Context: an optimization exercise on an open-source flow, tuned for small area. The choices shown serve that exercise and are no tape-out recipe.
The RTL was checked by simulation tests, not by an equivalence proof against the original design.
The series may have gaps, and a smaller design here may also do less where the tests do not look.

Fig. 1: run 1, power grid
(0.5 px per um) Pins as bars on the die edge. Tap cells in grey.
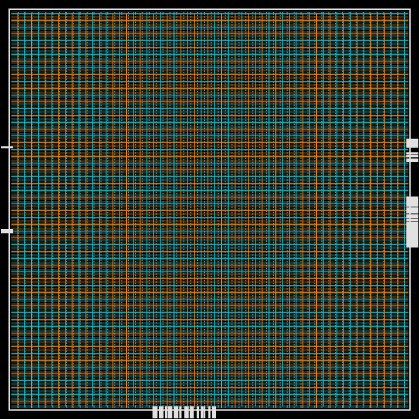
Fig. 2: run 1, zoomed window
Region (180, 579) to (220, 619) um. Cells in grey, sequential cells in the stronger grey; small squares are vias.
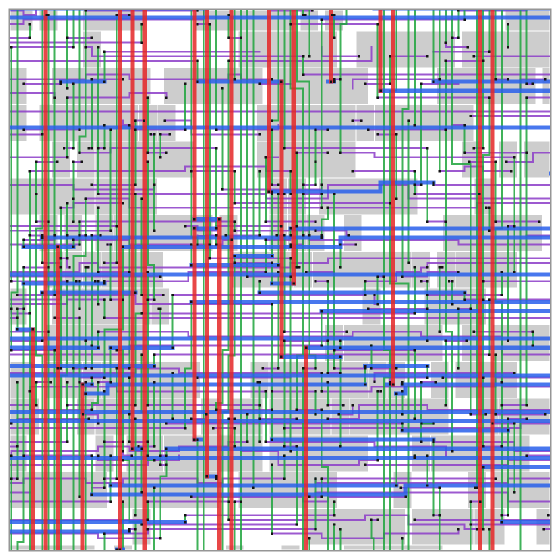
Fig. 3: run 1, where the registers sit
(1 px per um) Other sequential cells in the stronger grey, the rest of the logic in the fainter grey.
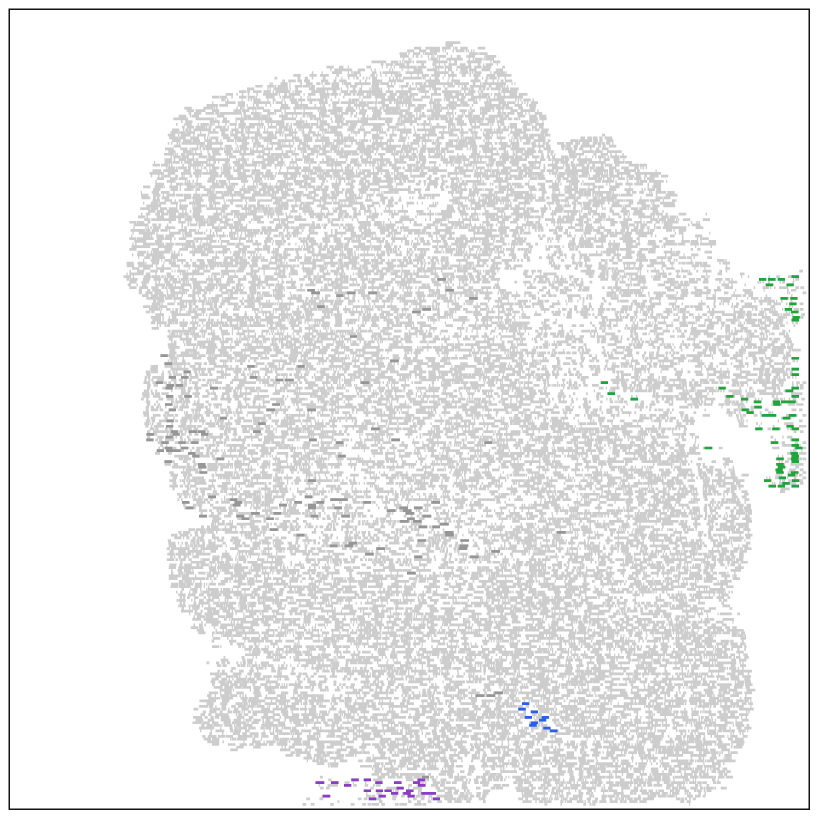
Fig. 4: run 1, signal wires by layer
(1 px per um)
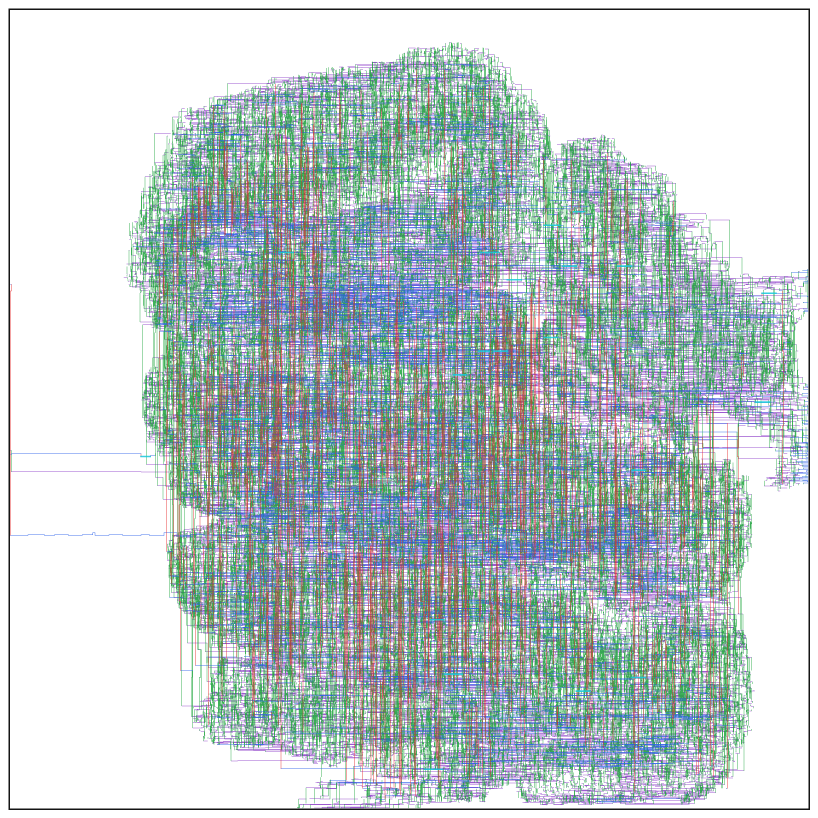
--- flow/run.sh ---
#!/bin/bash
# synth_recipe.tcl (not shown) runs the flow's synth.tcl, then flattens the netlist and writes it again
# the make line also repeats each setting of config.mk as NAME=value (left out here)
make -C /OpenROAD-flow-scripts/flow DESIGN_CONFIG=/design/flow/config.mk WORK_HOME=/design/flow/orfs CLKGATE_MAP_FILE= SYNTH_SCRIPT=/design/flow/synth_recipe.tcl finish
--- flow/config.mk ---
export PLATFORM = sky130hd
export DESIGN_NAME = goertzel
export DESIGN_NICKNAME = goertzel
export VERILOG_FILES = /design/flow/design.v
export SDC_FILE = /design/flow/constraint.sdc
export NUM_CORES = 4
export LEC_CHECK = 0
export CAP_MARGIN = 20
export CORE_MARGIN = 2
export CORE_UTILIZATION = 35
export SLEW_MARGIN = 20
--- flow/constraint.sdc ---
create_clock -name core_clock -period 40.0 [get_ports {clk}]
set_input_delay 8.0000 -clock core_clock [delete_from_list [all_inputs] [get_ports {clk}]]
set_output_delay 8.0000 -clock core_clock [all_outputs]
set_load 0.01 [all_outputs]
--- flow/design.v ---
module goertzel
#(
	parameter [31:0] bin_coeff = 32'd16413441
)
(
    input clk,
    input reset,
    input advance_in,
    input logic signed [23:0] input_sig,
    output logic signed [63:0] power,
    output logic advance
);
logic signed [63:0] v_1;
logic signed [63:0] v_2;
logic signed [63:0] input_sig_64;
logic signed [63:0] bin_coeff_64;
logic padding_flag;
logic [10-1:0] signal_counter;
always_ff @ (posedge clk) begin
    if (reset) begin
    input_sig_64 <= 0;
    padding_flag <= 0;
    advance <= 0;
    v_1 <= 0;
    v_2 <= 0;
    power <= 0;
    signal_counter = 0;
    end
    else if (advance_in) begin
    if (input_sig < 0)
        input_sig_64 <= {40'b1111111111111111111111111111111111111111, input_sig};
    else
        input_sig_64 <= {40'b0, input_sig};
    padding_flag <= 1;
    if (padding_flag) begin
        advance <= 0;
        v_1 <= input_sig_64 + bin_coeff_64*v_1/8388608 - v_2;
        v_2 <= v_1;
        if (signal_counter == 1024-1) begin
            power <= v_1*v_1/8388608 + v_2*v_2/8388608 - (v_1*v_2)/(8388608)*bin_coeff_64/8388608;
            v_1 <= 0;
            v_2 <= 0;
            advance <=1;
        end
        signal_counter = signal_counter + 1;
    end
end
end
assign bin_coeff_64 = {32'b0, bin_coeff};
endmodule
==> run summary, run 1 <==
post-synth cell types=100; Area Overhead vs Synth=5.67%; post-layout net count=31,536; WL/cell=26.4 um; Synth top cells by count=inv_1, fa_1, nand2_1, ha_1, nor2_1; Synth Instances=23,730; met2 usage=41.0%; FF-to-FF setup slack=12.34 ns; CP max FO=35; top post-synthesis cells by area=fa_1, inv_1, ha_1; CTS buffer count=38; share of cell area taken by multi-input logic gates=80.1%; Worst setup EP type=flop; Buf+Inv Stages, Crit Path=10; clk cell area share=0.558%; Setup Buffers After CTS=0; Worst Hold Margin=0.443 ns; slew margin rel.=12.6%; status=no timing/DRC/antenna violations; Final Hold Viols=0; Worst path depth=79; Worst-Margin Slew=1.31 ns; Mapped Area=0.221 sq mm; hold path depth=2; area of the multi-input gates=0.187 sq mm; number of I/O port buffers=91; top cell class by occupied area=multi-input gates; RR Endpoint=power[45]; Worst path max stage delay=1.16 ns; DRC=0; CTS Root Cell=clkbuf_16; clock-pin slew on the worst setup and hold paths=0.07 ns; met3 wire len=92.1 mm; clock buffer depth=3; Max Cap Viol=0; FF+latch count=228; Data buffer area share=1.68%; Final ANT Viol Nets=0; # rows=291; Syn Area/Cell=9.31 sq um; Placement Setup Slack=13.22 ns; post-DP HPWL=681 mm; Fmax=36.1 MHz; most common cell after layout, fill and taps aside=inv_1; first-pass GRT wire length=1230 mm; DP Area=0.232 sq mm; YS warnings=1; hold path startpoint=power[58]; Top Registers=power x64, v_1 x64, v_2 x64; dominant register cell in the synthesized netlist=dfxtp_1; CP max stage cell=clkinv_2; cell total after placement=31,611; Mapped Nets=31,965; Compound-Gate Fraction of Synth Area=4.15%; R2R depth=79; Global Route Usage Sum=26.7%; final period utilization=69.2%; grt met3 use=7.05%; vias in the first global route=179,005; unrepaired setup endpoints after global routing=no; synthesis-stage register bit count=228; ys async rst share=0%; die area=0.637 sq mm
Notes on Fig. 1 above:
[cyan] VDD
[orange] VSS
met4 straps: 58
rows: 291
die width: 798 um
Core Area: 0.628 sq mm

Notes on Fig. 2 above:
[green] M2
[purple] M1
[blue] M3
[red] M4
cells with their middle in the window: 100
most frequent: inv_1 (35), fa_1 (34), nand2_1 (16)
sequential cells in the window: 0

Notes on Fig. 3 above:
[blue] signal_counter | flops: 10
[purple] input_sig_64 | flops: 24 | where: bottom middle
not coloured: 130
sequential portion of the cell area: 2.06%
Finished Core Util: 37.1%
register area: 0.00480 sq mm

Notes on Fig. 4 above:
[green] M2 | wire length: 364 mm
[purple] M1 | wire length: 311 mm
[cyan] M5 | wire length: 313 um
[red] M4 | wire length: 69.7 mm
[blue] M3 | wire length: 92.1 mm
routed vias: 164,011
Routed WL: 838 mm

==> run 2: a larger rewrite; changed files in full <==
==> flow/design.v <==
module goertzel
#(
	parameter [31:0] bin_coeff = 32'd16413441
)
(
    input clk,
    input reset,
    input advance_in,
    input logic signed [23:0] input_sig,
    output logic signed [63:0] power,
    output logic advance
);
localparam int K  = 6;                        
localparam int VW = 51;                       
localparam int PW = 43;                       
localparam int NS = (VW + K - 1) / K;         
function automatic int nbits(input logic [31:0] v);
    nbits = 0;
    for (int i = 0; i < 32; i++) if (v[i]) nbits = i + 1;
endfunction
localparam int CW = nbits(bin_coeff);         
localparam int CS = (CW + K - 1) / K;         
localparam logic [K*CS-1:0] CX = bin_coeff[K*CS-1:0];
localparam int S_UPD  = CS + 1;               
localparam int S_SQ0  = CS + 2;               
localparam int S_SQ1  = S_SQ0 + NS;           
localparam int S_Q    = S_SQ1 + NS;           
localparam int S_QC0  = S_Q + 1;              
localparam int S_QC1  = S_QC0 + CS - 1;       
localparam int S_FIN  = S_QC1 + 1;            
logic signed [VW-1:0] v1, v2;
logic [63:0]          H;                      
logic signed [PW-1:0] R;                      
logic signed [PW-1:0] pw;
logic                 p;
logic [9:0]           n;
logic [4:0]           st;
logic [1:0]           mode;                   
assign power = {{(64-PW){pw[PW-1]}}, pw};
logic          mac_first, mac_corr;
logic [K-1:0]  b;
logic [63:0]   A, acc_in, H_next;
logic [NS*K-1:0] v1u, v2u;
assign A   = {{(64-VW){v1[VW-1]}}, v1};
assign v1u = {{(NS*K-VW){1'b0}}, v1};
assign v2u = {{(NS*K-VW){1'b0}}, v2};
always_comb begin
    mac_first = 1'b0; mac_corr = 1'b0; b = '0;
    if (st >= 1 && st <= CS) begin
        mac_first = (st == 1);
        b = CX[K*(CS-st) +: K];
    end else if (mode != 0 && st >= S_SQ0 && st < S_SQ1) begin
        mac_first = (st == S_SQ0);
        mac_corr = mac_first & v1[VW-1];
        b = v1u[K*(S_SQ1-1-st) +: K];
    end else if (mode == 2 && st >= S_SQ1 && st < S_Q) begin
        mac_first = (st == S_SQ1);
        mac_corr = mac_first & v2[VW-1];
        b = v2u[K*(S_Q-1-st) +: K];
    end else if (mode == 2 && st >= S_QC0 && st <= S_QC1) begin
        mac_first = (st == S_QC0);
        b = CX[K*(S_QC1-st) +: K];
    end
end
assign acc_in = mac_first ? (mac_corr ? ~(A << 3) : 64'd0) : (H << K);
logic [63:0] cs_s [0:K];
logic [63:0] cs_c [0:K];
assign cs_s[0] = acc_in;
assign cs_c[0] = {63'd0, mac_corr};
genvar gt, gc;
generate
    for (gt = 0; gt < K; gt++) begin : g_row
        logic [63:0] row;
        assign row = (A << gt) & {64{b[gt]}};
        for (gc = 0; gc < 64; gc++) begin : g_col
            logic a0, a1, a2;
            assign a0 = cs_s[gt][gc];
            assign a1 = cs_c[gt][gc];
            assign a2 = row[gc];
            assign cs_s[gt+1][gc] = a0 ^ a1 ^ a2;
            if (gc < 63) assign cs_c[gt+1][gc+1] = (a0 & a1) | (a2 & (a0 ^ a1));
        end
        assign cs_c[gt+1][0] = 1'b0;
    end
endgenerate
logic [64:0] rc;
assign rc[0] = 1'b0;
generate
    for (gc = 0; gc < 64; gc++) begin : g_cpa
        logic a0, a1;
        assign a0 = cs_s[K][gc];
        assign a1 = cs_c[K][gc];
        assign H_next[gc] = a0 ^ a1 ^ rc[gc];
        assign rc[gc+1] = (a0 & a1) | (rc[gc] & (a0 ^ a1));
    end
endgenerate
logic [VW-1:0] h, ap, aq, sum;
logic          r, acin;
logic          pulse, end_blk, upd_pulse;
assign h = {{(VW-41){H[63]}}, H[63:23]};
assign r = H[63] & (|H[22:0]);
assign pulse     = advance_in;
assign end_blk   = pulse & p & (n == 10'd1023);
assign upd_pulse = pulse & ~(p & (n == 10'd1022));
always_comb begin
    ap = '0; aq = h; acin = r;
    if (upd_pulse) begin
        ap = {{(VW-24){input_sig[23]}}, input_sig}; aq = ~v2; acin = 1'b1;
    end else if (st == S_UPD) begin
        ap = v2;
    end else if (st == S_SQ1 && mode == 2) begin
        ap = VW'(R);
    end else if (st == S_FIN) begin
        ap = VW'(R); aq = ~h; acin = ~r;
    end
end
logic [VW:0] ac;
assign ac[0] = acin;
generate
    for (gc = 0; gc < VW; gc++) begin : g_add
        assign sum[gc] = ap[gc] ^ aq[gc] ^ ac[gc];
        assign ac[gc+1] = (ap[gc] & aq[gc]) | (ac[gc] & (ap[gc] ^ aq[gc]));
    end
endgenerate
always_ff @(posedge clk) begin
    H <= H_next;
    if (st == S_SQ1 && mode != 0) R <= sum[PW-1:0];
    if (st == S_FIN && mode == 2) R <= sum[PW-1:0];
    if (reset) begin
        v1 <= '0; v2 <= '0; pw <= '0;
        p <= 1'b0; n <= '0; st <= '0; mode <= '0; advance <= 1'b0;
    end else begin
        if (st != 0) st <= st + 5'd1;
        if (st == S_UPD) begin
            v1 <= sum;
            v2 <= v1;
        end
        if (st == S_Q && mode == 2) begin
            v1 <= sum;
            v2 <= '0;
        end
        if (pulse) begin
            p <= 1'b1;
            if (p) begin
                n <= n + 10'd1;
                advance <= (n == 10'd1023);
            end
            if (upd_pulse) begin
                v2 <= sum;
                st <= 5'd1;
                mode <= (p && n == 10'd1020) ? 2'd1 : (p && n == 10'd1021) ? 2'd2 : 2'd0;
            end
            if (end_blk) begin
                pw <= R;
                v1 <= '0;
            end
        end
    end
end
endmodule
Fig. 5: run 2, signal wires by layer
(2 px per um)
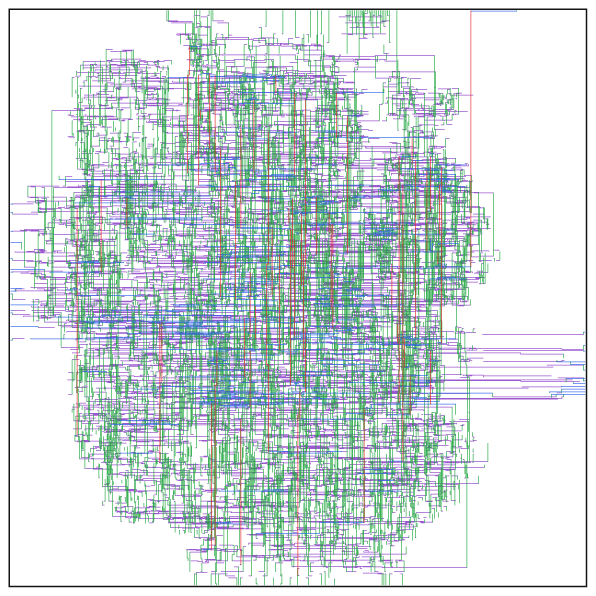
[blue] M3 | wire length: 5,360 um
[red] M4 | wire length: 2,860 um
[purple] M1 | wire length: 37.5 mm
[green] M2 | wire length: 38.6 mm
Global Route Usage Sum: 20.7%
Routed WL: 84.3 mm

Fig. 6: run 2, the clock network
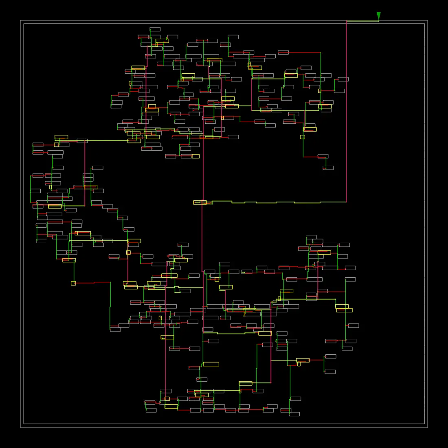
FF+latch count: 271
clk_skew: 0.0269 ns
insertion delay to the later sink of the worst-skew pair: 0.57 ns

==> run summary, run 2 <==
met2 usage=32.8%; FF-to-FF setup slack=8.82 ns; dominant register cell in the synthesized netlist=dfxtp_1; RR Endpoint=H[63]; Synth Instances=2,998; slew margin rel.=26.9%; cell total after placement=3,953; YS warnings=3; Worst Hold Margin=0.452 ns; Area Overhead vs Synth=10.2%; hold path startpoint=pw[38]; routed vias=21,598; die area=0.0829 sq mm; Worst path depth=87; DRC=0; Data buffer area share=4.25%; post-layout net count=3,458; first-pass GRT wire length=133 mm; final period utilization=77.9%; post-DP HPWL=62.0 mm; WL/cell=21.0 um; Worst path max stage delay=0.83 ns; Mapped Nets=3,526; Synth top cells by count=fa_1, nand2_1, inv_1, and2_1, dfxtp_1; status=no timing/DRC/antenna violations; vias in the first global route=21,886; ys async rst share=0%; Worst setup EP type=flop; Final ANT Viol Nets=0; DP Area=0.0299 sq mm; register area=0.00586 sq mm; Final Hold Viols=0; Fmax=32.1 MHz; met3 wire len=5.36 mm; clk cell area share=3.75%; unrepaired setup endpoints after global routing=no; Placement Setup Slack=8.28 ns; Max Cap Viol=0; Setup Buffers After CTS=0; top cell class by occupied area=multi-input gates; share of cell area taken by multi-input logic gates=65.5%
Fig. 7: run 2, power grid
(1.5 px per um) Pins as bars on the die edge. Tap cells in grey.
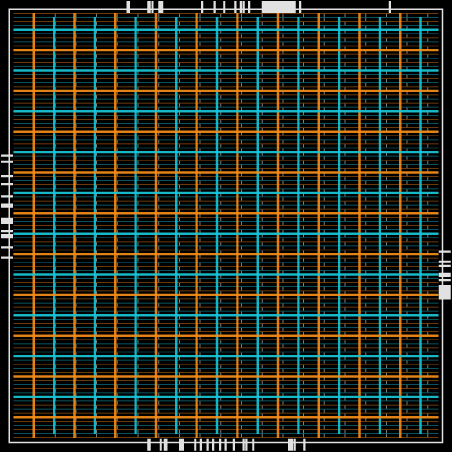
[cyan] VDD
[orange] VSS
tap cells: 1,060
met5 straps: 20
signal pins: 92
rows: 104
met1 rails: 105
Vert. Die Dim: 288 um
die width: 288 um
Core Area: 0.0802 sq mm

## Run 3: files that changed since run 2, shown whole
==> flow/design.v <==
module goertzel
#(
	parameter [31:0] bin_coeff = 32'd16413441
)
(
    input clk,
    input reset,
    input advance_in,
    input logic signed [23:0] input_sig,
    output logic signed [63:0] power,
    output logic advance
);
localparam int K  = 6;                        
localparam int VW = 51;                       
localparam int PW = 43;                       
localparam int NS = (VW + K - 1) / K;         
function automatic int nbits(input logic [31:0] v);
    nbits = 0;
    for (int i = 0; i < 32; i++) if (v[i]) nbits = i + 1;
endfunction
localparam int CW = nbits(bin_coeff);         
localparam int CS = (CW + K - 1) / K;         
localparam logic [K*CS-1:0] CX = bin_coeff[K*CS-1:0];
localparam int S_UPD  = CS + 1;               
localparam int S_SQ0  = CS + 2;               
localparam int S_SQ1  = S_SQ0 + NS;           
localparam int S_Q    = S_SQ1 + NS;           
localparam int S_QC0  = S_Q + 1;              
localparam int S_QC1  = S_QC0 + CS - 1;       
localparam int S_FIN  = S_QC1 + 1;            
logic signed [VW-1:0] v1, v2;
logic [63:0]          H;                      
logic signed [PW-1:0] R;                      
logic signed [PW-1:0] pw;
logic                 p;
logic [9:0]           n;
logic [4:0]           st;
logic [1:0]           mode;                   
assign power = {{(64-PW){pw[PW-1]}}, pw};
logic          mac_first, c_first;
logic [K:0]    bf;
logic [63:0]   A, acc_in, H_next;
logic [NS*K:0] v1f, v2f;
logic [K*CS:0] cxf;
assign A   = {{(64-VW){v1[VW-1]}}, v1};
assign v1f = {{(NS*K-VW+1){v1[VW-1]}}, v1, 1'b0};
assign v2f = {{(NS*K-VW+1){v2[VW-1]}}, v2, 1'b0};
assign cxf = {CX, 1'b0};
logic [3:0] sl;
logic       src_c, src_v1, src_v2;
always_comb begin
    mac_first = 1'b0; c_first = 1'b0; sl = '0;
    src_c = 1'b0; src_v1 = 1'b0; src_v2 = 1'b0;
    for (int i = 1; i <= CS; i++)
        if (st == 5'(i)) begin
            src_c = 1'b1; sl = 4'(CS - i); mac_first = (i == 1); c_first = (i == 1);
        end
    for (int i = S_SQ0; i < S_SQ1; i++)
        if (st == 5'(i) && mode != 0) begin
            src_v1 = 1'b1; sl = 4'(S_SQ1 - 1 - i); mac_first = (i == S_SQ0);
        end
    for (int i = S_SQ1; i < S_Q; i++)
        if (st == 5'(i) && mode == 2) begin
            src_v2 = 1'b1; sl = 4'(S_Q - 1 - i); mac_first = (i == S_SQ1);
        end
    for (int i = S_QC0; i <= S_QC1; i++)
        if (st == 5'(i) && mode == 2) begin
            src_c = 1'b1; sl = 4'(S_QC1 - i); mac_first = (i == S_QC0); c_first = (i == S_QC0);
        end
end
always_comb begin
    bf = '0;
    for (int i = 0; i < NS; i++)
        if (sl == 4'(i)) bf = ({(K+1){src_v1}} & v1f[K*i +: K+1]) | ({(K+1){src_v2}} & v2f[K*i +: K+1]);
    for (int i = 0; i < CS; i++)
        if (src_c && sl == 4'(i)) bf = cxf[K*i +: K+1];
end
assign acc_in = mac_first ? (c_first ? (A << K) : 64'd0) : (H << K);
localparam int ND = K / 2;
logic [63:0] pp [0:ND-1];
logic [ND-1:0] pneg;
genvar gt, gc;
generate
    for (gt = 0; gt < ND; gt++) begin : g_booth
        logic b0, b1, b2, one, two, neg;
        logic [63:0] m;
        assign b0 = bf[2*gt];
        assign b1 = bf[2*gt+1];
        assign b2 = bf[2*gt+2];
        assign one = b1 ^ b0;
        assign two = (b2 & ~b1 & ~b0) | (~b2 & b1 & b0);
        assign neg = b2;
        assign m = ({64{one}} & (A << (2*gt))) | ({64{two}} & (A << (2*gt+1)));
        assign pp[gt] = (m ^ {64{neg}}) & ({64{1'b1}} << (2*gt));
        assign pneg[gt] = neg;
    end
endgenerate
logic [63:0] cs_s [0:ND];
logic [63:0] cs_c [0:ND];
assign cs_s[0] = acc_in;
assign cs_c[0] = {{(63-2*(ND-1)){1'b0}}, pneg[ND-1], 1'b0, pneg[1], 1'b0, pneg[0]};
generate
    for (gt = 0; gt < ND; gt++) begin : g_row
        for (gc = 0; gc < 64; gc++) begin : g_col
            logic a0, a1, a2;
            assign a0 = cs_s[gt][gc];
            assign a1 = cs_c[gt][gc];
            assign a2 = pp[gt][gc];
            logic co;
            goertzel_fa u_fa (.a(a0), .b(a1), .c(a2), .s(cs_s[gt+1][gc]), .co(co));
            if (gc < 63) assign cs_c[gt+1][gc+1] = co;
        end
        assign cs_c[gt+1][0] = 1'b0;
    end
endgenerate
logic [64:0] rc;
assign rc[0] = 1'b0;
generate
    for (gc = 0; gc < 64; gc++) begin : g_cpa
        logic a0, a1;
        assign a0 = cs_s[ND][gc];
        assign a1 = cs_c[ND][gc];
        goertzel_fa u_fa (.a(a0), .b(a1), .c(rc[gc]), .s(H_next[gc]), .co(rc[gc+1]));
    end
endgenerate
logic [VW-1:0] h, ap, aq, sum;
logic          r, acin;
logic          pulse, end_blk, upd_pulse;
assign h = {{(VW-41){H[63]}}, H[63:23]};
assign r = H[63] & (|H[22:0]);
assign pulse     = advance_in;
assign end_blk   = pulse & p & (n == 10'd1023);
assign upd_pulse = pulse & ~(p & (n == 10'd1022));
always_comb begin
    ap = '0; aq = h; acin = r;
    if (upd_pulse) begin
        ap = {{(VW-24){input_sig[23]}}, input_sig}; aq = ~v2; acin = 1'b1;
    end else if (st == S_UPD) begin
        ap = v2;
    end else if (st == S_SQ1 && mode == 2) begin
        ap = VW'(R);
    end else if (st == S_FIN) begin
        ap = VW'(R); aq = ~h; acin = ~r;
    end
end
logic [VW:0] ac;
assign ac[0] = acin;
generate
    for (gc = 0; gc < VW; gc++) begin : g_add
        goertzel_fa u_fa (.a(ap[gc]), .b(aq[gc]), .c(ac[gc]), .s(sum[gc]), .co(ac[gc+1]));
    end
endgenerate
always_ff @(posedge clk) begin
    H <= H_next;
    if (st == S_SQ1 && mode != 0) R <= sum[PW-1:0];
    if (st == S_FIN && mode == 2) R <= sum[PW-1:0];
    if (reset) begin
        v1 <= '0; v2 <= '0; pw <= '0;
        p <= 1'b0; n <= '0; st <= '0; mode <= '0; advance <= 1'b0;
    end else begin
        if (st != 0) st <= st + 5'd1;
        if (st == S_UPD) begin
            v1 <= sum;
            v2 <= v1;
        end
        if (st == S_Q && mode == 2) begin
            v1 <= sum;
            v2 <= '0;
        end
        if (pulse) begin
            p <= 1'b1;
            if (p) begin
                n <= n + 10'd1;
                advance <= (n == 10'd1023);
            end
            if (upd_pulse) begin
                v2 <= sum;
                st <= 5'd1;
                mode <= (p && n == 10'd1020) ? 2'd1 : (p && n == 10'd1021) ? 2'd2 : 2'd0;
            end
            if (end_blk) begin
                pw <= R;
                v1 <= '0;
            end
        end
    end
end
endmodule
module goertzel_fa (input a, input b, input c, output s, output co);
    assign s = a ^ b ^ c;
    assign co = (a & b) | (c & (a ^ b));
endmodule
Fig. 8: run 3, power grid
(2 px per um) Pins as bars on the die edge. Tap cells in grey.
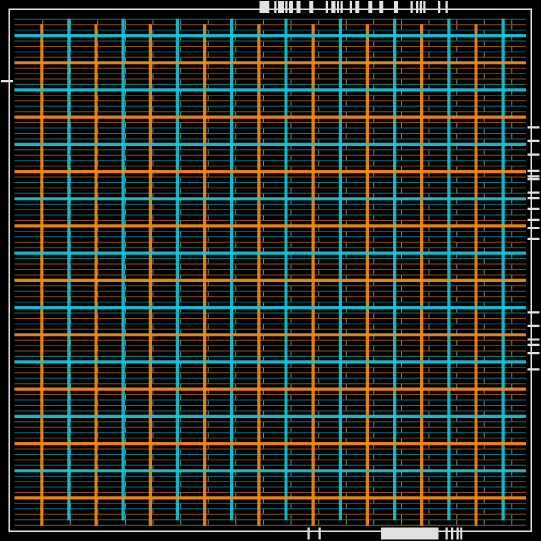
[orange] VSS
[cyan] VDD
rows: 93
tap cells: 855
die width: 260 um
Vert. Die Dim: 260 um

Fig. 9: run 3, zoomed window
Region (45, 175) to (85, 215) um. Cells in grey, sequential cells in the stronger grey; small squares are vias.
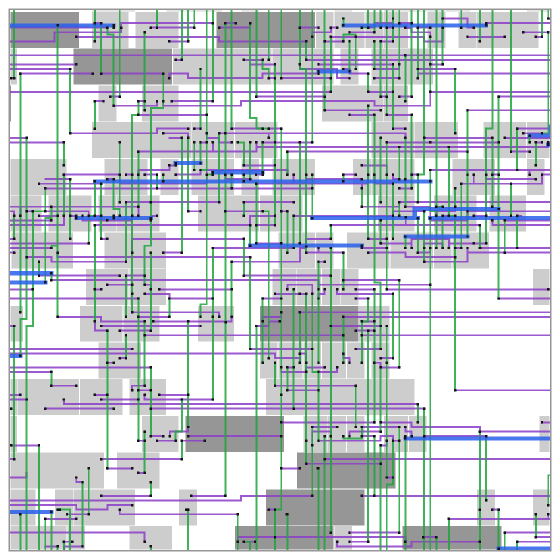
[blue] M3
[green] M2
[purple] M1
cells with their middle in the window: 98
netlist names of flops here include: H (9)
sequential cells in the window: 9
most frequent: nand2_1 (17), xnor2_1 (12), a22oi_1 (11)

==> run summary, run 3 <==
top post-synthesis cells by area=dfxtp_1, fa_1, nand2_1; CP arrival=33.56 ns; Synth Instances=2,666; DRC=0; Mapped Area=0.0230 sq mm; share of cell area taken by multi-input logic gates=59.5%; clk cell area share=4.50%; insertion delay to the later sink of the worst-skew pair=0.55 ns; dominant register cell in the synthesized netlist=dfxtp_1; Routed WL=74.9 mm; DP Area=0.0244 sq mm; Data buffer area share=5.10%; die area=0.0678 sq mm; synthesis-stage register bit count=271; top cell class by occupied area=multi-input gates; RR Endpoint=H[63]; Mapped Nets=2,995; number of I/O port buffers=91; CP max stage cell=or2_1; routed vias=19,740; FF+latch count=271; Worst-Margin Slew=1.03 ns; first-pass GRT wire length=117 mm; hold path startpoint=pw[24]; status=no timing/DRC/antenna violations; ys async rst share=0%; Worst setup EP type=flop; FF-to-FF setup slack=6.87 ns; final period utilization=82.8%; Syn Area/Cell=8.62 sq um; CTS buffer count=35; Top Registers=H x64, v1 x51, v2 x51; cell total after placement=3,406; Synth top cells by count=nand2_1, inv_1, dfxtp_1, fa_1, nor2_1; CTS Root Cell=clkbuf_16; Worst path depth=87; met2 usage=35.6%; clk_skew=0.0181 ns; CP max FO=50; vias in the first global route=19,682; grt met3 use=3.55%; Buf+Inv Stages, Crit Path=5; area of the multi-input gates=0.0152 sq mm; clock buffer depth=3; post-DP HPWL=53.6 mm; post-layout net count=2,917; Placement Setup Slack=6.80 ns; Global Route Usage Sum=22.1%; # rows=93; TritonRoute pass-1 iters=8; most common cell after layout, fill and taps aside=nand2_1; Max Cap Viol=0; Final ANT Viol Nets=0; hold path depth=2; clock-pin slew on the worst setup and hold paths=0.06 ns; WL/cell=21.6 um; Area Overhead vs Synth=11.1%; unrepaired setup endpoints after global routing=no; post-synth cell types=85; YS warnings=7; R2R depth=87; Fmax=30.2 MHz
Fig. 10: run 3, where the registers sit
(2 px per um) Other sequential cells in the stronger grey, the rest of the logic in the fainter grey.
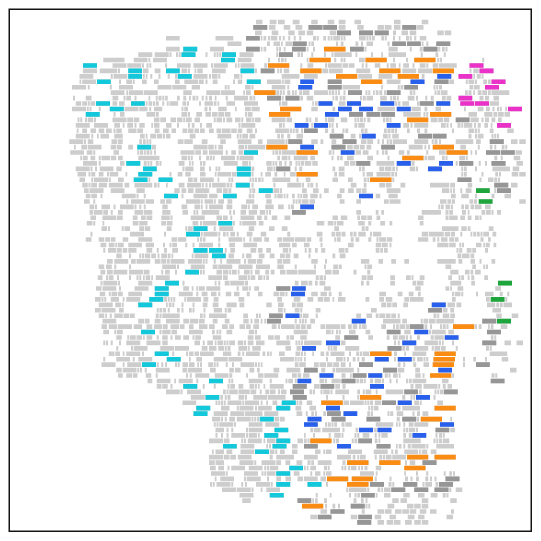
[orange] R | flops: 43
[blue] v2 | flops: 51
[cyan] H | flops: 64
[green] st | flops: 5 | where: right middle
[magenta] n | flops: 10 | where: top right
register area: 0.00586 sq mm
sequential portion of the cell area: 22.9%
Finished Core Util: 39.5%

==> run 4: a larger rewrite; changed files in full <==
==> flow/design.v <==
module goertzel
#(
	parameter [31:0] bin_coeff = 32'd16413441
)
(
    input clk,
    input reset,
    input advance_in,
    input logic signed [23:0] input_sig,
    output logic signed [63:0] power,
    output logic advance
);
localparam int K  = 6;                        
localparam int VW = 51;                       
localparam int PW = 43;                       
localparam int NS = (VW + K - 1) / K;         
localparam int CS = 4;                        
localparam int NCS = CS + 1;                  
localparam logic [K*CS-1:0]  CX  = bin_coeff[K*CS-1:0];
localparam logic [K*NCS-1:0] CXW = bin_coeff[K*NCS-1:0];
localparam logic [K*NCS-1:0] NCX = ~CXW + 1'b1;
localparam int S_UPD  = CS + 1;               
localparam int S_SQ0  = CS + 2;               
localparam int S_T1   = S_SQ0 + NS;           
localparam int S_PR0  = S_T1 + 1;             
localparam int S_Q    = S_PR0 + NS;           
localparam int S_QC0  = S_Q + 1;              
localparam int S_QC1  = S_QC0 + NCS - 1;      
localparam int S_FIN  = S_QC1 + 1;            
logic signed [VW-1:0] v1, v2;
logic [63:0]          H;                      
logic signed [PW-1:0] R;                      
logic signed [PW-1:0] pw;
logic                 p;
logic [9:0]           n;
logic [4:0]           st;
logic [1:0]           mode;                   
assign power = {{(64-PW){pw[PW-1]}}, pw};
logic pulse, end_blk, upd_pulse;
assign pulse     = advance_in;
assign end_blk   = pulse & p & (n == 10'd1023);
assign upd_pulse = pulse & ~(p & (n == 10'd1022));
logic m_c, m_nc, m_v1, m_v2;                  
logic first, c_first;
logic op_sub, op_add, op_h;                   
logic a_v2, a_r;                              
logic [3:0] sl;
always_comb begin
    m_c = 1'b0; m_nc = 1'b0; m_v1 = 1'b0; m_v2 = 1'b0;
    first = 1'b0; c_first = 1'b0; sl = '0;
    op_sub = 1'b0; op_add = 1'b0; op_h = 1'b0; a_v2 = 1'b0; a_r = 1'b0;
    if (upd_pulse) begin
        op_sub = 1'b1; a_v2 = 1'b1;
    end else begin
        for (int i = 1; i <= CS; i++)
            if (st == 5'(i)) begin
                m_c = 1'b1; sl = 4'(CS - i); first = (i == 1); c_first = (i == 1);
            end
        if (st == 5'(S_UPD)) begin
            op_add = 1'b1; op_h = 1'b1; a_v2 = 1'b1;
        end
        for (int i = S_SQ0; i < S_T1; i++)
            if (st == 5'(i) && mode != 0) begin
                m_v1 = 1'b1; sl = 4'(S_T1 - 1 - i); first = (i == S_SQ0);
            end
        if (st == 5'(S_T1) && mode != 0) begin
            op_h = 1'b1; op_add = mode[1]; a_r = 1'b1;
        end
        for (int i = S_PR0; i < S_Q; i++)
            if (st == 5'(i) && mode == 2) begin
                m_v2 = 1'b1; sl = 4'(S_Q - 1 - i); first = (i == S_PR0);
            end
        if (st == 5'(S_Q) && mode == 2) op_h = 1'b1;
        for (int i = S_QC0; i <= S_QC1; i++)
            if (st == 5'(i) && mode == 2) begin
                m_nc = 1'b1; sl = 4'(S_QC1 - i); first = (i == S_QC0);
            end
        if (st == 5'(S_FIN) && mode == 2) begin
            op_h = 1'b1; op_add = 1'b1; a_r = 1'b1;
        end
    end
end
logic [K:0]      bf;                          
logic [NS*K:0]   v1f, v2f;
logic [K*CS:0]   cxf;
logic [K*NCS:0]  ncxf;
assign v1f  = {{(NS*K-VW+1){v1[VW-1]}}, v1, 1'b0};
assign v2f  = {{(NS*K-VW+1){v2[VW-1]}}, v2, 1'b0};
assign cxf  = {CX, 1'b0};
assign ncxf = {NCX, 1'b0};
always_comb begin
    bf = '0;
    if (op_sub) bf = {{K{1'b1}}, 1'b0};       
    if (op_add) bf = {{(K-1){1'b0}}, 2'b10};  
    for (int i = 0; i < NS; i++)
        if (sl == 4'(i)) bf = bf | ({(K+1){m_v1}} & v1f[K*i +: K+1]) | ({(K+1){m_v2}} & v2f[K*i +: K+1]);
    for (int i = 0; i < CS; i++)
        if (m_c && sl == 4'(i)) bf = cxf[K*i +: K+1];
    for (int i = 0; i < NCS; i++)
        if (m_nc && sl == 4'(i)) bf = ncxf[K*i +: K+1];
end
logic [VW-1:0] am;
logic [63:0]   A, acc_in, H_next, h;
logic          r;
assign am = a_v2 ? v2 : a_r ? VW'(R) : v1;
assign A  = {{(64-VW){am[VW-1]}}, am};
assign h = {{23{H[63]}}, H[63:23]};
assign r = H[63] & (|H[22:0]);
assign acc_in = op_sub  ? {{40{input_sig[23]}}, input_sig} :
                op_h    ? h :
                c_first ? (A << K) :
                first   ? 64'd0 : (H << K);
localparam int ND = K / 2;
logic [63:0] pp [0:ND-1];
logic [ND-1:0] pneg;
genvar gt, gc;
generate
    for (gt = 0; gt < ND; gt++) begin : g_booth
        logic b0, b1, b2, one, two, neg;
        logic [63:0] m;
        assign b0 = bf[2*gt];
        assign b1 = bf[2*gt+1];
        assign b2 = bf[2*gt+2];
        assign one = b1 ^ b0;
        assign two = (b2 & ~b1 & ~b0) | (~b2 & b1 & b0);
        assign neg = b2;
        assign m = ({64{one}} & (A << (2*gt))) | ({64{two}} & (A << (2*gt+1)));
        assign pp[gt] = (m ^ {64{neg}}) & ({64{1'b1}} << (2*gt));
        assign pneg[gt] = neg;
    end
endgenerate
logic [63:0] cs_s [0:ND];
logic [63:0] cs_c [0:ND];
assign cs_s[0] = acc_in;
assign cs_c[0] = {59'd0, pneg[2], 1'b0, pneg[1], 1'b0, pneg[0]};
generate
    for (gt = 0; gt < ND; gt++) begin : g_row
        for (gc = 0; gc < 64; gc++) begin : g_col
            logic a0, a1, a2;
            assign a0 = cs_s[gt][gc];
            assign a1 = cs_c[gt][gc];
            assign a2 = pp[gt][gc];
            assign cs_s[gt+1][gc] = a0 ^ a1 ^ a2;
            if (gc < 63) assign cs_c[gt+1][gc+1] = (a0 & a1) | (a2 & (a0 ^ a1));
        end
        assign cs_c[gt+1][0] = 1'b0;
    end
endgenerate
logic [64:0] rc;
assign rc[0] = op_h & r;
generate
    for (gc = 0; gc < 64; gc++) begin : g_cpa
        logic a0, a1;
        assign a0 = cs_s[ND][gc];
        assign a1 = cs_c[ND][gc];
        assign H_next[gc] = a0 ^ a1 ^ rc[gc];
        assign rc[gc+1] = (a0 & a1) | (rc[gc] & (a0 ^ a1));
    end
endgenerate
always_ff @(posedge clk) begin
    H <= H_next;
    if ((st == 5'(S_T1) && mode != 0) || (st == 5'(S_FIN) && mode == 2)) R <= H_next[PW-1:0];
    if (reset) begin
        v1 <= '0; v2 <= '0; pw <= '0;
        p <= 1'b0; n <= '0; st <= '0; mode <= '0; advance <= 1'b0;
    end else begin
        if (st != 0) st <= st + 5'd1;
        if (st == 5'(S_UPD)) begin
            v1 <= H_next[VW-1:0];
            v2 <= v1;
        end
        if (st == 5'(S_Q) && mode == 2) begin
            v1 <= H_next[VW-1:0];
            v2 <= '0;
        end
        if (pulse) begin
            p <= 1'b1;
            if (p) begin
                n <= n + 10'd1;
                advance <= (n == 10'd1023);
            end
            if (upd_pulse) begin
                v2 <= H_next[VW-1:0];
                st <= 5'd1;
                mode <= (p && n == 10'd1020) ? 2'd1 : (p && n == 10'd1021) ? 2'd2 : 2'd0;
            end
            if (end_blk) begin
                pw <= R;
                v1 <= '0;
            end
        end
    end
end
endmodule
==> flow/config.mk <==
export PLATFORM = sky130hd
export DESIGN_NAME = goertzel
export DESIGN_NICKNAME = goertzel
export VERILOG_FILES = /design/flow/design.v
export SDC_FILE = /design/flow/constraint.sdc
export NUM_CORES = 4
export LEC_CHECK = 0
export CAP_MARGIN = 20
export CORE_MARGIN = 2
export CORE_UTILIZATION = 35
export CTS_BUF_LIST = sky130_fd_sc_hd__clkbuf_4
export SLEW_MARGIN = 20
Fig. 11: run 4, the clock network
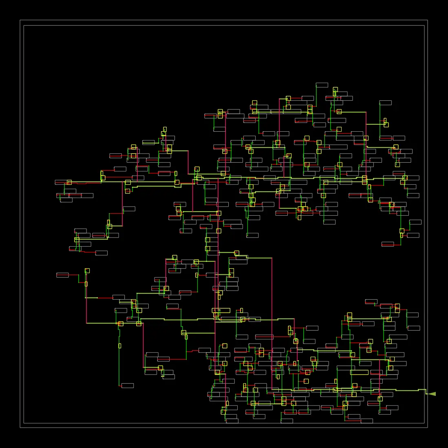
clk_buf instances: 116
clk_skew: 0.0496 ns
insertion delay to the later sink of the worst-skew pair: 0.83 ns

Fig. 12: run 4, signal wires by layer
(3 px per um)
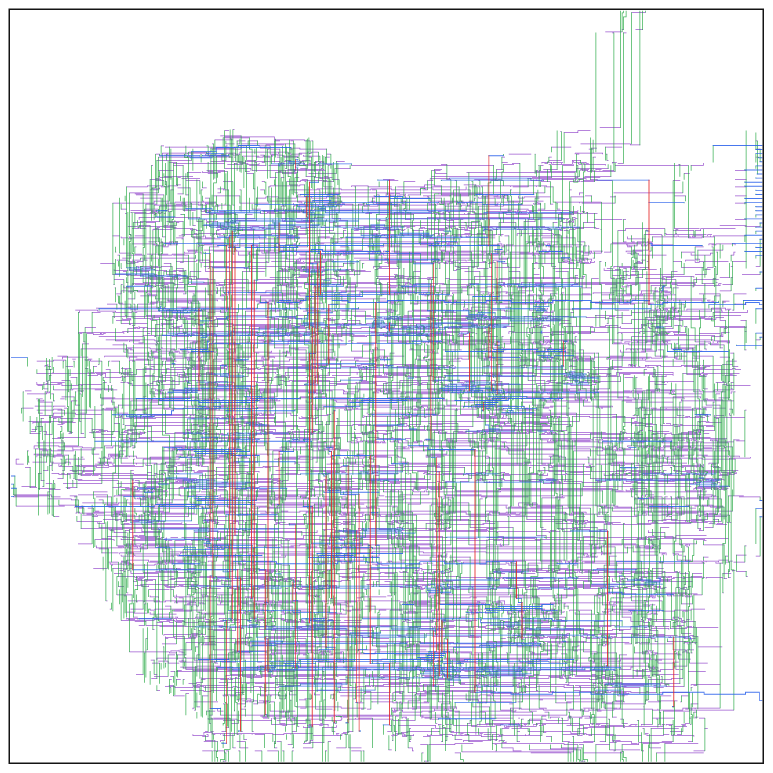
[purple] M1 | wire length: 34.0 mm
[blue] M3 | wire length: 7,240 um
[red] M4 | wire length: 2,880 um
[green] M2 | wire length: 33.8 mm
routed vias: 19,673
Routed WL: 77.9 mm
WL/cell: 23.0 um
Global Route Usage Sum: 24.5%

==> run summary, run 4 <==
status=no timing/DRC/antenna violations; CTS Root Cell=clkbuf_4; met3 wire len=7.24 mm; final setup vio count=0; Hold EP=pw[15]; largest reg by FF count=H; Setup Buffers After CTS=0; sequential element share of the synthesized area=27.5%; post-layout net count=2,829; Post-synth EDFFs=43; Worst-Margin Slew=1.16 ns; met2 WL=33.8 mm; Data buffer area share=6.11%; number of I/O port buffers=91; Compound-Gate Fraction of Synth Area=21.5%; CP arrival=39.27 ns; Area Overhead vs Synth=12.2%; largest family of logic cells by synthesized area=adder cells; YS warnings=4; # rows=90; DP Area=0.0229 sq mm; Worst Hold Margin=0.453 ns; top post-synthesis cells by area=dfxtp_1, fa_1, nand2_1; Top Registers=H x64, v1 x51, v2 x51; ys async rst share=0%; synthesis-stage register bit count=271; post-synth cell types=93; Worst path max stage delay=0.50 ns; Max Cap Viol=0; vias in the first global route=19,234; R2R depth=89; Synth top cells by count=nand2_1, a21oi_1, dfxtp_1, fa_1, nor2_1; die area=0.0629 sq mm; Fmax=25.9 MHz; Mapped Nets=2,802; Worst path depth=86; slew margin rel.=22.5%; DRC=0; fill count=6,121; Buf+Inv Stages, Crit Path=7; final period utilization=96.5%; CP max stage cell=fa_1; critical path endpoint=H[63]; RR Endpoint=H[63]; first-pass GRT wire length=119 mm; hold path depth=2; Worst setup EP type=flop; dominant register cell in the synthesized netlist=dfxtp_1; most common cell after layout, fill and taps aside=nand2_1; clock-pin slew on the worst setup and hold paths=0.06 ns; clock buffer depth=3; CP max FO=6; hold path startpoint=pw[15]; TritonRoute pass-1 iters=6; Finished Core Util=39.6%; area of the multi-input gates=0.0142 sq mm; Syn Area/Cell=8.47 sq um; Final Hold Viols=0; busiest layer in global routing=met2; FF-to-FF setup slack=6.86 ns; Mapped Area=0.0213 sq mm; cell total after placement=3,245; clk cell area share=4.34%; register area=0.00586 sq mm; unrepaired setup endpoints after global routing=no; FF+latch count=271; sequential portion of the cell area=24.5%; Synth Instances=2,517; Final ANT Viol Nets=0; RR Startpoint=st[0]; grt met3 use=4.83%; share of cell area taken by multi-input logic gates=59.5%; post-DP HPWL=56.2 mm; CTS buffer count=79
Fig. 13: run 4, power grid
(2 px per um) Pins as bars on the die edge. Tap cells in grey.
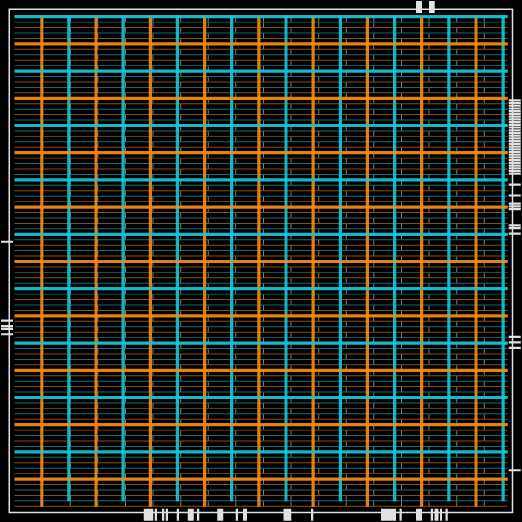
[orange] VSS
[cyan] VDD
tap cells: 782
signal pins: 92
rows: 90
met5 straps: 18
met1 rails: 91
die width: 251 um
Core Area: 0.0604 sq mm
Vert. Die Dim: 251 um

==> inputs of run 5 (changes only) <==
--- a/flow/config.mk
+++ b/flow/config.mk
@@ -8,5 +8,4 @@
 export CAP_MARGIN = 20
 export CORE_MARGIN = 2
 export CORE_UTILIZATION = 35
-export CTS_BUF_LIST = sky130_fd_sc_hd__clkbuf_4
 export SLEW_MARGIN = 20
Fig. 14: run 5, signal wires by layer
(3 px per um)
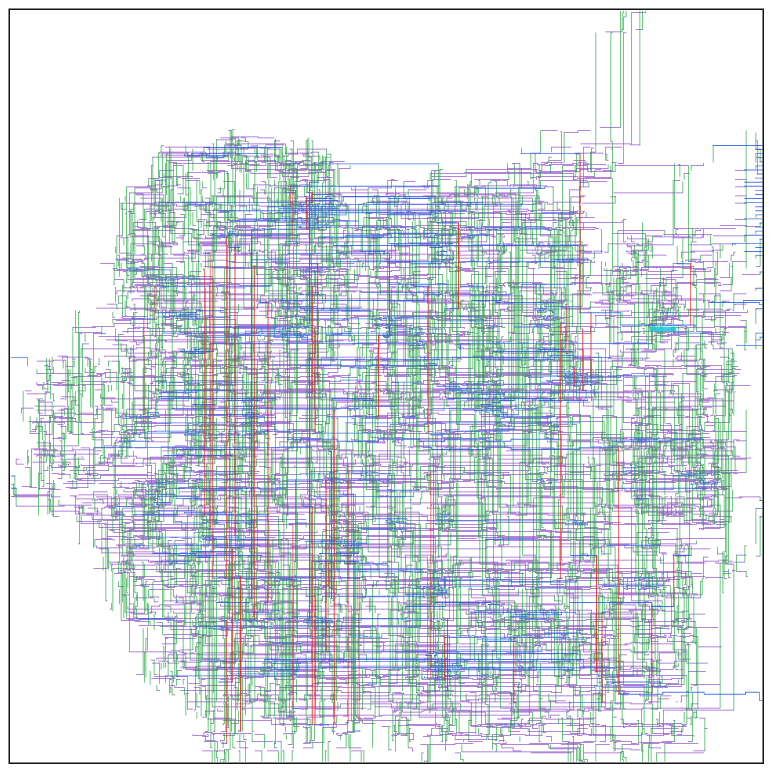
[green] M2 | wire length: 33.7 mm
[red] M4 | wire length: 2,940 um
[purple] M1 | wire length: 34.2 mm
[blue] M3 | wire length: 6,610 um
[cyan] M5 | wire length: 7.40 um
routed vias: 19,338
Routed WL: 77.4 mm
WL/cell: 23.4 um

Fig. 15: run 5, where the registers sit
(2 px per um) Other sequential cells in the stronger grey, the rest of the logic in the fainter grey.
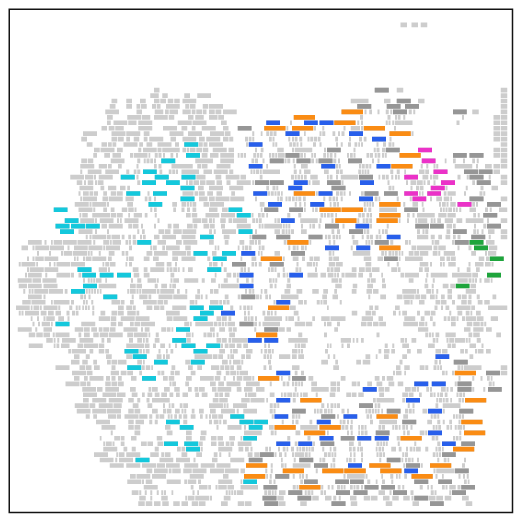
[blue] v2 | flops: 51
[orange] R | flops: 43
[cyan] H | flops: 64
[magenta] n | flops: 10
[green] st | flops: 5 | where: right middle
not coloured: 98
sequential portion of the cell area: 24.4%
Finished Core Util: 39.8%

==> run summary, run 5 <==
critical path endpoint=H[63]; Worst path max stage delay=0.50 ns; Compound-Gate Fraction of Synth Area=21.5%; Max Cap Viol=0; sequential element share of the synthesized area=27.5%; largest reg by FF count=H; CP max stage cell=fa_1; dominant register cell in the synthesized netlist=dfxtp_1; Buf+Inv Stages, Crit Path=7; Worst path depth=86; hold path depth=2; final setup vio count=0; first-pass GRT wire length=118 mm; register area=0.00586 sq mm; DP Area=0.0229 sq mm; busiest layer in global routing=met2; Placement Setup Slack=0.127 ns; # rows=90; multi-input gates=1,935; die area=0.0629 sq mm; Mapped Nets=2,802; Final ANT Viol Nets=0; share of cell area taken by multi-input logic gates=59.2%; RR Endpoint=H[63]; vias in the first global route=18,829; FF-to-FF setup slack=6.92 ns; clock buffer depth=3; R2R depth=89; clk cell area share=4.83%; Mapped Area=0.0213 sq mm; Setup Buffers After CTS=0; hold path startpoint=pw[15]; ys async rst share=0%; largest family of logic cells by synthesized area=adder cells; met3 wire len=6.61 mm; DRC=0; synthesis-stage register bit count=271; Fmax=25.7 MHz; CTS Root Cell=clkbuf_16; RR Startpoint=st[0]; post-synth cell types=93; Core Area=0.0604 sq mm; CP max FO=6; Synth Instances=2,517; Global Route Usage Sum=24.4%; post-DP HPWL=56.2 mm; clk_buf instances=53; top post-synthesis cells by area=dfxtp_1, fa_1, nand2_1; status=no timing/DRC/antenna violations; FF+latch count=271; top cell class by occupied area=multi-input gates; Final Hold Viols=0; slew margin rel.=22.1%; grt met3 use=3.77%; clock-pin slew on the worst setup and hold paths=0.06 ns; post-layout net count=2,786; Top Registers=H x64, v1 x51, v2 x51; unrepaired setup endpoints after global routing=no; CTS buffer count=36; Vert. Die Dim=251 um; met2 usage=37.0%; final period utilization=97.2%; Worst setup EP type=flop; clk_skew=0.0170 ns; Worst-Margin Slew=1.17 ns; Data buffer area share=6.08%; CP arrival=39.30 ns; Worst Hold Margin=0.453 ns; YS warnings=4; Syn Area/Cell=8.47 sq um
Fig. 16: run 5, zoomed window
Region (43, 168) to (83, 208) um. Cells in grey, sequential cells in the stronger grey; small squares are vias.
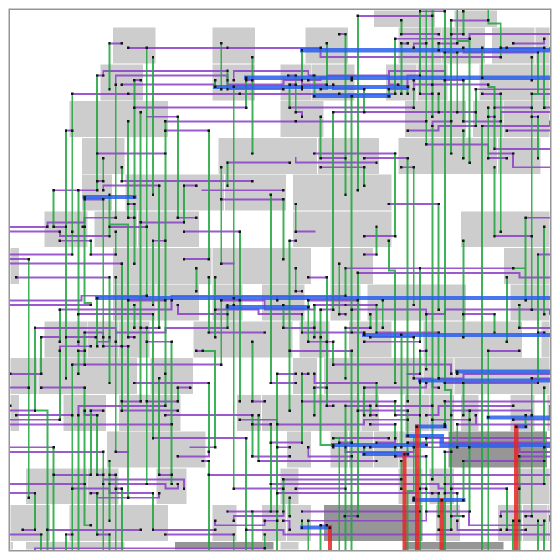
[red] M4
[blue] M3
[green] M2
[purple] M1
cells with their middle in the window: 86
most frequent: fa_1 (18), a21oi_1 (16), o22ai_1 (13)
netlist names of flops here include: H (2)
sequential cells in the window: 2

==> inputs of run 6 (changes only) <==
--- a/flow/config.mk
+++ b/flow/config.mk
@@ -7,5 +7,7 @@
 export LEC_CHECK = 0
 export CAP_MARGIN = 20
 export CORE_MARGIN = 2
-export CORE_UTILIZATION = 35
+export CORE_UTILIZATION = 60
+export CTS_BUF_LIST = sky130_fd_sc_hd__clkbuf_4
+export CTS_CLUSTER_SIZE = 20
 export SLEW_MARGIN = 20
Fig. 17: run 6, where the registers sit
(2 px per um) Other sequential cells in the stronger grey, the rest of the logic in the fainter grey.
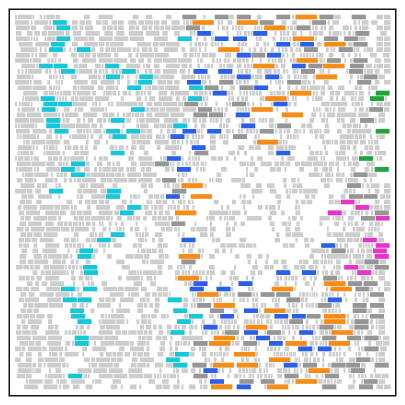
[orange] R | flops: 43
[cyan] H | flops: 64
[magenta] n | flops: 10 | where: right middle
[green] st | flops: 5
[blue] v2 | flops: 51
not coloured: 98
sequential portion of the cell area: 25.0%
Finished Core Util: 66.3%

Fig. 18: run 6, zoomed window
Region (28, 124) to (68, 164) um. Cells in grey, sequential cells in the stronger grey; small squares are vias.
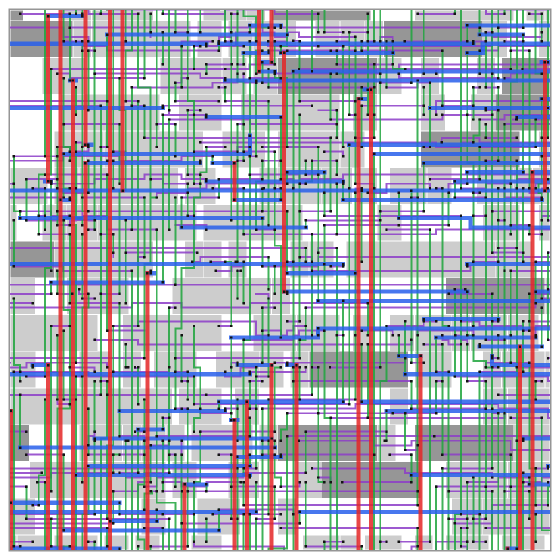
[blue] M3
[purple] M1
[red] M4
[green] M2
most frequent: nor2_1 (21), a21oi_1 (19), fa_1 (15)
cells with their middle in the window: 122
sequential cells in the window: 10
netlist names of flops here include: H (10)

==> run summary, run 6 <==
synthesis-stage register bit count=271; post-layout net count=2,815; busiest layer in global routing=met2; final setup vio count=0; final period utilization=97.2%; CP arrival=39.53 ns; status=no timing/DRC/antenna violations; post-synth cell types=93; CTS Root Cell=clkbuf_4; RR Startpoint=st[0]; post-DP HPWL=54.2 mm; register area=0.00586 sq mm; clock buffer depth=3; multi-input gates=1,935; top cell class by occupied area=multi-input gates; DP Area=0.0224 sq mm; met3 wire len=8.88 mm; CP max stage cell=clkdlybuf4s50_1; most common cell after layout, fill and taps aside=nand2_1; insertion delay to the later sink of the worst-skew pair=0.80 ns; Max Cap Viol=0; Final ANT Viol Nets=0; Worst path max stage delay=0.52 ns; FF+latch count=271; sequential element share of the synthesized area=27.5%; WL/cell=24.7 um; Worst Hold Margin=0.451 ns; Compound-Gate Fraction of Synth Area=21.5%; clk_buf instances=112; largest reg by FF count=H; TritonRoute pass-1 iters=6; hold path depth=2; clk cell area share=4.35%; die width=193 um; Synth top cells by count=nand2_1, a21oi_1, dfxtp_1, fa_1, nor2_1; cell total after placement=2,915; Hold EP=pw[41]; number of I/O port buffers=91; largest family of logic cells by synthesized area=adder cells; Buf+Inv Stages, Crit Path=6; Worst setup EP type=flop; vias in the first global route=18,962; Top Registers=H x64, v1 x51, v2 x51; fill count=2,983; grt met3 use=10.5%; YS warnings=4; FF-to-FF setup slack=6.91 ns; met2 WL=32.6 mm; R2R depth=88; share of cell area taken by multi-input logic gates=60.7%; dominant register cell in the synthesized netlist=dfxtp_1; clock-pin slew on the worst setup and hold paths=0.06 ns; critical path endpoint=H[63]; Vert. Die Dim=193 um; Mapped Nets=2,802
Fig. 19: run 6, signal wires by layer
(3 px per um)
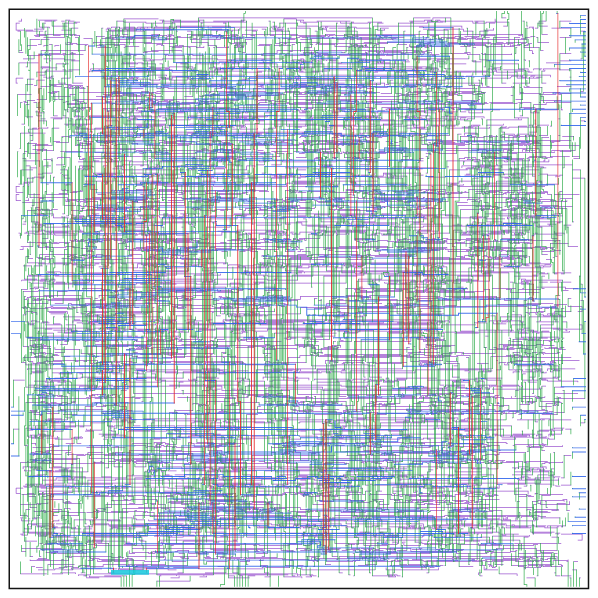
[purple] M1 | wire length: 29.2 mm
[cyan] M5 | wire length: 11.0 um
[red] M4 | wire length: 4,510 um
[green] M2 | wire length: 32.6 mm
[blue] M3 | wire length: 8,880 um
routed vias: 20,026
Routed WL: 75.2 mm
Global Route Usage Sum: 41.1%

==> inputs of run 7 (changes only) <==
==> flow/flow/run.sh (new file) <==
#!/bin/bash
# Layout flow: the standard flow (standard.sh) with two changes that keep
# the design, its registers and its constraints as they are:
#  1. after the standard synthesis, the combinational gates are mapped again
#     by ABC with an area-oriented script (remap.ys, remap.abc); the
#     flip-flops, full/half adders and tie cells stay as the standard
#     synthesis made them;
#  2. the input and output ports are buffered with buf_1 cells.
# Each tool's output goes to a log file of its own in this folder.
set -euo pipefail
here=$PWD
res=$here/orfs/results/sky130hd/goertzel/base
yosys_bin=/OpenROAD-flow-scripts/tools/install/yosys/bin/yosys

bash standard.sh synth > flow_1_synth.log 2>&1
cp "$res/1_2_yosys.v" "$here/std_1_2_yosys.v"
sed -e "s#@LIB@#$FLOW_HOME/platforms/sky130hd/lib/sky130_fd_sc_hd__tt_025C_1v80.lib#g" \
    -e "s#@IN@#$here/std_1_2_yosys.v#g" \
    -e "s#@OUT@#$res/1_2_yosys.v#g" \
    -e "s#@TMP@#$here/remap_tmp.v#g" -e "s#@ABC@#$here/flow/remap.abc#g" flow/remap.ys > remap_run.ys
"$yosys_bin" -s remap_run.ys > flow_2_remap.log 2>&1
rm -f "$res/1_synth.odb" "$res/1_synth.sdc"

export BUFFER_PORTS_ARGS="-buffer_cell sky130_fd_sc_hd__buf_1"
bash standard.sh > flow_3_layout.log 2>&1
==> flow/flow/remap.abc (new file) <==
&get -n
&st
&dch
&nf -R 1000
&put
topo
==> flow/flow/remap.ys (new file) <==
# Map the combinational gates of the standard synthesis again, for area.
# The flip-flops, full/half adders and tie cells are kept as they are.
read_liberty -ignore_miss_func @LIB@
blackbox sky130_fd_sc_hd__*df* sky130_fd_sc_hd__fa_* sky130_fd_sc_hd__ha_* sky130_fd_sc_hd__conb_*
read_verilog @IN@
hierarchy -check -top goertzel
flatten
opt -purge
abc -liberty @LIB@ -dont_use sky130_fd_sc_hd__probe* -dont_use sky130_fd_sc_hd__lpflow* -dont_use sky130_fd_sc_hd__clkdly* -dont_use sky130_fd_sc_hd__dlygate* -dont_use sky130_fd_sc_hd__dlymetal* -script @ABC@
opt_clean -purge
write_verilog -noattr -selected @TMP@
design -reset
read_liberty -lib @LIB@
read_verilog @TMP@
hierarchy -check -top goertzel
hilomap -singleton -hicell sky130_fd_sc_hd__conb_1 HI -locell sky130_fd_sc_hd__conb_1 LO
insbuf -buf sky130_fd_sc_hd__buf_4 A X
splitnets
opt_clean -purge
check -assert -mapped
tee -o remap_stat.txt stat -liberty @LIB@
write_verilog -noattr -nohex -nodec @OUT@
==> flow/standard.sh (new file) <==
#!/bin/bash
# synth_recipe.tcl (not shown) runs the flow's synth.tcl, then flattens the netlist and writes it again
# the make line also repeats each setting of config.mk as NAME=value (left out here)
make -C /OpenROAD-flow-scripts/flow DESIGN_CONFIG=/design/flow/config.mk WORK_HOME=/design/flow/orfs CLKGATE_MAP_FILE= SYNTH_SCRIPT=/design/flow/synth_recipe.tcl "${@:-finish}"
removed: flow/run.sh
Fig. 20: run 7, power grid
(2 px per um) Pins as bars on the die edge. Tap cells in grey.
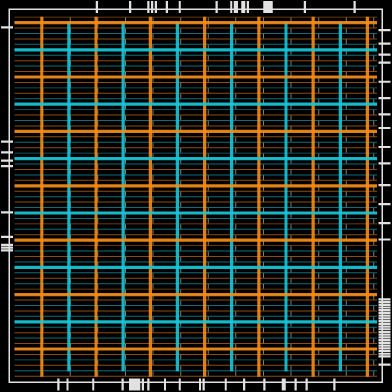
[orange] VSS
[cyan] VDD
signal pins: 92
met5 straps: 13
tap cells: 442
met1 rails: 67
met4 straps: 13
Vert. Die Dim: 186 um
Core Area: 0.0325 sq mm
die width: 186 um

Fig. 21: run 7, where the registers sit
(2 px per um) Other sequential cells in the stronger grey, the rest of the logic in the fainter grey.
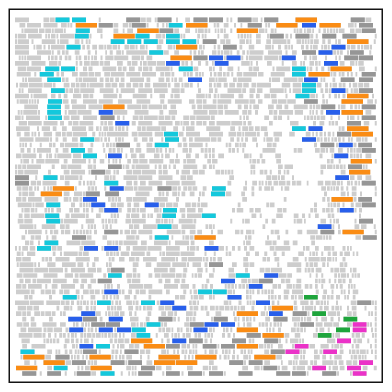
[cyan] H | flops: 64
[orange] R | flops: 43 | where: all over the die
[green] st | flops: 5 | where: bottom right
[magenta] n | flops: 10 | where: bottom right
[blue] v2 | flops: 51 | where: all over the die
Finished Core Util: 67.6%
sequential portion of the cell area: 26.6%

==> run summary, run 7 <==
detailed router's first-iteration violation count=2,964; Setup Buffers After CTS=0; PnR worst setup slack=1.16 ns; Worst-Margin Slew=1.11 ns; vias in the first global route=18,956; largest reg by FF count=H; Data buffer area share=3.81%; Routed WL=73.9 mm; Worst EP required=40.70 ns; CP max stage cell=fa_1; Max Cap Viol=0; final period utilization=97.1%; Top Registers=H x64, v1 x51, v2 x51; met2 WL=33.0 mm; Worst path max stage delay=0.51 ns; highest routed layer=met4; TritonRoute pass-1 iters=9; clk cell area share=4.78%; Worst setup EP type=flop; first-pass GRT wire length=111 mm; register area=0.00586 sq mm; Placement Setup Slack=-0.0837 ns; busiest layer in global routing=met2; worst min-delay path category=reg -> reg; die area=0.0345 sq mm; top cell class by occupied area=multi-input gates; status=no timing/DRC/antenna violations; CP Launch Type=input pin; post-CTS sizing=0; hold path startpoint=advance; share of layout cells above drive strength 1=9.23%; fill count=2,761; inverter count=91; Worst path depth=89; clk_buf instances=120; Final Hold Viols=0; final setup vio count=0; share of cell area taken by multi-input logic gates=60.7%; critical path endpoint=H[63]; # rows=66; Initial Util=61.0%; clock buffer depth=3; hold path depth=2; Synth Instances=2,235; Buf+Inv Stages, Crit Path=7; insertion delay to the later sink of the worst-skew pair=0.80 ns; Area Overhead vs Synth=10.9%; DRC=0; WL/cell=25.4 um; YS warnings=4; FF+latch count=271; htree depth=3; Hold EP=advance; Overflow after GRT=0; cell total after placement=2,767; Setup CP Type=in -> reg; post-DP HPWL=51.4 mm; pin count of the biggest net entering global routing=68; CP arrival=39.53 ns; tap cells=442; CTS buffer count=77; grt met3 use=11.7%; Syn Area/Cell=8.87 sq um; post-layout net count=2,690; most frequent cells in the layout=nand2_1, a21oi_1, dfxtp_1; CTS Root Cell=clkbuf_4; CP startpoint=advance_in; Mapped Area=0.0198 sq mm; clock-pin slew on the worst setup and hold paths=0.06 ns; Final ANT Viol Nets=0; Ports=92; DP Area=0.0209 sq mm; fin. max-slew vios=0; CP max FO=7; DR vias/cell=6.67; R2R depth=88; ANT cells=1; area of the multi-input gates=0.0133 sq mm; number of I/O port buffers=91; GPL Wtd Cong=1.00; RR Endpoint=H[63]; met3 wire len=9.83 mm; most common cell after layout, fill and taps aside=nand2_1; multi-input gates=1,809; Mapped Nets=2,520; Global Route Usage Sum=43.3%; routed vias=19,428; FF-to-FF setup slack=6.54 ns; RR Startpoint=st[2]; bufs w/o clock=155; Crit path max-delay family=adder cells; met2 usage=66.9%; Worst Hold Margin=0.470 ns; most frequent CP cell=fa_1; Tmin final=38.84 ns; Fmax=25.7 MHz; slew margin rel.=25.9%; CTS tree=done
Fig. 22: run 7, the clock network
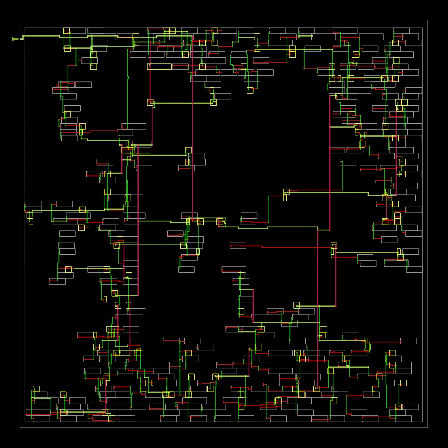
CTS sink cnt: 271
clk_skew: 0.0494 ns

==> inputs of run 8 (changes only) <==
--- a/flow/flow/run.sh
+++ b/flow/flow/run.sh
@@ -1,11 +1,12 @@
 #!/bin/bash
-# Layout flow: the standard flow (standard.sh) with two changes that keep
+# Layout flow: the standard flow (standard.sh) with three changes that keep
 # the design, its registers and its constraints as they are:
 #  1. after the standard synthesis, the combinational gates are mapped again
 #     by ABC with an area-oriented script (remap.ys, remap.abc); the
 #     flip-flops, full/half adders and tie cells stay as the standard
 #     synthesis made them;
-#  2. the input and output ports are buffered with buf_1 cells.
+#  2. the input and output ports are buffered with buf_1 cells;
+#  3. clock tree synthesis uses the buffers below and no dummy loads.
 # Each tool's output goes to a log file of its own in this folder.
 set -euo pipefail
 here=$PWD
@@ -22,4 +23,5 @@
 rm -f "$res/1_synth.odb" "$res/1_synth.sdc"
 
 export BUFFER_PORTS_ARGS="-buffer_cell sky130_fd_sc_hd__buf_1"
+export CTS_ARGS="-sink_clustering_enable -repair_clock_nets -dont_use_dummy_load -buf_list sky130_fd_sc_hd__clkbuf_8 -sink_clustering_size 16 -sink_clustering_max_diameter 60"
 bash standard.sh > flow_3_layout.log 2>&1
==> flow/flow/remap.abc (replaced) <==
&get -n
&st
&deepsyn -T 60
&dch
&nf -R 1000
&put
topo
--- a/flow/config.mk
+++ b/flow/config.mk
@@ -7,7 +7,5 @@
 export LEC_CHECK = 0
 export CAP_MARGIN = 20
 export CORE_MARGIN = 2
-export CORE_UTILIZATION = 60
-export CTS_BUF_LIST = sky130_fd_sc_hd__clkbuf_4
-export CTS_CLUSTER_SIZE = 20
+export CORE_UTILIZATION = 50
 export SLEW_MARGIN = 20
Fig. 23: run 8, signal wires by layer
(3 px per um)
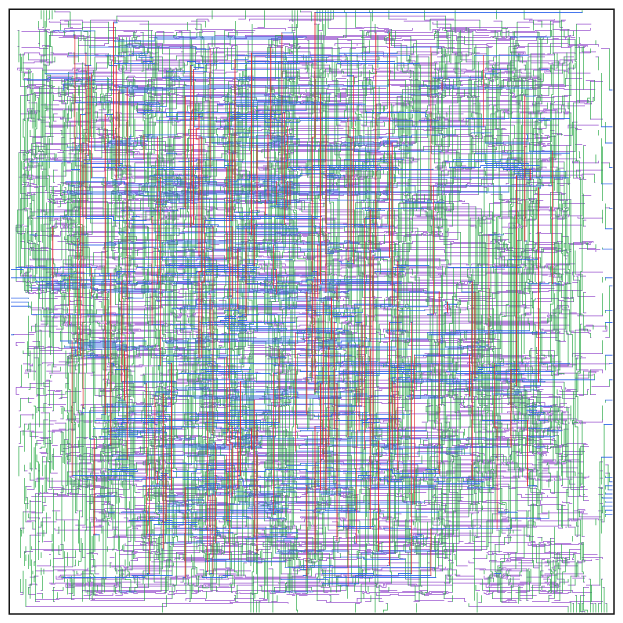
[blue] M3 | wire length: 9,780 um
[green] M2 | wire length: 36.5 mm
[purple] M1 | wire length: 32.6 mm
[red] M4 | wire length: 5,270 um
Global Route Usage Sum: 41.5%
routed vias: 19,215

Fig. 24: run 8, zoomed window
Region (30, 131) to (70, 171) um. Cells in grey, sequential cells in the stronger grey; small squares are vias.
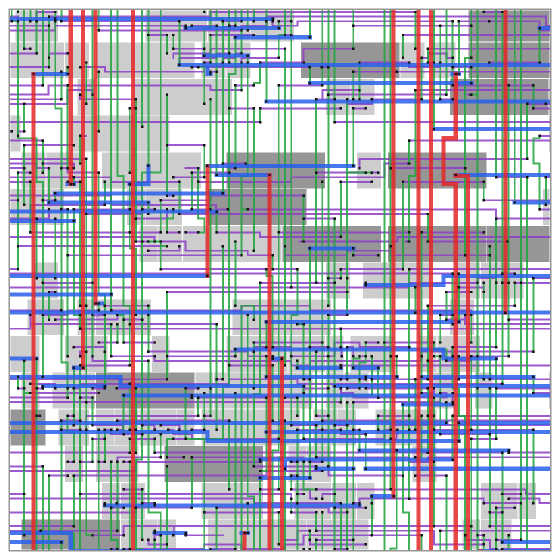
[blue] M3
[green] M2
[red] M4
[purple] M1
sequential cells in the window: 13
most frequent: nand2_1 (15), dfxtp_1 (13), o21ai_0 (13)
netlist names of flops here include: H (11)
cells with their middle in the window: 97

==> run summary, run 8 <==
status=no timing/DRC/antenna violations; Core Area=0.0385 sq mm; final period utilization=96.6%; Ports=92; RR Endpoint=H[63]; multi-input gates=1,708; tap cells=518; Worst path depth=91; CP arrival=39.12 ns; TritonRoute pass-1 iters=6; fin. max-slew vios=0; Worst Hold Margin=0.453 ns; highest routed layer=met4; GPL Wtd Cong=1.01; Finished Core Util=55.5%; vias in the first global route=18,301; most common cell after layout, fill and taps aside=nand2_1; number of I/O port buffers=91; Final ANT Viol Nets=0; post-layout net count=2,589; Buf+Inv Stages, Crit Path=7; die area=0.0404 sq mm; CTS sink cnt=271; post-CTS sizing=0; clock-pin slew on the worst setup and hold paths=0.08 ns; # rows=72; grt met3 use=9.69%; critical path endpoint=H[63]; Area Overhead vs Synth=9.92%; Setup Buffers After CTS=0; detailed router's first-iteration violation count=2,643; register area=0.00586 sq mm; inverter count=104; Setup CP Type=in -> reg; CP max stage cell=fa_1; top cell class by occupied area=multi-input gates; DR vias/cell=6.81; Worst-Margin Slew=1.20 ns; DP Area=0.0208 sq mm; Data buffer area share=5.07%; Crit path max-delay family=adder cells; Worst setup EP type=flop; pin count of the biggest net entering global routing=48; CP startpoint=advance_in; fill count=3,570; Initial Util=50.5%; Routed WL=84.2 mm; share of layout cells above drive strength 1=7.56%; met2 usage=62.2%; Overflow after GRT=0; Synth Instances=2,147; CTS Root Cell=clkbuf_8; Worst path max stage delay=0.51 ns; Tmin final=38.64 ns; busiest layer in global routing=met2; die width=201 um; R2R depth=94; hold path depth=2; htree depth=2; Placement Setup Slack=0.0632 ns; share of cell area taken by multi-input logic gates=60.4%; Syn Area/Cell=9.05 sq um; Mapped Nets=2,432; PnR worst setup slack=1.36 ns; CP max FO=14; ANT cells=1; FF+latch count=271; Top Registers=H x64, v1 x51, v2 x51; DRC=0; CTS tree=done; Max Cap Viol=0; CTS buffer count=34; met2 WL=36.5 mm; clk cell area share=2.19%; YS warnings=4; cell total after placement=2,783; clock buffer depth=3; Hold EP=v2[11]; bufs w/o clock=185; post-DP HPWL=60.6 mm; slew margin rel.=19.4%; Final Hold Viols=0
Fig. 25: run 8, power grid
(2 px per um) Pins as bars on the die edge. Tap cells in grey.
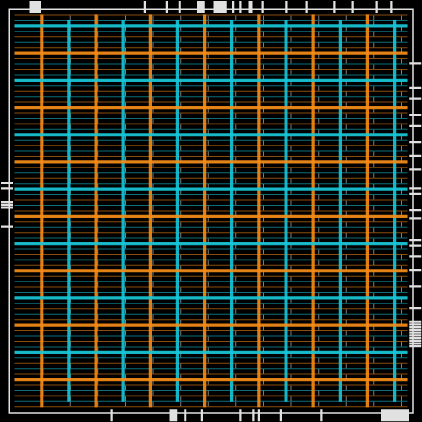
[cyan] VDD
[orange] VSS
tap cells: 518
met5 straps: 14
signal pins: 92
met1 rails: 73
Vert. Die Dim: 201 um

==> inputs of run 9 (changes only) <==
--- a/flow/config.mk
+++ b/flow/config.mk
@@ -8,4 +8,5 @@
 export CAP_MARGIN = 20
 export CORE_MARGIN = 2
 export CORE_UTILIZATION = 50
+export GPL_TIMING_DRIVEN = 0
 export SLEW_MARGIN = 20
Fig. 26: run 9, the clock network
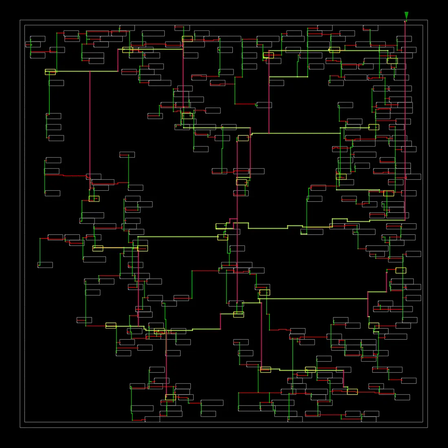
clk_buf instances: 27
clk_skew: 0.0556 ns
insertion delay to the later sink of the worst-skew pair: 0.65 ns
CTS buffer count: 27

Fig. 27: run 9, zoomed window
Region (30, 131) to (70, 171) um. Cells in grey, sequential cells in the stronger grey; small squares are vias.
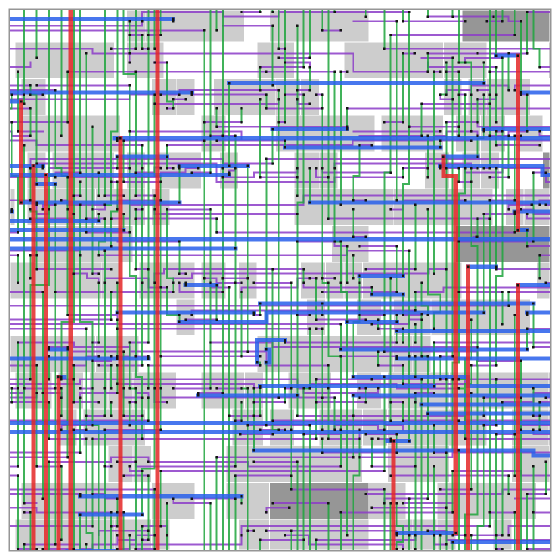
[green] M2
[purple] M1
[red] M4
[blue] M3
netlist names of flops here include: H (2), R (1)
cells with their middle in the window: 107
sequential cells in the window: 3
most frequent: nand2_1 (19), fa_1 (18), a21oi_1 (15)

==> run summary, run 9 <==
final setup vio count=0; largest reg by FF count=H; busiest layer in global routing=met2; R2R depth=93; # rows=72; Mapped Nets=2,432; post-CTS sizing=40; Worst EP required=40.53 ns; clk cell area share=1.67%; Worst setup EP type=flop; Hold EP=v2[24]; CP Launch Type=input pin; share of cell area taken by multi-input logic gates=59.4%; htree depth=1; FF-to-FF setup slack=5.74 ns; Core Area=0.0385 sq mm; met3 wire len=9.64 mm; tap cells=518; most frequent cells in the layout=nand2_1, nor2_1, dfxtp_1; Worst path depth=86; fill count=3,512; post-DP HPWL=59.1 mm; register area=0.00586 sq mm; Routed WL=82.9 mm; die area=0.0404 sq mm; status=no timing/DRC/antenna violations; Worst-Margin Slew=1.25 ns; Initial Util=50.5%; cell total after placement=2,801; Data buffer area share=7.92%; CTS tree=done; Tmin final=39.18 ns; clock buffer depth=3; RR Startpoint=st[4]; PnR worst setup slack=0.823 ns; GPL Wtd Cong=0.999; FF+latch count=271; DP Area=0.0214 sq mm; CTS Root Cell=clkbuf_8; Overflow after GRT=0; bufs w/o clock=225; Synth Instances=2,147; hold path startpoint=v2[24]; unrepaired setup endpoints after global routing=no; share of layout cells above drive strength 1=10.9%; Global Route Usage Sum=40.9%; Setup Buffers After CTS=14; Max Cap Viol=0; inverter count=104; RR Endpoint=H[63]; area of the multi-input gates=0.0132 sq mm
Fig. 28: run 9, where the registers sit
(2 px per um) Other sequential cells in the stronger grey, the rest of the logic in the fainter grey.
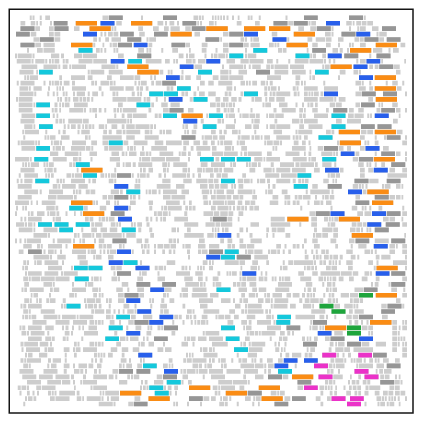
[cyan] H | flops: 64 | where: all over the die
[orange] R | flops: 43 | where: all over the die
[green] st | flops: 5 | where: bottom right
[magenta] n | flops: 10 | where: bottom right
[blue] v2 | flops: 51 | where: all over the die
not coloured: 98
Finished Core Util: 57.9%
sequential portion of the cell area: 26.3%

==> inputs of run 10 (changes only) <==
--- a/flow/design.v
+++ b/flow/design.v
@@ -49,9 +49,7 @@
     m_c = 1'b0; m_nc = 1'b0; m_v1 = 1'b0; m_v2 = 1'b0;
     first = 1'b0; c_first = 1'b0; sl = '0;
     op_sub = 1'b0; op_add = 1'b0; op_h = 1'b0; a_v2 = 1'b0; a_r = 1'b0;
-    if (upd_pulse) begin
-        op_sub = 1'b1; a_v2 = 1'b1;
-    end else begin
+    begin : sched
         for (int i = 1; i <= CS; i++)
             if (st == 5'(i)) begin
                 m_c = 1'b1; sl = 4'(CS - i); first = (i == 1); c_first = (i == 1);
@@ -77,6 +75,9 @@
             end
         if (st == 5'(S_FIN) && mode == 2) begin
             op_h = 1'b1; op_add = 1'b1; a_r = 1'b1;
+        end
+        if (!(m_c | m_nc | m_v1 | m_v2 | op_h)) begin
+            op_sub = 1'b1; a_v2 = 1'b1;
         end
     end
 end
--- a/flow/config.mk
+++ b/flow/config.mk
@@ -8,5 +8,4 @@
 export CAP_MARGIN = 20
 export CORE_MARGIN = 2
 export CORE_UTILIZATION = 50
-export GPL_TIMING_DRIVEN = 0
 export SLEW_MARGIN = 20
Fig. 29: run 10, signal wires by layer
(3 px per um)
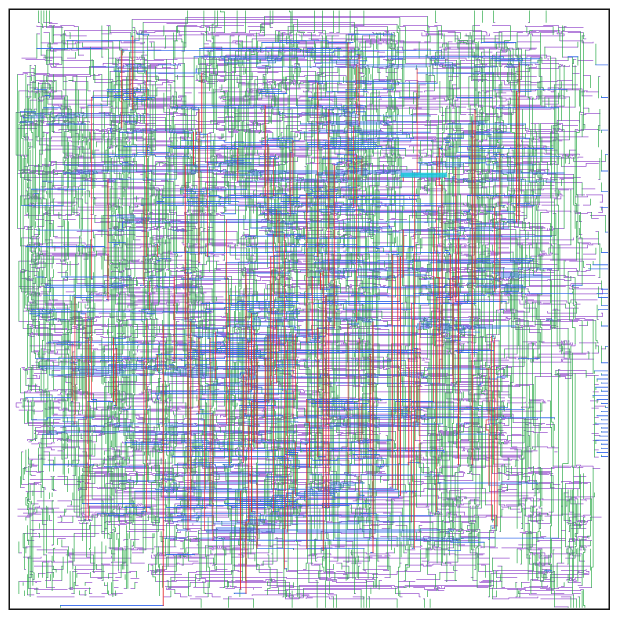
[cyan] M5 | wire length: 13.8 um
[blue] M3 | wire length: 9,390 um
[green] M2 | wire length: 34.2 mm
[purple] M1 | wire length: 30.6 mm
[red] M4 | wire length: 4,880 um
WL/cell: 30.0 um
Routed WL: 79.1 mm
routed vias: 18,279
Global Route Usage Sum: 40.0%

Fig. 30: run 10, where the registers sit
(2 px per um) Other sequential cells in the stronger grey, the rest of the logic in the fainter grey.
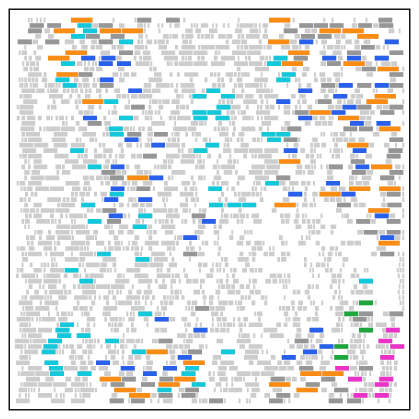
[cyan] H | flops: 64
[orange] R | flops: 43 | where: all over the die
[green] st | flops: 5 | where: bottom right
[blue] v2 | flops: 51 | where: all over the die
[magenta] n | flops: 10 | where: bottom right
not coloured: 98
sequential portion of the cell area: 28.2%
Finished Core Util: 55.1%

==> run summary, run 10 <==
grt met3 use=8.19%; Syn Area/Cell=9.66 sq um; met2 usage=60.3%; Mapped Nets=2,264; most frequent cells in the layout=dfxtp_1, nand2_1, fa_1; clk_buf instances=28; CTS Root Cell=clkbuf_8; die area=0.0398 sq mm; Worst Hold Margin=0.458 ns; DR vias/cell=6.94; RR Startpoint=st[0]; insertion delay to the later sink of the worst-skew pair=0.67 ns; Area Overhead vs Synth=8.58%; # rows=71; highest routed layer=met5; htree depth=1; PnR worst setup slack=3.31 ns; R2R depth=101; met2 WL=34.2 mm; Synth Instances=1,979; cell total after placement=2,605; most frequent CP cell=fa_1; Data buffer area share=4.83%; unrepaired setup endpoints after global routing=no; DRC=0; CP max FO=1; critical path endpoint=H[63]; CP max stage cell=fa_1; number of I/O port buffers=91; Mapped Area=0.0191 sq mm; post-CTS sizing=0; share of cell area taken by multi-input logic gates=59.8%; most common cell after layout, fill and taps aside=dfxtp_1; ANT cells=0; final setup vio count=0; status=no timing/DRC/antenna violations; largest reg by FF count=H; CP Launch Type=input pin; detailed router's first-iteration violation count=2,536; hold path startpoint=v2[46]; fill count=3,441; bufs w/o clock=179; Max Cap Viol=0; pin count of the biggest net entering global routing=53; CP arrival=37.16 ns; Setup CP Type=in -> reg; inverter count=122; vias in the first global route=17,316; worst min-delay path category=reg -> reg; FF+latch count=271; Worst path max stage delay=0.55 ns; CP startpoint=input_sig[2]; tap cells=511; GPL Wtd Cong=1.00; post-layout net count=2,409; clk_skew=0.115 ns; slew margin rel.=21.8%; clk cell area share=1.86%; Setup Buffers After CTS=0; area of the multi-input gates=0.0124 sq mm; TritonRoute pass-1 iters=6; clock buffer depth=3; die width=200 um; Fmax=27.3 MHz; CTS tree=done; top cell class by occupied area=multi-input gates; Initial Util=50.7%; CTS buffer count=28; met3 wire len=9.39 mm; CTS sink cnt=271; Buf+Inv Stages, Crit Path=6; Worst setup EP type=flop; Crit path max-delay family=adder cells; Tmin final=36.69 ns; Worst path depth=77; first-pass GRT wire length=116 mm; Placement Setup Slack=2.57 ns; Worst-Margin Slew=1.17 ns; Top Registers=H x64, v1 x51, v2 x51; DP Area=0.0204 sq mm; share of layout cells above drive strength 1=6.36%; clock-pin slew on the worst setup and hold paths=0.10 ns; Worst EP required=40.47 ns; fin. max-slew vios=0; post-DP HPWL=56.0 mm
Fig. 31: run 10, power grid
(2 px per um) Pins as bars on the die edge. Tap cells in grey.
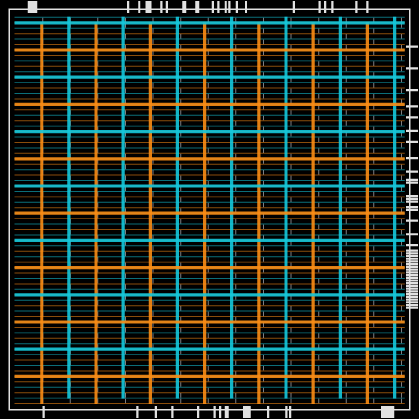
[cyan] VDD
[orange] VSS
met5 straps: 14
signal pins: 92
met1 rails: 72
met4 straps: 14
tap cells: 511
Core Area: 0.0377 sq mm
Vert. Die Dim: 200 um

==> inputs of run 11 (changes only) <==
--- a/flow/design.v
+++ b/flow/design.v
@@ -49,7 +49,9 @@
     m_c = 1'b0; m_nc = 1'b0; m_v1 = 1'b0; m_v2 = 1'b0;
     first = 1'b0; c_first = 1'b0; sl = '0;
     op_sub = 1'b0; op_add = 1'b0; op_h = 1'b0; a_v2 = 1'b0; a_r = 1'b0;
-    begin : sched
+    if (upd_pulse) begin
+        op_sub = 1'b1; a_v2 = 1'b1;
+    end else begin
         for (int i = 1; i <= CS; i++)
             if (st == 5'(i)) begin
                 m_c = 1'b1; sl = 4'(CS - i); first = (i == 1); c_first = (i == 1);
@@ -75,9 +77,6 @@
             end
         if (st == 5'(S_FIN) && mode == 2) begin
             op_h = 1'b1; op_add = 1'b1; a_r = 1'b1;
-        end
-        if (!(m_c | m_nc | m_v1 | m_v2 | op_h)) begin
-            op_sub = 1'b1; a_v2 = 1'b1;
         end
     end
 end
--- a/flow/flow/run.sh
+++ b/flow/flow/run.sh
@@ -23,5 +23,5 @@
 rm -f "$res/1_synth.odb" "$res/1_synth.sdc"
 
 export BUFFER_PORTS_ARGS="-buffer_cell sky130_fd_sc_hd__buf_1"
-export CTS_ARGS="-sink_clustering_enable -repair_clock_nets -dont_use_dummy_load -buf_list sky130_fd_sc_hd__clkbuf_8 -sink_clustering_size 16 -sink_clustering_max_diameter 60"
+export CTS_ARGS="-sink_clustering_enable -repair_clock_nets -dont_use_dummy_load -buf_list sky130_fd_sc_hd__clkbuf_16"
 bash standard.sh > flow_3_layout.log 2>&1
Fig. 32: run 11, the clock network
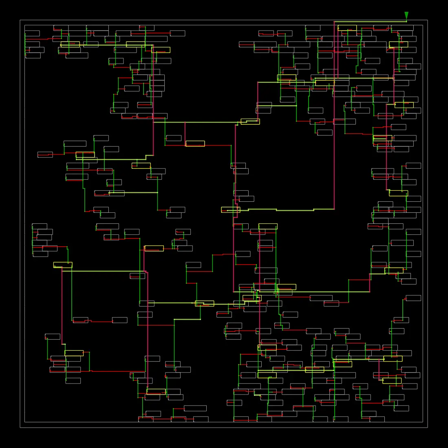
clk_skew: 0.0263 ns
insertion delay to the later sink of the worst-skew pair: 0.58 ns
clk_buf instances: 30

Fig. 33: run 11, zoomed window
Region (30, 131) to (70, 171) um. Cells in grey, sequential cells in the stronger grey; small squares are vias.
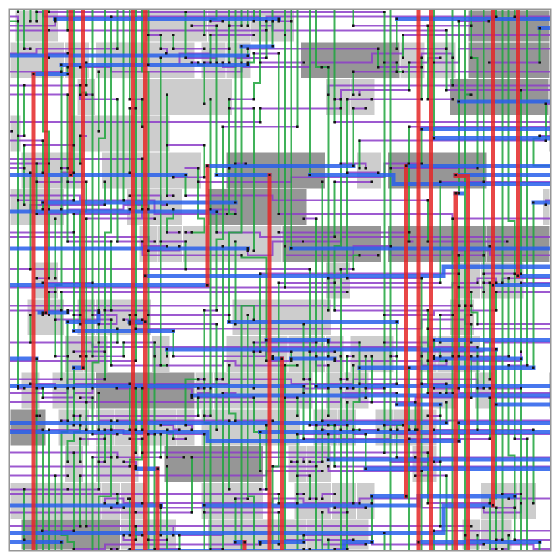
[red] M4
[blue] M3
[green] M2
[purple] M1
cells with their middle in the window: 97
sequential cells in the window: 13
netlist names of flops here include: H (11)
most frequent: nand2_1 (15), dfxtp_1 (13), o21ai_0 (13)

==> run summary, run 11 <==
status=no timing/DRC/antenna violations; largest reg by FF count=H; tap cells=518; detailed router's first-iteration violation count=2,457; WL/cell=29.8 um; slew margin rel.=20.0%; final period utilization=96.7%; met3 wire len=9.64 mm; Vert. Die Dim=201 um; inverter count=104; Data buffer area share=4.91%; CP arrival=39.14 ns; Routed WL=83.9 mm; CP startpoint=advance_in; Placement Setup Slack=0.0632 ns; clk cell area share=3.47%; Initial Util=50.5%; final setup vio count=0; met2 usage=62.2%; Core Area=0.0385 sq mm; clock-pin slew on the worst setup and hold paths=0.06 ns; Max Cap Viol=0; worst min-delay path category=reg -> reg; CTS tree=done; ANT cells=2; hold path startpoint=v2[9]; post-layout net count=2,584; Worst setup EP type=flop; die width=201 um; CP Launch Type=input pin; met2 WL=36.3 mm; multi-input gates=1,708; Setup Buffers After CTS=0; Ports=92; area of the multi-input gates=0.0129 sq mm; DRC=0; Mapped Area=0.0194 sq mm; Finished Core Util=56.2%; Buf+Inv Stages, Crit Path=6; most frequent CP cell=fa_1; most common cell after layout, fill and taps aside=nand2_1; top cell class by occupied area=multi-input gates; FF-to-FF setup slack=6.53 ns; fin. max-slew vios=0
Fig. 34: run 11, where the registers sit
(2 px per um) Other sequential cells in the stronger grey, the rest of the logic in the fainter grey.
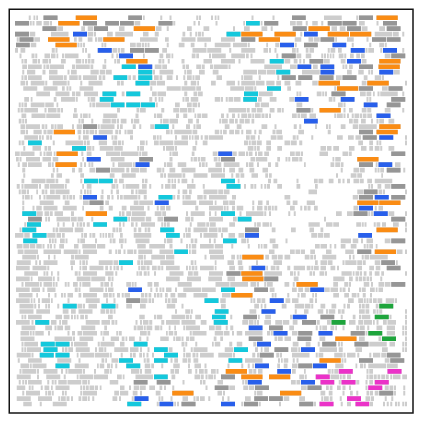
[blue] v2 | flops: 51 | where: all over the die
[cyan] H | flops: 64
[magenta] n | flops: 10 | where: bottom right
[orange] R | flops: 43 | where: all over the die
[green] st | flops: 5 | where: bottom right
not coloured: 98
sequential portion of the cell area: 27.1%

==> inputs of run 12 (changes only) <==
--- a/flow/design.v
+++ b/flow/design.v
@@ -49,9 +49,7 @@
     m_c = 1'b0; m_nc = 1'b0; m_v1 = 1'b0; m_v2 = 1'b0;
     first = 1'b0; c_first = 1'b0; sl = '0;
     op_sub = 1'b0; op_add = 1'b0; op_h = 1'b0; a_v2 = 1'b0; a_r = 1'b0;
-    if (upd_pulse) begin
-        op_sub = 1'b1; a_v2 = 1'b1;
-    end else begin
+    begin : sched
         for (int i = 1; i <= CS; i++)
             if (st == 5'(i)) begin
                 m_c = 1'b1; sl = 4'(CS - i); first = (i == 1); c_first = (i == 1);
@@ -77,6 +75,9 @@
             end
         if (st == 5'(S_FIN) && mode == 2) begin
             op_h = 1'b1; op_add = 1'b1; a_r = 1'b1;
+        end
+        if (!(m_c | m_nc | m_v1 | m_v2 | op_h)) begin
+            op_sub = 1'b1; a_v2 = 1'b1;
         end
     end
 end
@@ -123,38 +124,38 @@
         assign b2 = bf[2*gt+2];
         assign one = b1 ^ b0;
         assign two = (b2 & ~b1 & ~b0) | (~b2 & b1 & b0);
-        assign neg = b2;
+        assign neg = b2 & ~(b1 & b0);
         assign m = ({64{one}} & (A << (2*gt))) | ({64{two}} & (A << (2*gt+1)));
         assign pp[gt] = (m ^ {64{neg}}) & ({64{1'b1}} << (2*gt));
         assign pneg[gt] = neg;
     end
 endgenerate
-logic [63:0] cs_s [0:ND];
-logic [63:0] cs_c [0:ND];
-assign cs_s[0] = acc_in;
-assign cs_c[0] = {59'd0, pneg[2], 1'b0, pneg[1], 1'b0, pneg[0]};
+logic [63:0] acc_x, pp1x, s1, c1, s2, c2;
+assign acc_x = acc_in | {59'd0, pneg[2], 1'b0, pneg[1], 2'b0};
+assign pp1x  = pp[1] | {63'd0, pneg[0]};
+assign c1[0] = 1'b0;
+assign c2[0] = 1'b0;
 generate
-    for (gt = 0; gt < ND; gt++) begin : g_row
-        for (gc = 0; gc < 64; gc++) begin : g_col
-            logic a0, a1, a2;
-            assign a0 = cs_s[gt][gc];
-            assign a1 = cs_c[gt][gc];
-            assign a2 = pp[gt][gc];
-            assign cs_s[gt+1][gc] = a0 ^ a1 ^ a2;
-            if (gc < 63) assign cs_c[gt+1][gc+1] = (a0 & a1) | (a2 & (a0 ^ a1));
-        end
-        assign cs_c[gt+1][0] = 1'b0;
+    for (gc = 0; gc < 64; gc++) begin : g_csa
+        logic a0, a1, a2, b0, b1, b2;
+        assign a0 = acc_x[gc];
+        assign a1 = pp[0][gc];
+        assign a2 = pp1x[gc];
+        assign s1[gc] = a0 ^ a1 ^ a2;
+        if (gc < 63) assign c1[gc+1] = (a0 & a1) | (a2 & (a0 ^ a1));
+        assign b0 = s1[gc];
+        assign b1 = c1[gc];
+        assign b2 = pp[2][gc];
+        assign s2[gc] = b0 ^ b1 ^ b2;
+        if (gc < 63) assign c2[gc+1] = (b0 & b1) | (b2 & (b0 ^ b1));
     end
 endgenerate
 logic [64:0] rc;
 assign rc[0] = op_h & r;
 generate
     for (gc = 0; gc < 64; gc++) begin : g_cpa
-        logic a0, a1;
-        assign a0 = cs_s[ND][gc];
-        assign a1 = cs_c[ND][gc];
-        assign H_next[gc] = a0 ^ a1 ^ rc[gc];
-        assign rc[gc+1] = (a0 & a1) | (rc[gc] & (a0 ^ a1));
+        assign H_next[gc] = s2[gc] ^ c2[gc] ^ rc[gc];
+        assign rc[gc+1] = (s2[gc] & c2[gc]) | (rc[gc] & (s2[gc] ^ c2[gc]));
     end
 endgenerate
 always_ff @(posedge clk) begin
--- a/flow/flow/run.sh
+++ b/flow/flow/run.sh
@@ -23,5 +23,5 @@
 rm -f "$res/1_synth.odb" "$res/1_synth.sdc"
 
 export BUFFER_PORTS_ARGS="-buffer_cell sky130_fd_sc_hd__buf_1"
-export CTS_ARGS="-sink_clustering_enable -repair_clock_nets -dont_use_dummy_load -buf_list sky130_fd_sc_hd__clkbuf_16"
+export CTS_ARGS="-sink_clustering_enable -repair_clock_nets -dont_use_dummy_load -buf_list sky130_fd_sc_hd__clkbuf_16 -sink_clustering_size 30 -sink_clustering_max_diameter 80"
 bash standard.sh > flow_3_layout.log 2>&1
Fig. 35: run 12, signal wires by layer
(3 px per um)
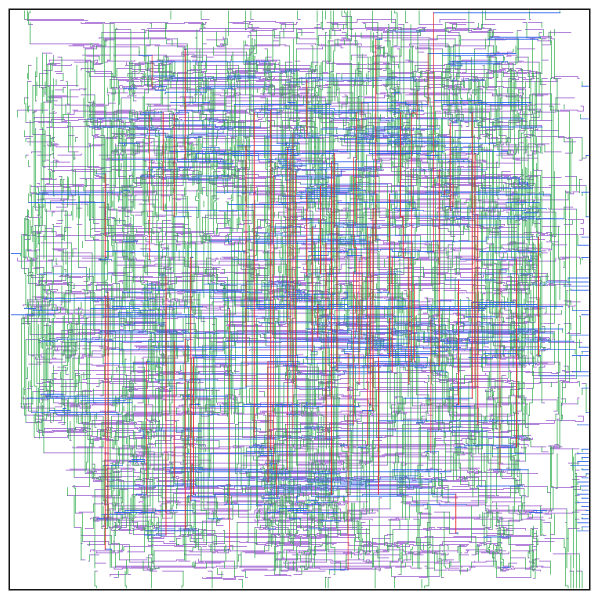
[blue] M3 | wire length: 7,090 um
[purple] M1 | wire length: 26.4 mm
[green] M2 | wire length: 28.1 mm
[red] M4 | wire length: 3,580 um
Routed WL: 65.1 mm
WL/cell: 28.7 um
Global Route Usage Sum: 35.4%

Fig. 36: run 12, the clock network
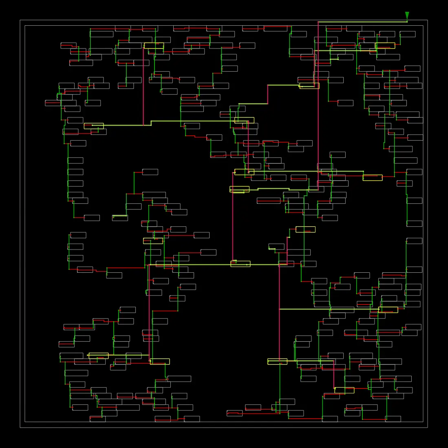
clk_skew: 0.0634 ns
CTS buffer count: 16

==> run summary, run 12 <==
status=no timing/DRC/antenna violations; RR Startpoint=st[2]; number of I/O port buffers=91; FF+latch count=271; Placement Setup Slack=2.55 ns; most common cell after layout, fill and taps aside=dfxtp_1; busiest layer in global routing=met2; htree depth=1; CP startpoint=input_sig[2]; Initial Util=50.5%; DRC=0; Tmin final=36.71 ns; met3 wire len=7.09 mm; Worst Hold Margin=0.460 ns; RR Endpoint=H[63]; final setup vio count=0; largest reg by FF count=H; tap cells=461; die area=0.0373 sq mm; Area Overhead vs Synth=7.25%; post-DP HPWL=46.1 mm; CTS tree=done; PnR worst setup slack=3.29 ns; share of cell area taken by multi-input logic gates=59.2%; Setup CP Type=in -> reg; Top Registers=H x64, v1 x51, v2 x51; met2 WL=28.1 mm; Ports=92; Setup Buffers After CTS=0; met2 usage=52.9%; hold path startpoint=R[1]; Final Hold Viols=0; Worst setup EP type=flop; Worst-Margin Slew=1.12 ns; bufs w/o clock=131; clk_buf instances=16; Final ANT Viol Nets=0; DP Area=0.0188 sq mm; routed vias=15,302; worst min-delay path category=reg -> reg; vias in the first global route=14,834; Max Cap Viol=0; sequential portion of the cell area=30.6%; Data buffer area share=3.34%; final period utilization=91.8%; YS warnings=2; post-CTS sizing=0; Hold EP=pw[1]; Worst EP required=40.42 ns; R2R depth=82; most frequent cells in the layout=dfxtp_1, a22oi_1, nand2_1; highest routed layer=met4; FF-to-FF setup slack=5.42 ns; CTS sink cnt=271; clock-pin slew on the worst setup and hold paths=0.11 ns; CP max FO=1; share of layout cells above drive strength 1=4.53%; Buf+Inv Stages, Crit Path=5; unrepaired setup endpoints after global routing=no; # rows=69; fill count=3,212; ANT cells=0; post-layout net count=2,039; DR vias/cell=6.74; Overflow after GRT=0; fin. max-slew vios=0; grt met3 use=7.17%; pin count of the biggest net entering global routing=53; multi-input gates=1,298; Mapped Nets=1,954; area of the multi-input gates=0.0113 sq mm; Worst path max stage delay=0.49 ns; top cell class by occupied area=multi-input gates; critical path endpoint=H[63]; CTS Root Cell=clkbuf_16; CP max stage cell=fa_1; inverter count=94
Fig. 37: run 12, where the registers sit
(2 px per um) Other sequential cells in the stronger grey, the rest of the logic in the fainter grey.
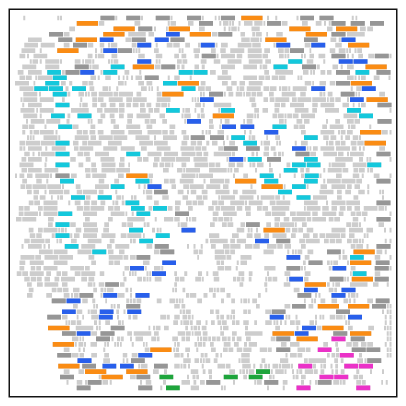
[green] st | flops: 5 | where: bottom middle
[magenta] n | flops: 10 | where: bottom right
[blue] v2 | flops: 51 | where: all over the die
[orange] R | flops: 43 | where: all over the die
[cyan] H | flops: 64
not coloured: 98
Finished Core Util: 54.1%

==> inputs of run 13 (changes only) <==
--- a/flow/flow/run.sh
+++ b/flow/flow/run.sh
@@ -23,5 +23,5 @@
 rm -f "$res/1_synth.odb" "$res/1_synth.sdc"
 
 export BUFFER_PORTS_ARGS="-buffer_cell sky130_fd_sc_hd__buf_1"
-export CTS_ARGS="-sink_clustering_enable -repair_clock_nets -dont_use_dummy_load -buf_list sky130_fd_sc_hd__clkbuf_16 -sink_clustering_size 30 -sink_clustering_max_diameter 80"
+export CTS_ARGS="-sink_clustering_enable -repair_clock_nets -dont_use_dummy_load -buf_list sky130_fd_sc_hd__clkbuf_4"
 bash standard.sh > flow_3_layout.log 2>&1
Fig. 38: run 13, the clock network
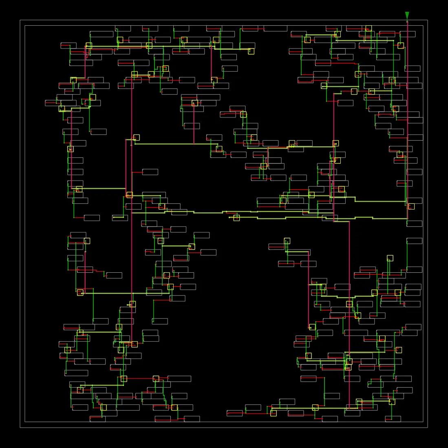
insertion delay to the later sink of the worst-skew pair: 0.79 ns
clk_buf instances: 76
clk_skew: 0.0807 ns

Fig. 39: run 13, zoomed window
Region (28, 125) to (68, 165) um. Cells in grey, sequential cells in the stronger grey; small squares are vias.
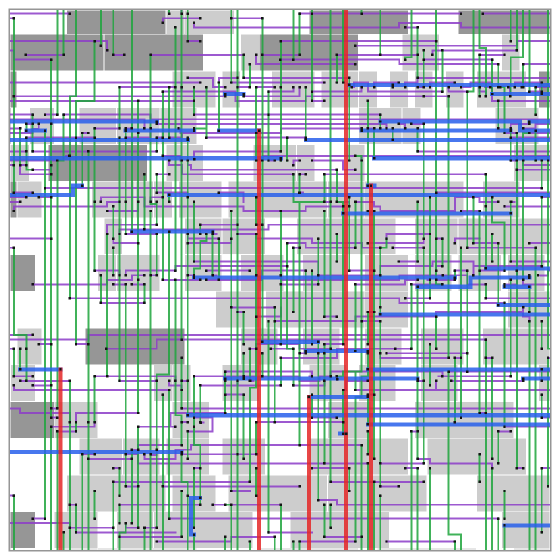
[red] M4
[blue] M3
[purple] M1
[green] M2
cells with their middle in the window: 95
sequential cells in the window: 8
netlist names of flops here include: H (4)
most frequent: a22oi_1 (18), xnor2_1 (17), nand2_1 (16)

==> run summary, run 13 <==
status=no timing/DRC/antenna violations; Hold EP=pw[11]; Top Registers=H x64, v1 x51, v2 x51; Initial Util=50.5%; Synth Instances=1,727; highest routed layer=met4; inverter count=94; FF-to-FF setup slack=5.52 ns; Fmax=27.4 MHz; CP max FO=1; YS warnings=2; TritonRoute pass-1 iters=19; DP Area=0.0188 sq mm; # rows=69; Global Route Usage Sum=36.1%; GPL Wtd Cong=0.970; CP startpoint=input_sig[2]; grt met3 use=8.60%; Syn Area/Cell=10.3 sq um; Max Cap Viol=0; Data buffer area share=3.31%; Tmin final=36.48 ns; PnR worst setup slack=3.52 ns; multi-input gates=1,298; Worst path max stage delay=0.50 ns; Setup Buffers After CTS=0; CTS tree=done; Mapped Nets=1,954; cell total after placement=2,255; Mapped Area=0.0179 sq mm; Routed WL=65.6 mm; pin count of the biggest net entering global routing=53; final setup vio count=0; final period utilization=91.2%; most common cell after layout, fill and taps aside=dfxtp_1; hold path startpoint=pw[11]; Area Overhead vs Synth=8.22%; RR Endpoint=H[63]; CTS buffer count=76; number of I/O port buffers=91; clock-pin slew on the worst setup and hold paths=0.05 ns; tap cells=461; Final Hold Viols=0; post-DP HPWL=46.1 mm; clk cell area share=2.95%
Fig. 40: run 13, power grid
(2 px per um) Pins as bars on the die edge. Tap cells in grey.
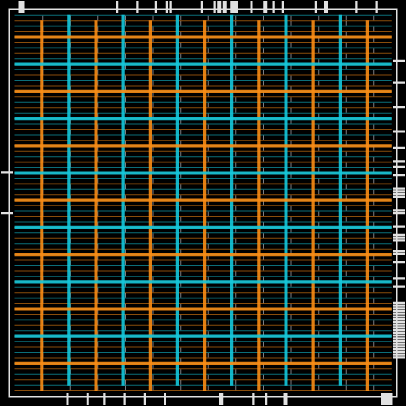
[orange] VSS
[cyan] VDD
rows: 69
met1 rails: 70
met5 straps: 13
signal pins: 92
tap cells: 461
die width: 193 um
Core Area: 0.0354 sq mm

==> inputs of run 14 (changes only) <==
--- a/flow/flow/run.sh
+++ b/flow/flow/run.sh
@@ -23,5 +23,5 @@
 rm -f "$res/1_synth.odb" "$res/1_synth.sdc"
 
 export BUFFER_PORTS_ARGS="-buffer_cell sky130_fd_sc_hd__buf_1"
-export CTS_ARGS="-sink_clustering_enable -repair_clock_nets -dont_use_dummy_load -buf_list sky130_fd_sc_hd__clkbuf_4"
+export CTS_ARGS="-sink_clustering_enable -repair_clock_nets -dont_use_dummy_load -buf_list sky130_fd_sc_hd__clkbuf_8 -sink_clustering_size 16 -sink_clustering_max_diameter 60"
 bash standard.sh > flow_3_layout.log 2>&1
Fig. 41: run 14, zoomed window
Region (28, 125) to (68, 165) um. Cells in grey, sequential cells in the stronger grey; small squares are vias.
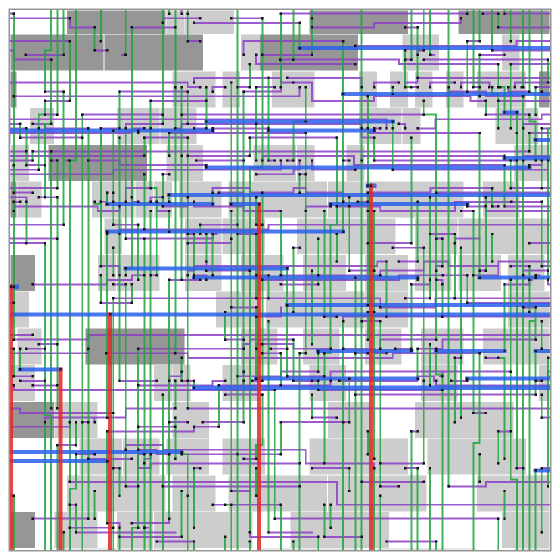
[red] M4
[purple] M1
[green] M2
[blue] M3
cells with their middle in the window: 92
sequential cells in the window: 8
netlist names of flops here include: H (4)
most frequent: a22oi_1 (17), xnor2_1 (17), nand2_1 (16)

Fig. 42: run 14, signal wires by layer
(3 px per um)
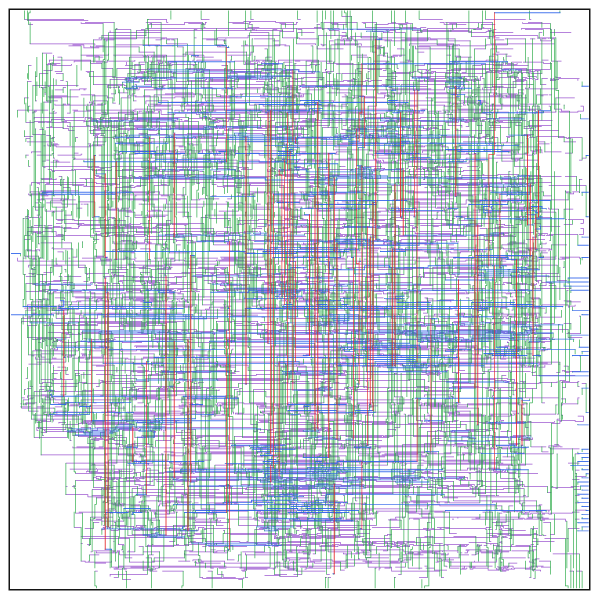
[blue] M3 | wire length: 7,280 um
[red] M4 | wire length: 3,640 um
[purple] M1 | wire length: 26.4 mm
[green] M2 | wire length: 28.0 mm
WL/cell: 28.6 um
routed vias: 15,385

==> run summary, run 14 <==
hold path startpoint=R[40]; fill count=3,215; Top Registers=H x64, v1 x51, v2 x51; GPL Wtd Cong=0.970; htree depth=1; Worst EP required=40.56 ns; Metal-1 WL=26.4 mm; tap cells=461; Post-Layout Cell Count=2,282; cell total after placement=2,255; Initial Util=50.5%; Hold EP=pw[40]; detailed router's first-iteration violation count=2,134; # rows=69; DP Area=0.0188 sq mm; clk cell area share=1.94%; TritonRoute pass-1 iters=9; initial antenna violation count=0; CP startpoint=input_sig[2]; Final ANT Viol Nets=0; pin count of the biggest net entering global routing=53; top cell class by occupied area=multi-input gates; most common cell after layout, fill and taps aside=dfxtp_1; Global Route Usage Sum=35.5%; critical path endpoint=H[63]; Routed WL=65.3 mm; Worst setup EP type=flop; Finished Core Util=54.0%; share of cell area taken by multi-input logic gates=59.2%; FF-to-FF setup slack=5.53 ns; die area=0.0373 sq mm; post-CTS sizing=0; Fmax=27.3 MHz; post-layout net count=2,050; Crit path max-delay family=adder cells; most frequent cells in the layout=dfxtp_1, a22oi_1, nand2_1; CTS tree=done; vias in the first global route=14,976; PnR worst setup slack=3.43 ns; clock-pin slew on the worst setup and hold paths=0.11 ns; Core Area=0.0354 sq mm; post-route cell area=0.0191 sq mm; hold path depth=1; R2R depth=82; FF+latch count=271; DRC=0; Max Cap Viol=0; share of layout cells above drive strength 1=5.11%; area of the multi-input gates=0.0113 sq mm; final setup vio count=0; multi-input gates=1,298; CP max FO=1; Ports=92; number of I/O port buffers=91; Worst path max stage delay=0.49 ns; sequential portion of the cell area=30.6%; most frequent CP cell=fa_1; RR Startpoint=st[2]; clock buffer depth=3; status=no timing/DRC/antenna violations; RR Endpoint=H[63]; Data buffer area share=3.34%; Placement Setup Slack=2.55 ns; unrepaired setup endpoints after global routing=no; Final Hold Viols=0; ANT cells=0; Worst Hold Margin=0.463 ns; met2 usage=52.5%; inverter count=94; final period utilization=91.4%; CP max stage cell=fa_1; met3 wire len=7.28 mm; worst min-delay path category=reg -> reg; CP arrival=37.13 ns; met2 WL=28.0 mm; slew margin rel.=22.1%; Worst path depth=73; post-DP HPWL=46.1 mm; Tmin final=36.57 ns; die width=193 um; Mapped Area=0.0179 sq mm; YS warnings=2; Buf+Inv Stages, Crit Path=5; bufs w/o clock=131; DR vias/cell=6.74; Synth Instances=1,727; Area Overhead vs Synth=7.09%; first-pass GRT wire length=97.8 mm; grt met3 use=7.64%; Overflow after GRT=0; busiest layer in global routing=met2; largest reg by FF count=H; fin. max-slew vios=0
Fig. 43: run 14, the clock network
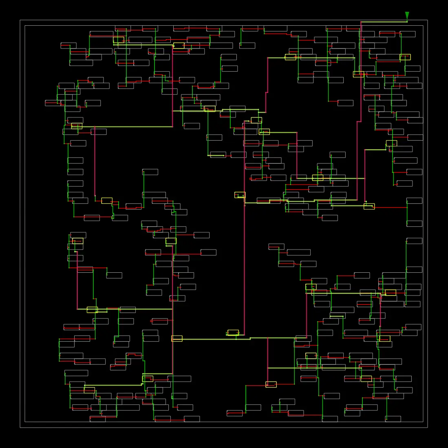
clk_buf instances: 27
clk_skew: 0.0569 ns
insertion delay to the later sink of the worst-skew pair: 0.64 ns
CTS buffer count: 27

==> inputs of run 15 (changes only) <==
--- a/flow/config.mk
+++ b/flow/config.mk
@@ -5,7 +5,7 @@
 export SDC_FILE = /design/flow/constraint.sdc
 export NUM_CORES = 4
 export LEC_CHECK = 0
-export CAP_MARGIN = 20
+export CAP_MARGIN = 5
 export CORE_MARGIN = 2
 export CORE_UTILIZATION = 50
-export SLEW_MARGIN = 20
+export SLEW_MARGIN = 5
Fig. 44: run 15, where the registers sit
(2 px per um) Other sequential cells in the stronger grey, the rest of the logic in the fainter grey.
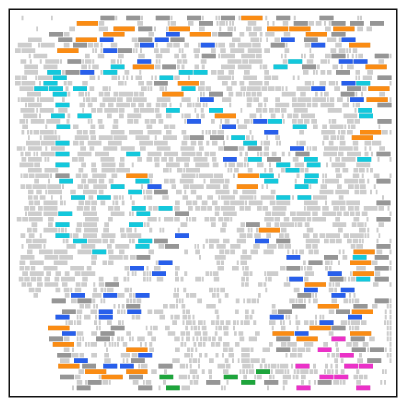
[orange] R | flops: 43 | where: all over the die
[green] st | flops: 5 | where: bottom middle
[blue] v2 | flops: 51 | where: all over the die
[cyan] H | flops: 64
[magenta] n | flops: 10 | where: bottom right
Finished Core Util: 54.0%
sequential portion of the cell area: 30.6%

Fig. 45: run 15, zoomed window
Region (28, 125) to (68, 165) um. Cells in grey, sequential cells in the stronger grey; small squares are vias.
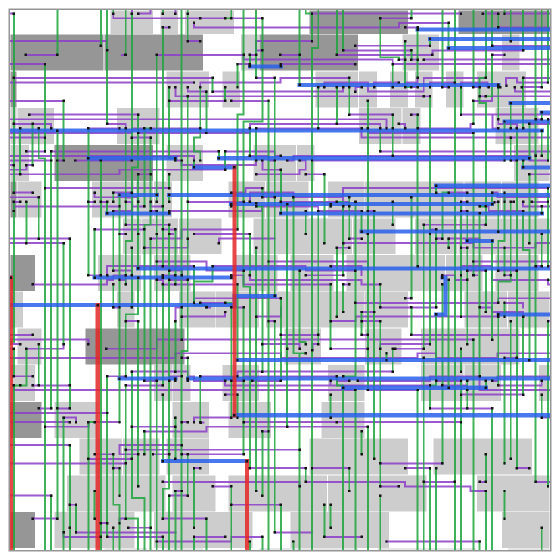
[blue] M3
[green] M2
[purple] M1
[red] M4
netlist names of flops here include: H (4)
cells with their middle in the window: 90
most frequent: a22oi_1 (17), xnor2_1 (17), nand2_1 (15)
sequential cells in the window: 7

==> run summary, run 15 <==
post-layout net count=2,048; top cell class by occupied area=multi-input gates; initial antenna violation count=1; number of I/O port buffers=91; GPL Wtd Cong=0.970; busiest layer in global routing=met2; PnR worst setup slack=3.35 ns; highest routed layer=met4; CP max stage cell=fa_1; Worst setup EP type=flop; met3 wire len=7.13 mm; Worst path depth=73; clock buffer depth=3; CTS tree=done; tap cells=461; Core Area=0.0354 sq mm; register area=0.00586 sq mm; Hold EP=v2[15]; Final ANT Viol Nets=0; CP max FO=1; inverter count=94; grt met3 use=7.82%; ANT cells=0; Initial Util=50.5%; hold path startpoint=v1[15]; bufs w/o clock=130; Fmax=27.3 MHz; TritonRoute pass-1 iters=13; vias in the first global route=15,046; area of the multi-input gates=0.0113 sq mm; pin count of the biggest net entering global routing=53; Crit path max-delay family=adder cells; Worst EP required=40.55 ns; final period utilization=91.6%; first-pass GRT wire length=97.3 mm; final setup vio count=0; DRC=0; die area=0.0373 sq mm; clk cell area share=1.87%; CP Launch Type=input pin; largest reg by FF count=H; Post-Layout Cell Count=2,280; slew margin rel.=12.7%; Metal-1 WL=26.2 mm; Data buffer area share=3.32%; Placement Setup Slack=2.51 ns; Worst-Margin Slew=1.30 ns; critical path endpoint=H[63]; Setup CP Type=in -> reg; Global Route Usage Sum=35.3%; Ports=92; Setup Buffers After CTS=0; most frequent cells in the layout=dfxtp_1, a22oi_1, nand2_1; post-CTS sizing=0; detailed router's first-iteration violation count=2,031; cell total after placement=2,254; share of cell area taken by multi-input logic gates=59.3%; most common cell after layout, fill and taps aside=dfxtp_1; clock-pin slew on the worst setup and hold paths=0.10 ns; Max Cap Viol=0; CTS Root Cell=clkbuf_8; clk_skew=0.0484 ns; Worst Hold Margin=0.450 ns; RR Endpoint=H[63]; DR vias/cell=6.73; Worst path max stage delay=0.50 ns; Vert. Die Dim=193 um; Buf+Inv Stages, Crit Path=5; FF-to-FF setup slack=5.49 ns; YS warnings=2; Mapped Area=0.0179 sq mm; die width=193 um; routed vias=15,354; Tmin final=36.65 ns; CTS sink cnt=271; post-route cell area=0.0191 sq mm; most frequent CP cell=fa_1; Area Overhead vs Synth=6.95%; # rows=69; CP startpoint=input_sig[2]; Routed WL=65.0 mm; RR Startpoint=st[2]; status=no timing/DRC/antenna violations; fill count=3,247; met2 usage=52.6%; FF+latch count=271; multi-input gates=1,298; Final Hold Viols=0; Mapped Nets=1,954; CP arrival=37.20 ns; Top Registers=H x64, v1 x51, v2 x51; Synth Instances=1,727; Syn Area/Cell=10.3 sq um; hold path depth=2; htree depth=1
Fig. 46: run 15, the clock network
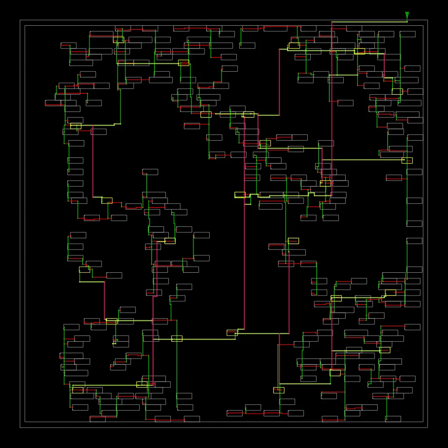
clk_buf instances: 26
CTS buffer count: 26
insertion delay to the later sink of the worst-skew pair: 0.63 ns


==> layout pictures side by side <==
Signal wires by layer.
(a)
(3 px per um)
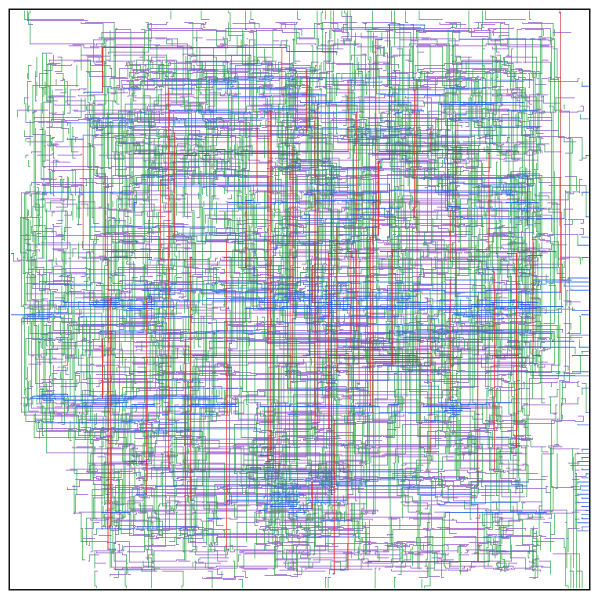
(b)
(3 px per um)
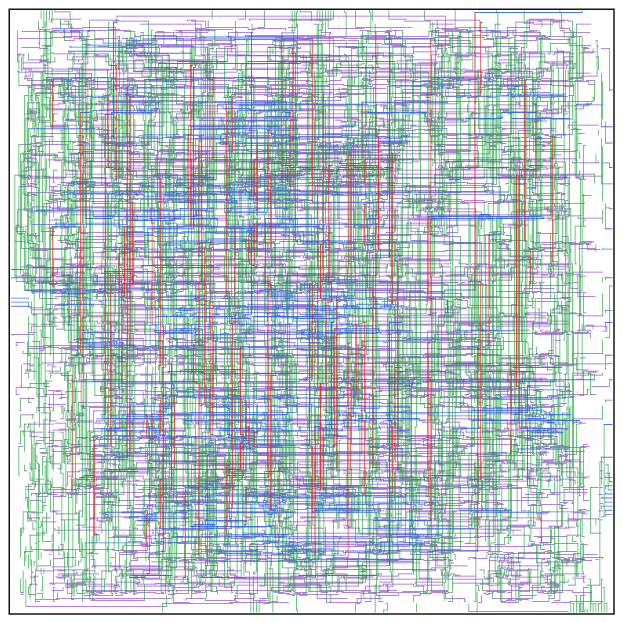
(c)
(3 px per um)
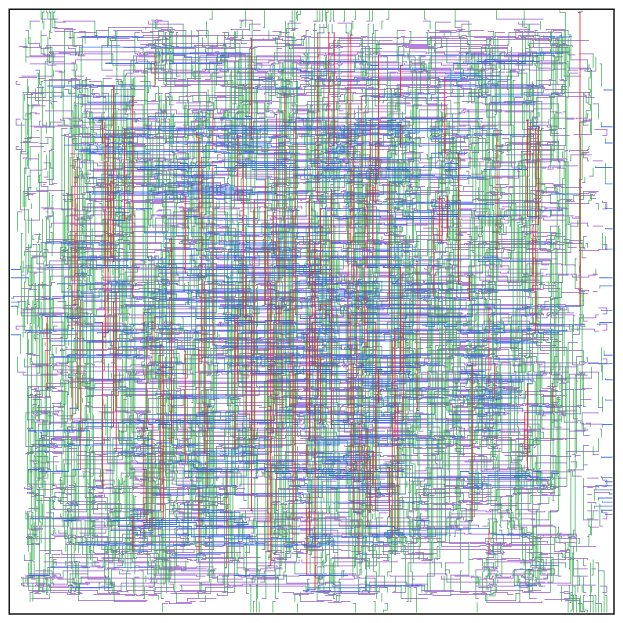
(d)
(2 px per um)
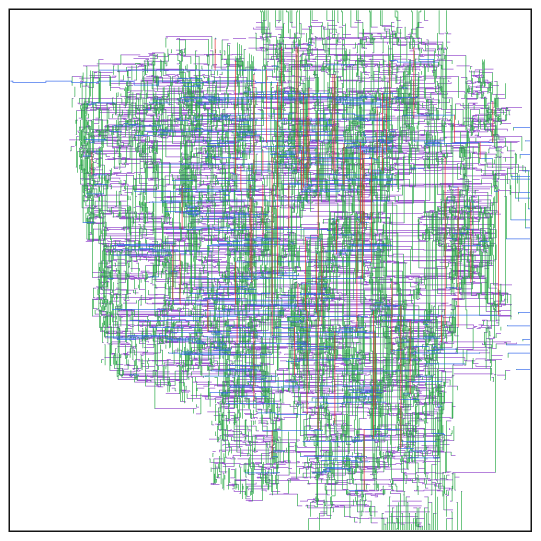
(e)
(4 px per um)
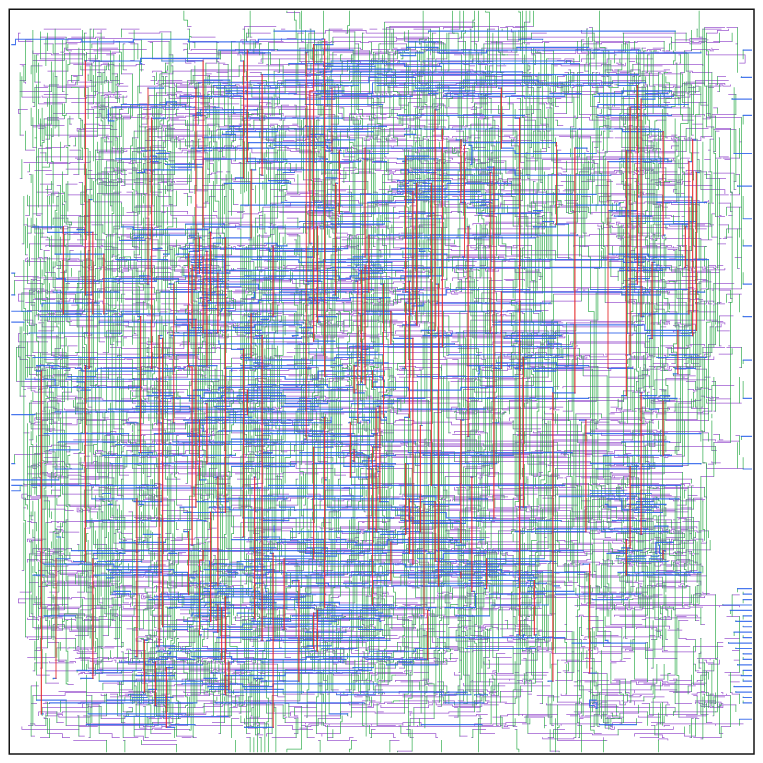
(a): run 13
(c): run 9
(b): run 11
(d): run 3
(e): run 7
Of these, largest die: (d)

Key to (c):
[green] M2 | wire length: 36.3 mm
[purple] M1 | wire length: 32.0 mm
[blue] M3 | wire length: 9,640 um
[red] M4 | wire length: 4,950 um


==> screenshots <==
Where the registers sit.
panel A
(1.5 px per um) Other sequential cells in the stronger grey, the rest of the logic in the fainter grey.
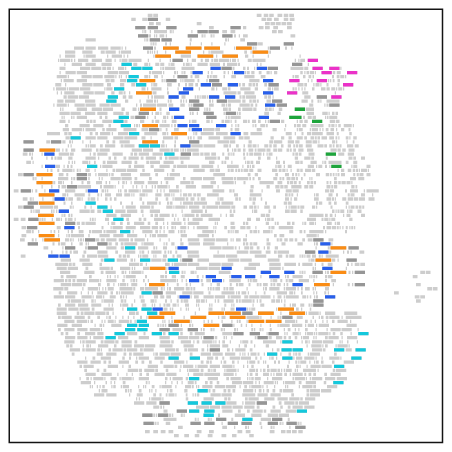
panel B
(2 px per um) Other sequential cells in the stronger grey, the rest of the logic in the fainter grey.
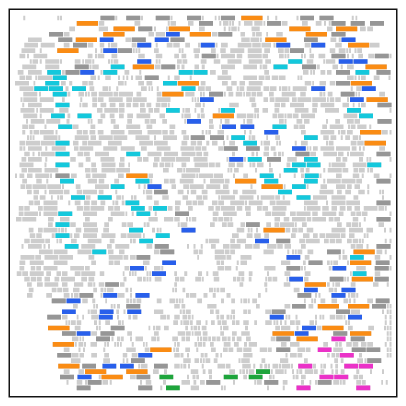
panel C
(2 px per um) Other sequential cells in the stronger grey, the rest of the logic in the fainter grey.
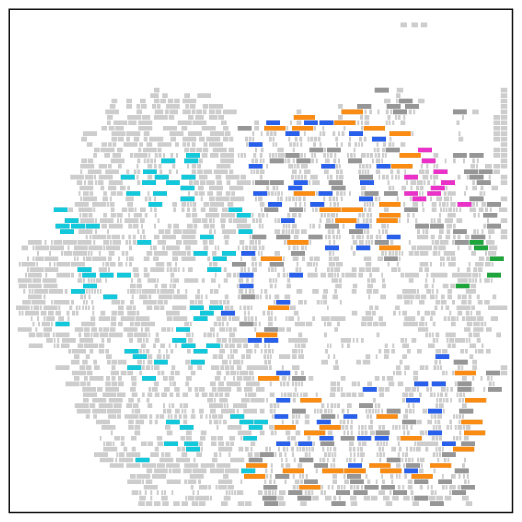
panel D
(2 px per um) Other sequential cells in the stronger grey, the rest of the logic in the fainter grey.
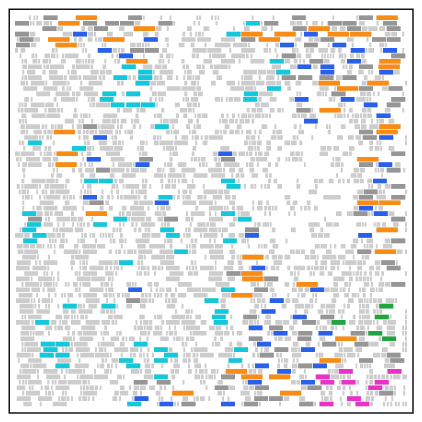
Panel B comes from run 14.
Panel C comes from run 4.
Panel A comes from run 2.
Panel D comes from run 8.
- most cells: panel A

Key to panel A:
[blue] v2 | flops: 51
[green] st | flops: 5
[orange] R | flops: 43
[magenta] n | flops: 10 | where: top right
[cyan] H | flops: 64

port drivers added, routing unchanged:
Ports are ideal in the flow. The routed layouts listed here were re-timed in OpenROAD.
Step 1 assumes that a clkbuf_16 drives the clock port and a buf_2 every other input.
Step 2 adds t to the input delays and takes it off the output delays; t is the mean of the earliest and latest rising clock arrival at the registers after step 1. Input paths then give back, and output paths get back, about the clock's delay inside the block.
Slacks: ideal ports / drivers / drivers and shift; pairs: ideal ports / drivers.
run | t, ns | slack for setup (ns) | worst slew at a driven data input, ns
run 1 | 0.851 | 12.335 / 12.335 / 12.335 | 0.11
run 2 | 0.617 | 8.825 / 8.825 / 8.242 | 0.05
run 3 | 0.608 | 6.867 / 6.867 / 6.867 | 0.04
run 4 | 0.857 | 1.414 / 1.442 / 0.585 | 0.04
run 5 | 0.611 | 1.136 / 1.167 / 0.556 | 0.04
run 6 | 0.831 | 1.138 / 1.160 / 0.329 | 0.04
run 7 | 0.834 | 1.163 / 1.194 / 0.360 | 0.04
run 8 | 0.668 | 1.357 / 1.382 / 0.714 | 0.06
run 9 | 0.678 | 0.823 / 0.839 / 0.161 | 0.05
run 10 | 0.666 | 3.306 / 3.339 / 2.672 | 0.04
run 11 | 0.623 | 1.315 / 1.346 / 0.723 | 0.06
run 12 | 0.548 | 3.293 / 3.321 / 2.773 | 0.04
run 13 | 0.800 | 3.523 / 3.554 / 2.754 | 0.04
run 14 | 0.663 | 3.433 / 3.462 / 2.798 | 0.04
run 15 | 0.657 | 3.354 / 3.379 / 2.722 | 0.04
After both steps every run listed still meets setup and hold. The setup slack of run 4, which loses most, moves by +0.028 ns with the drivers and by -0.829 ns with both steps.
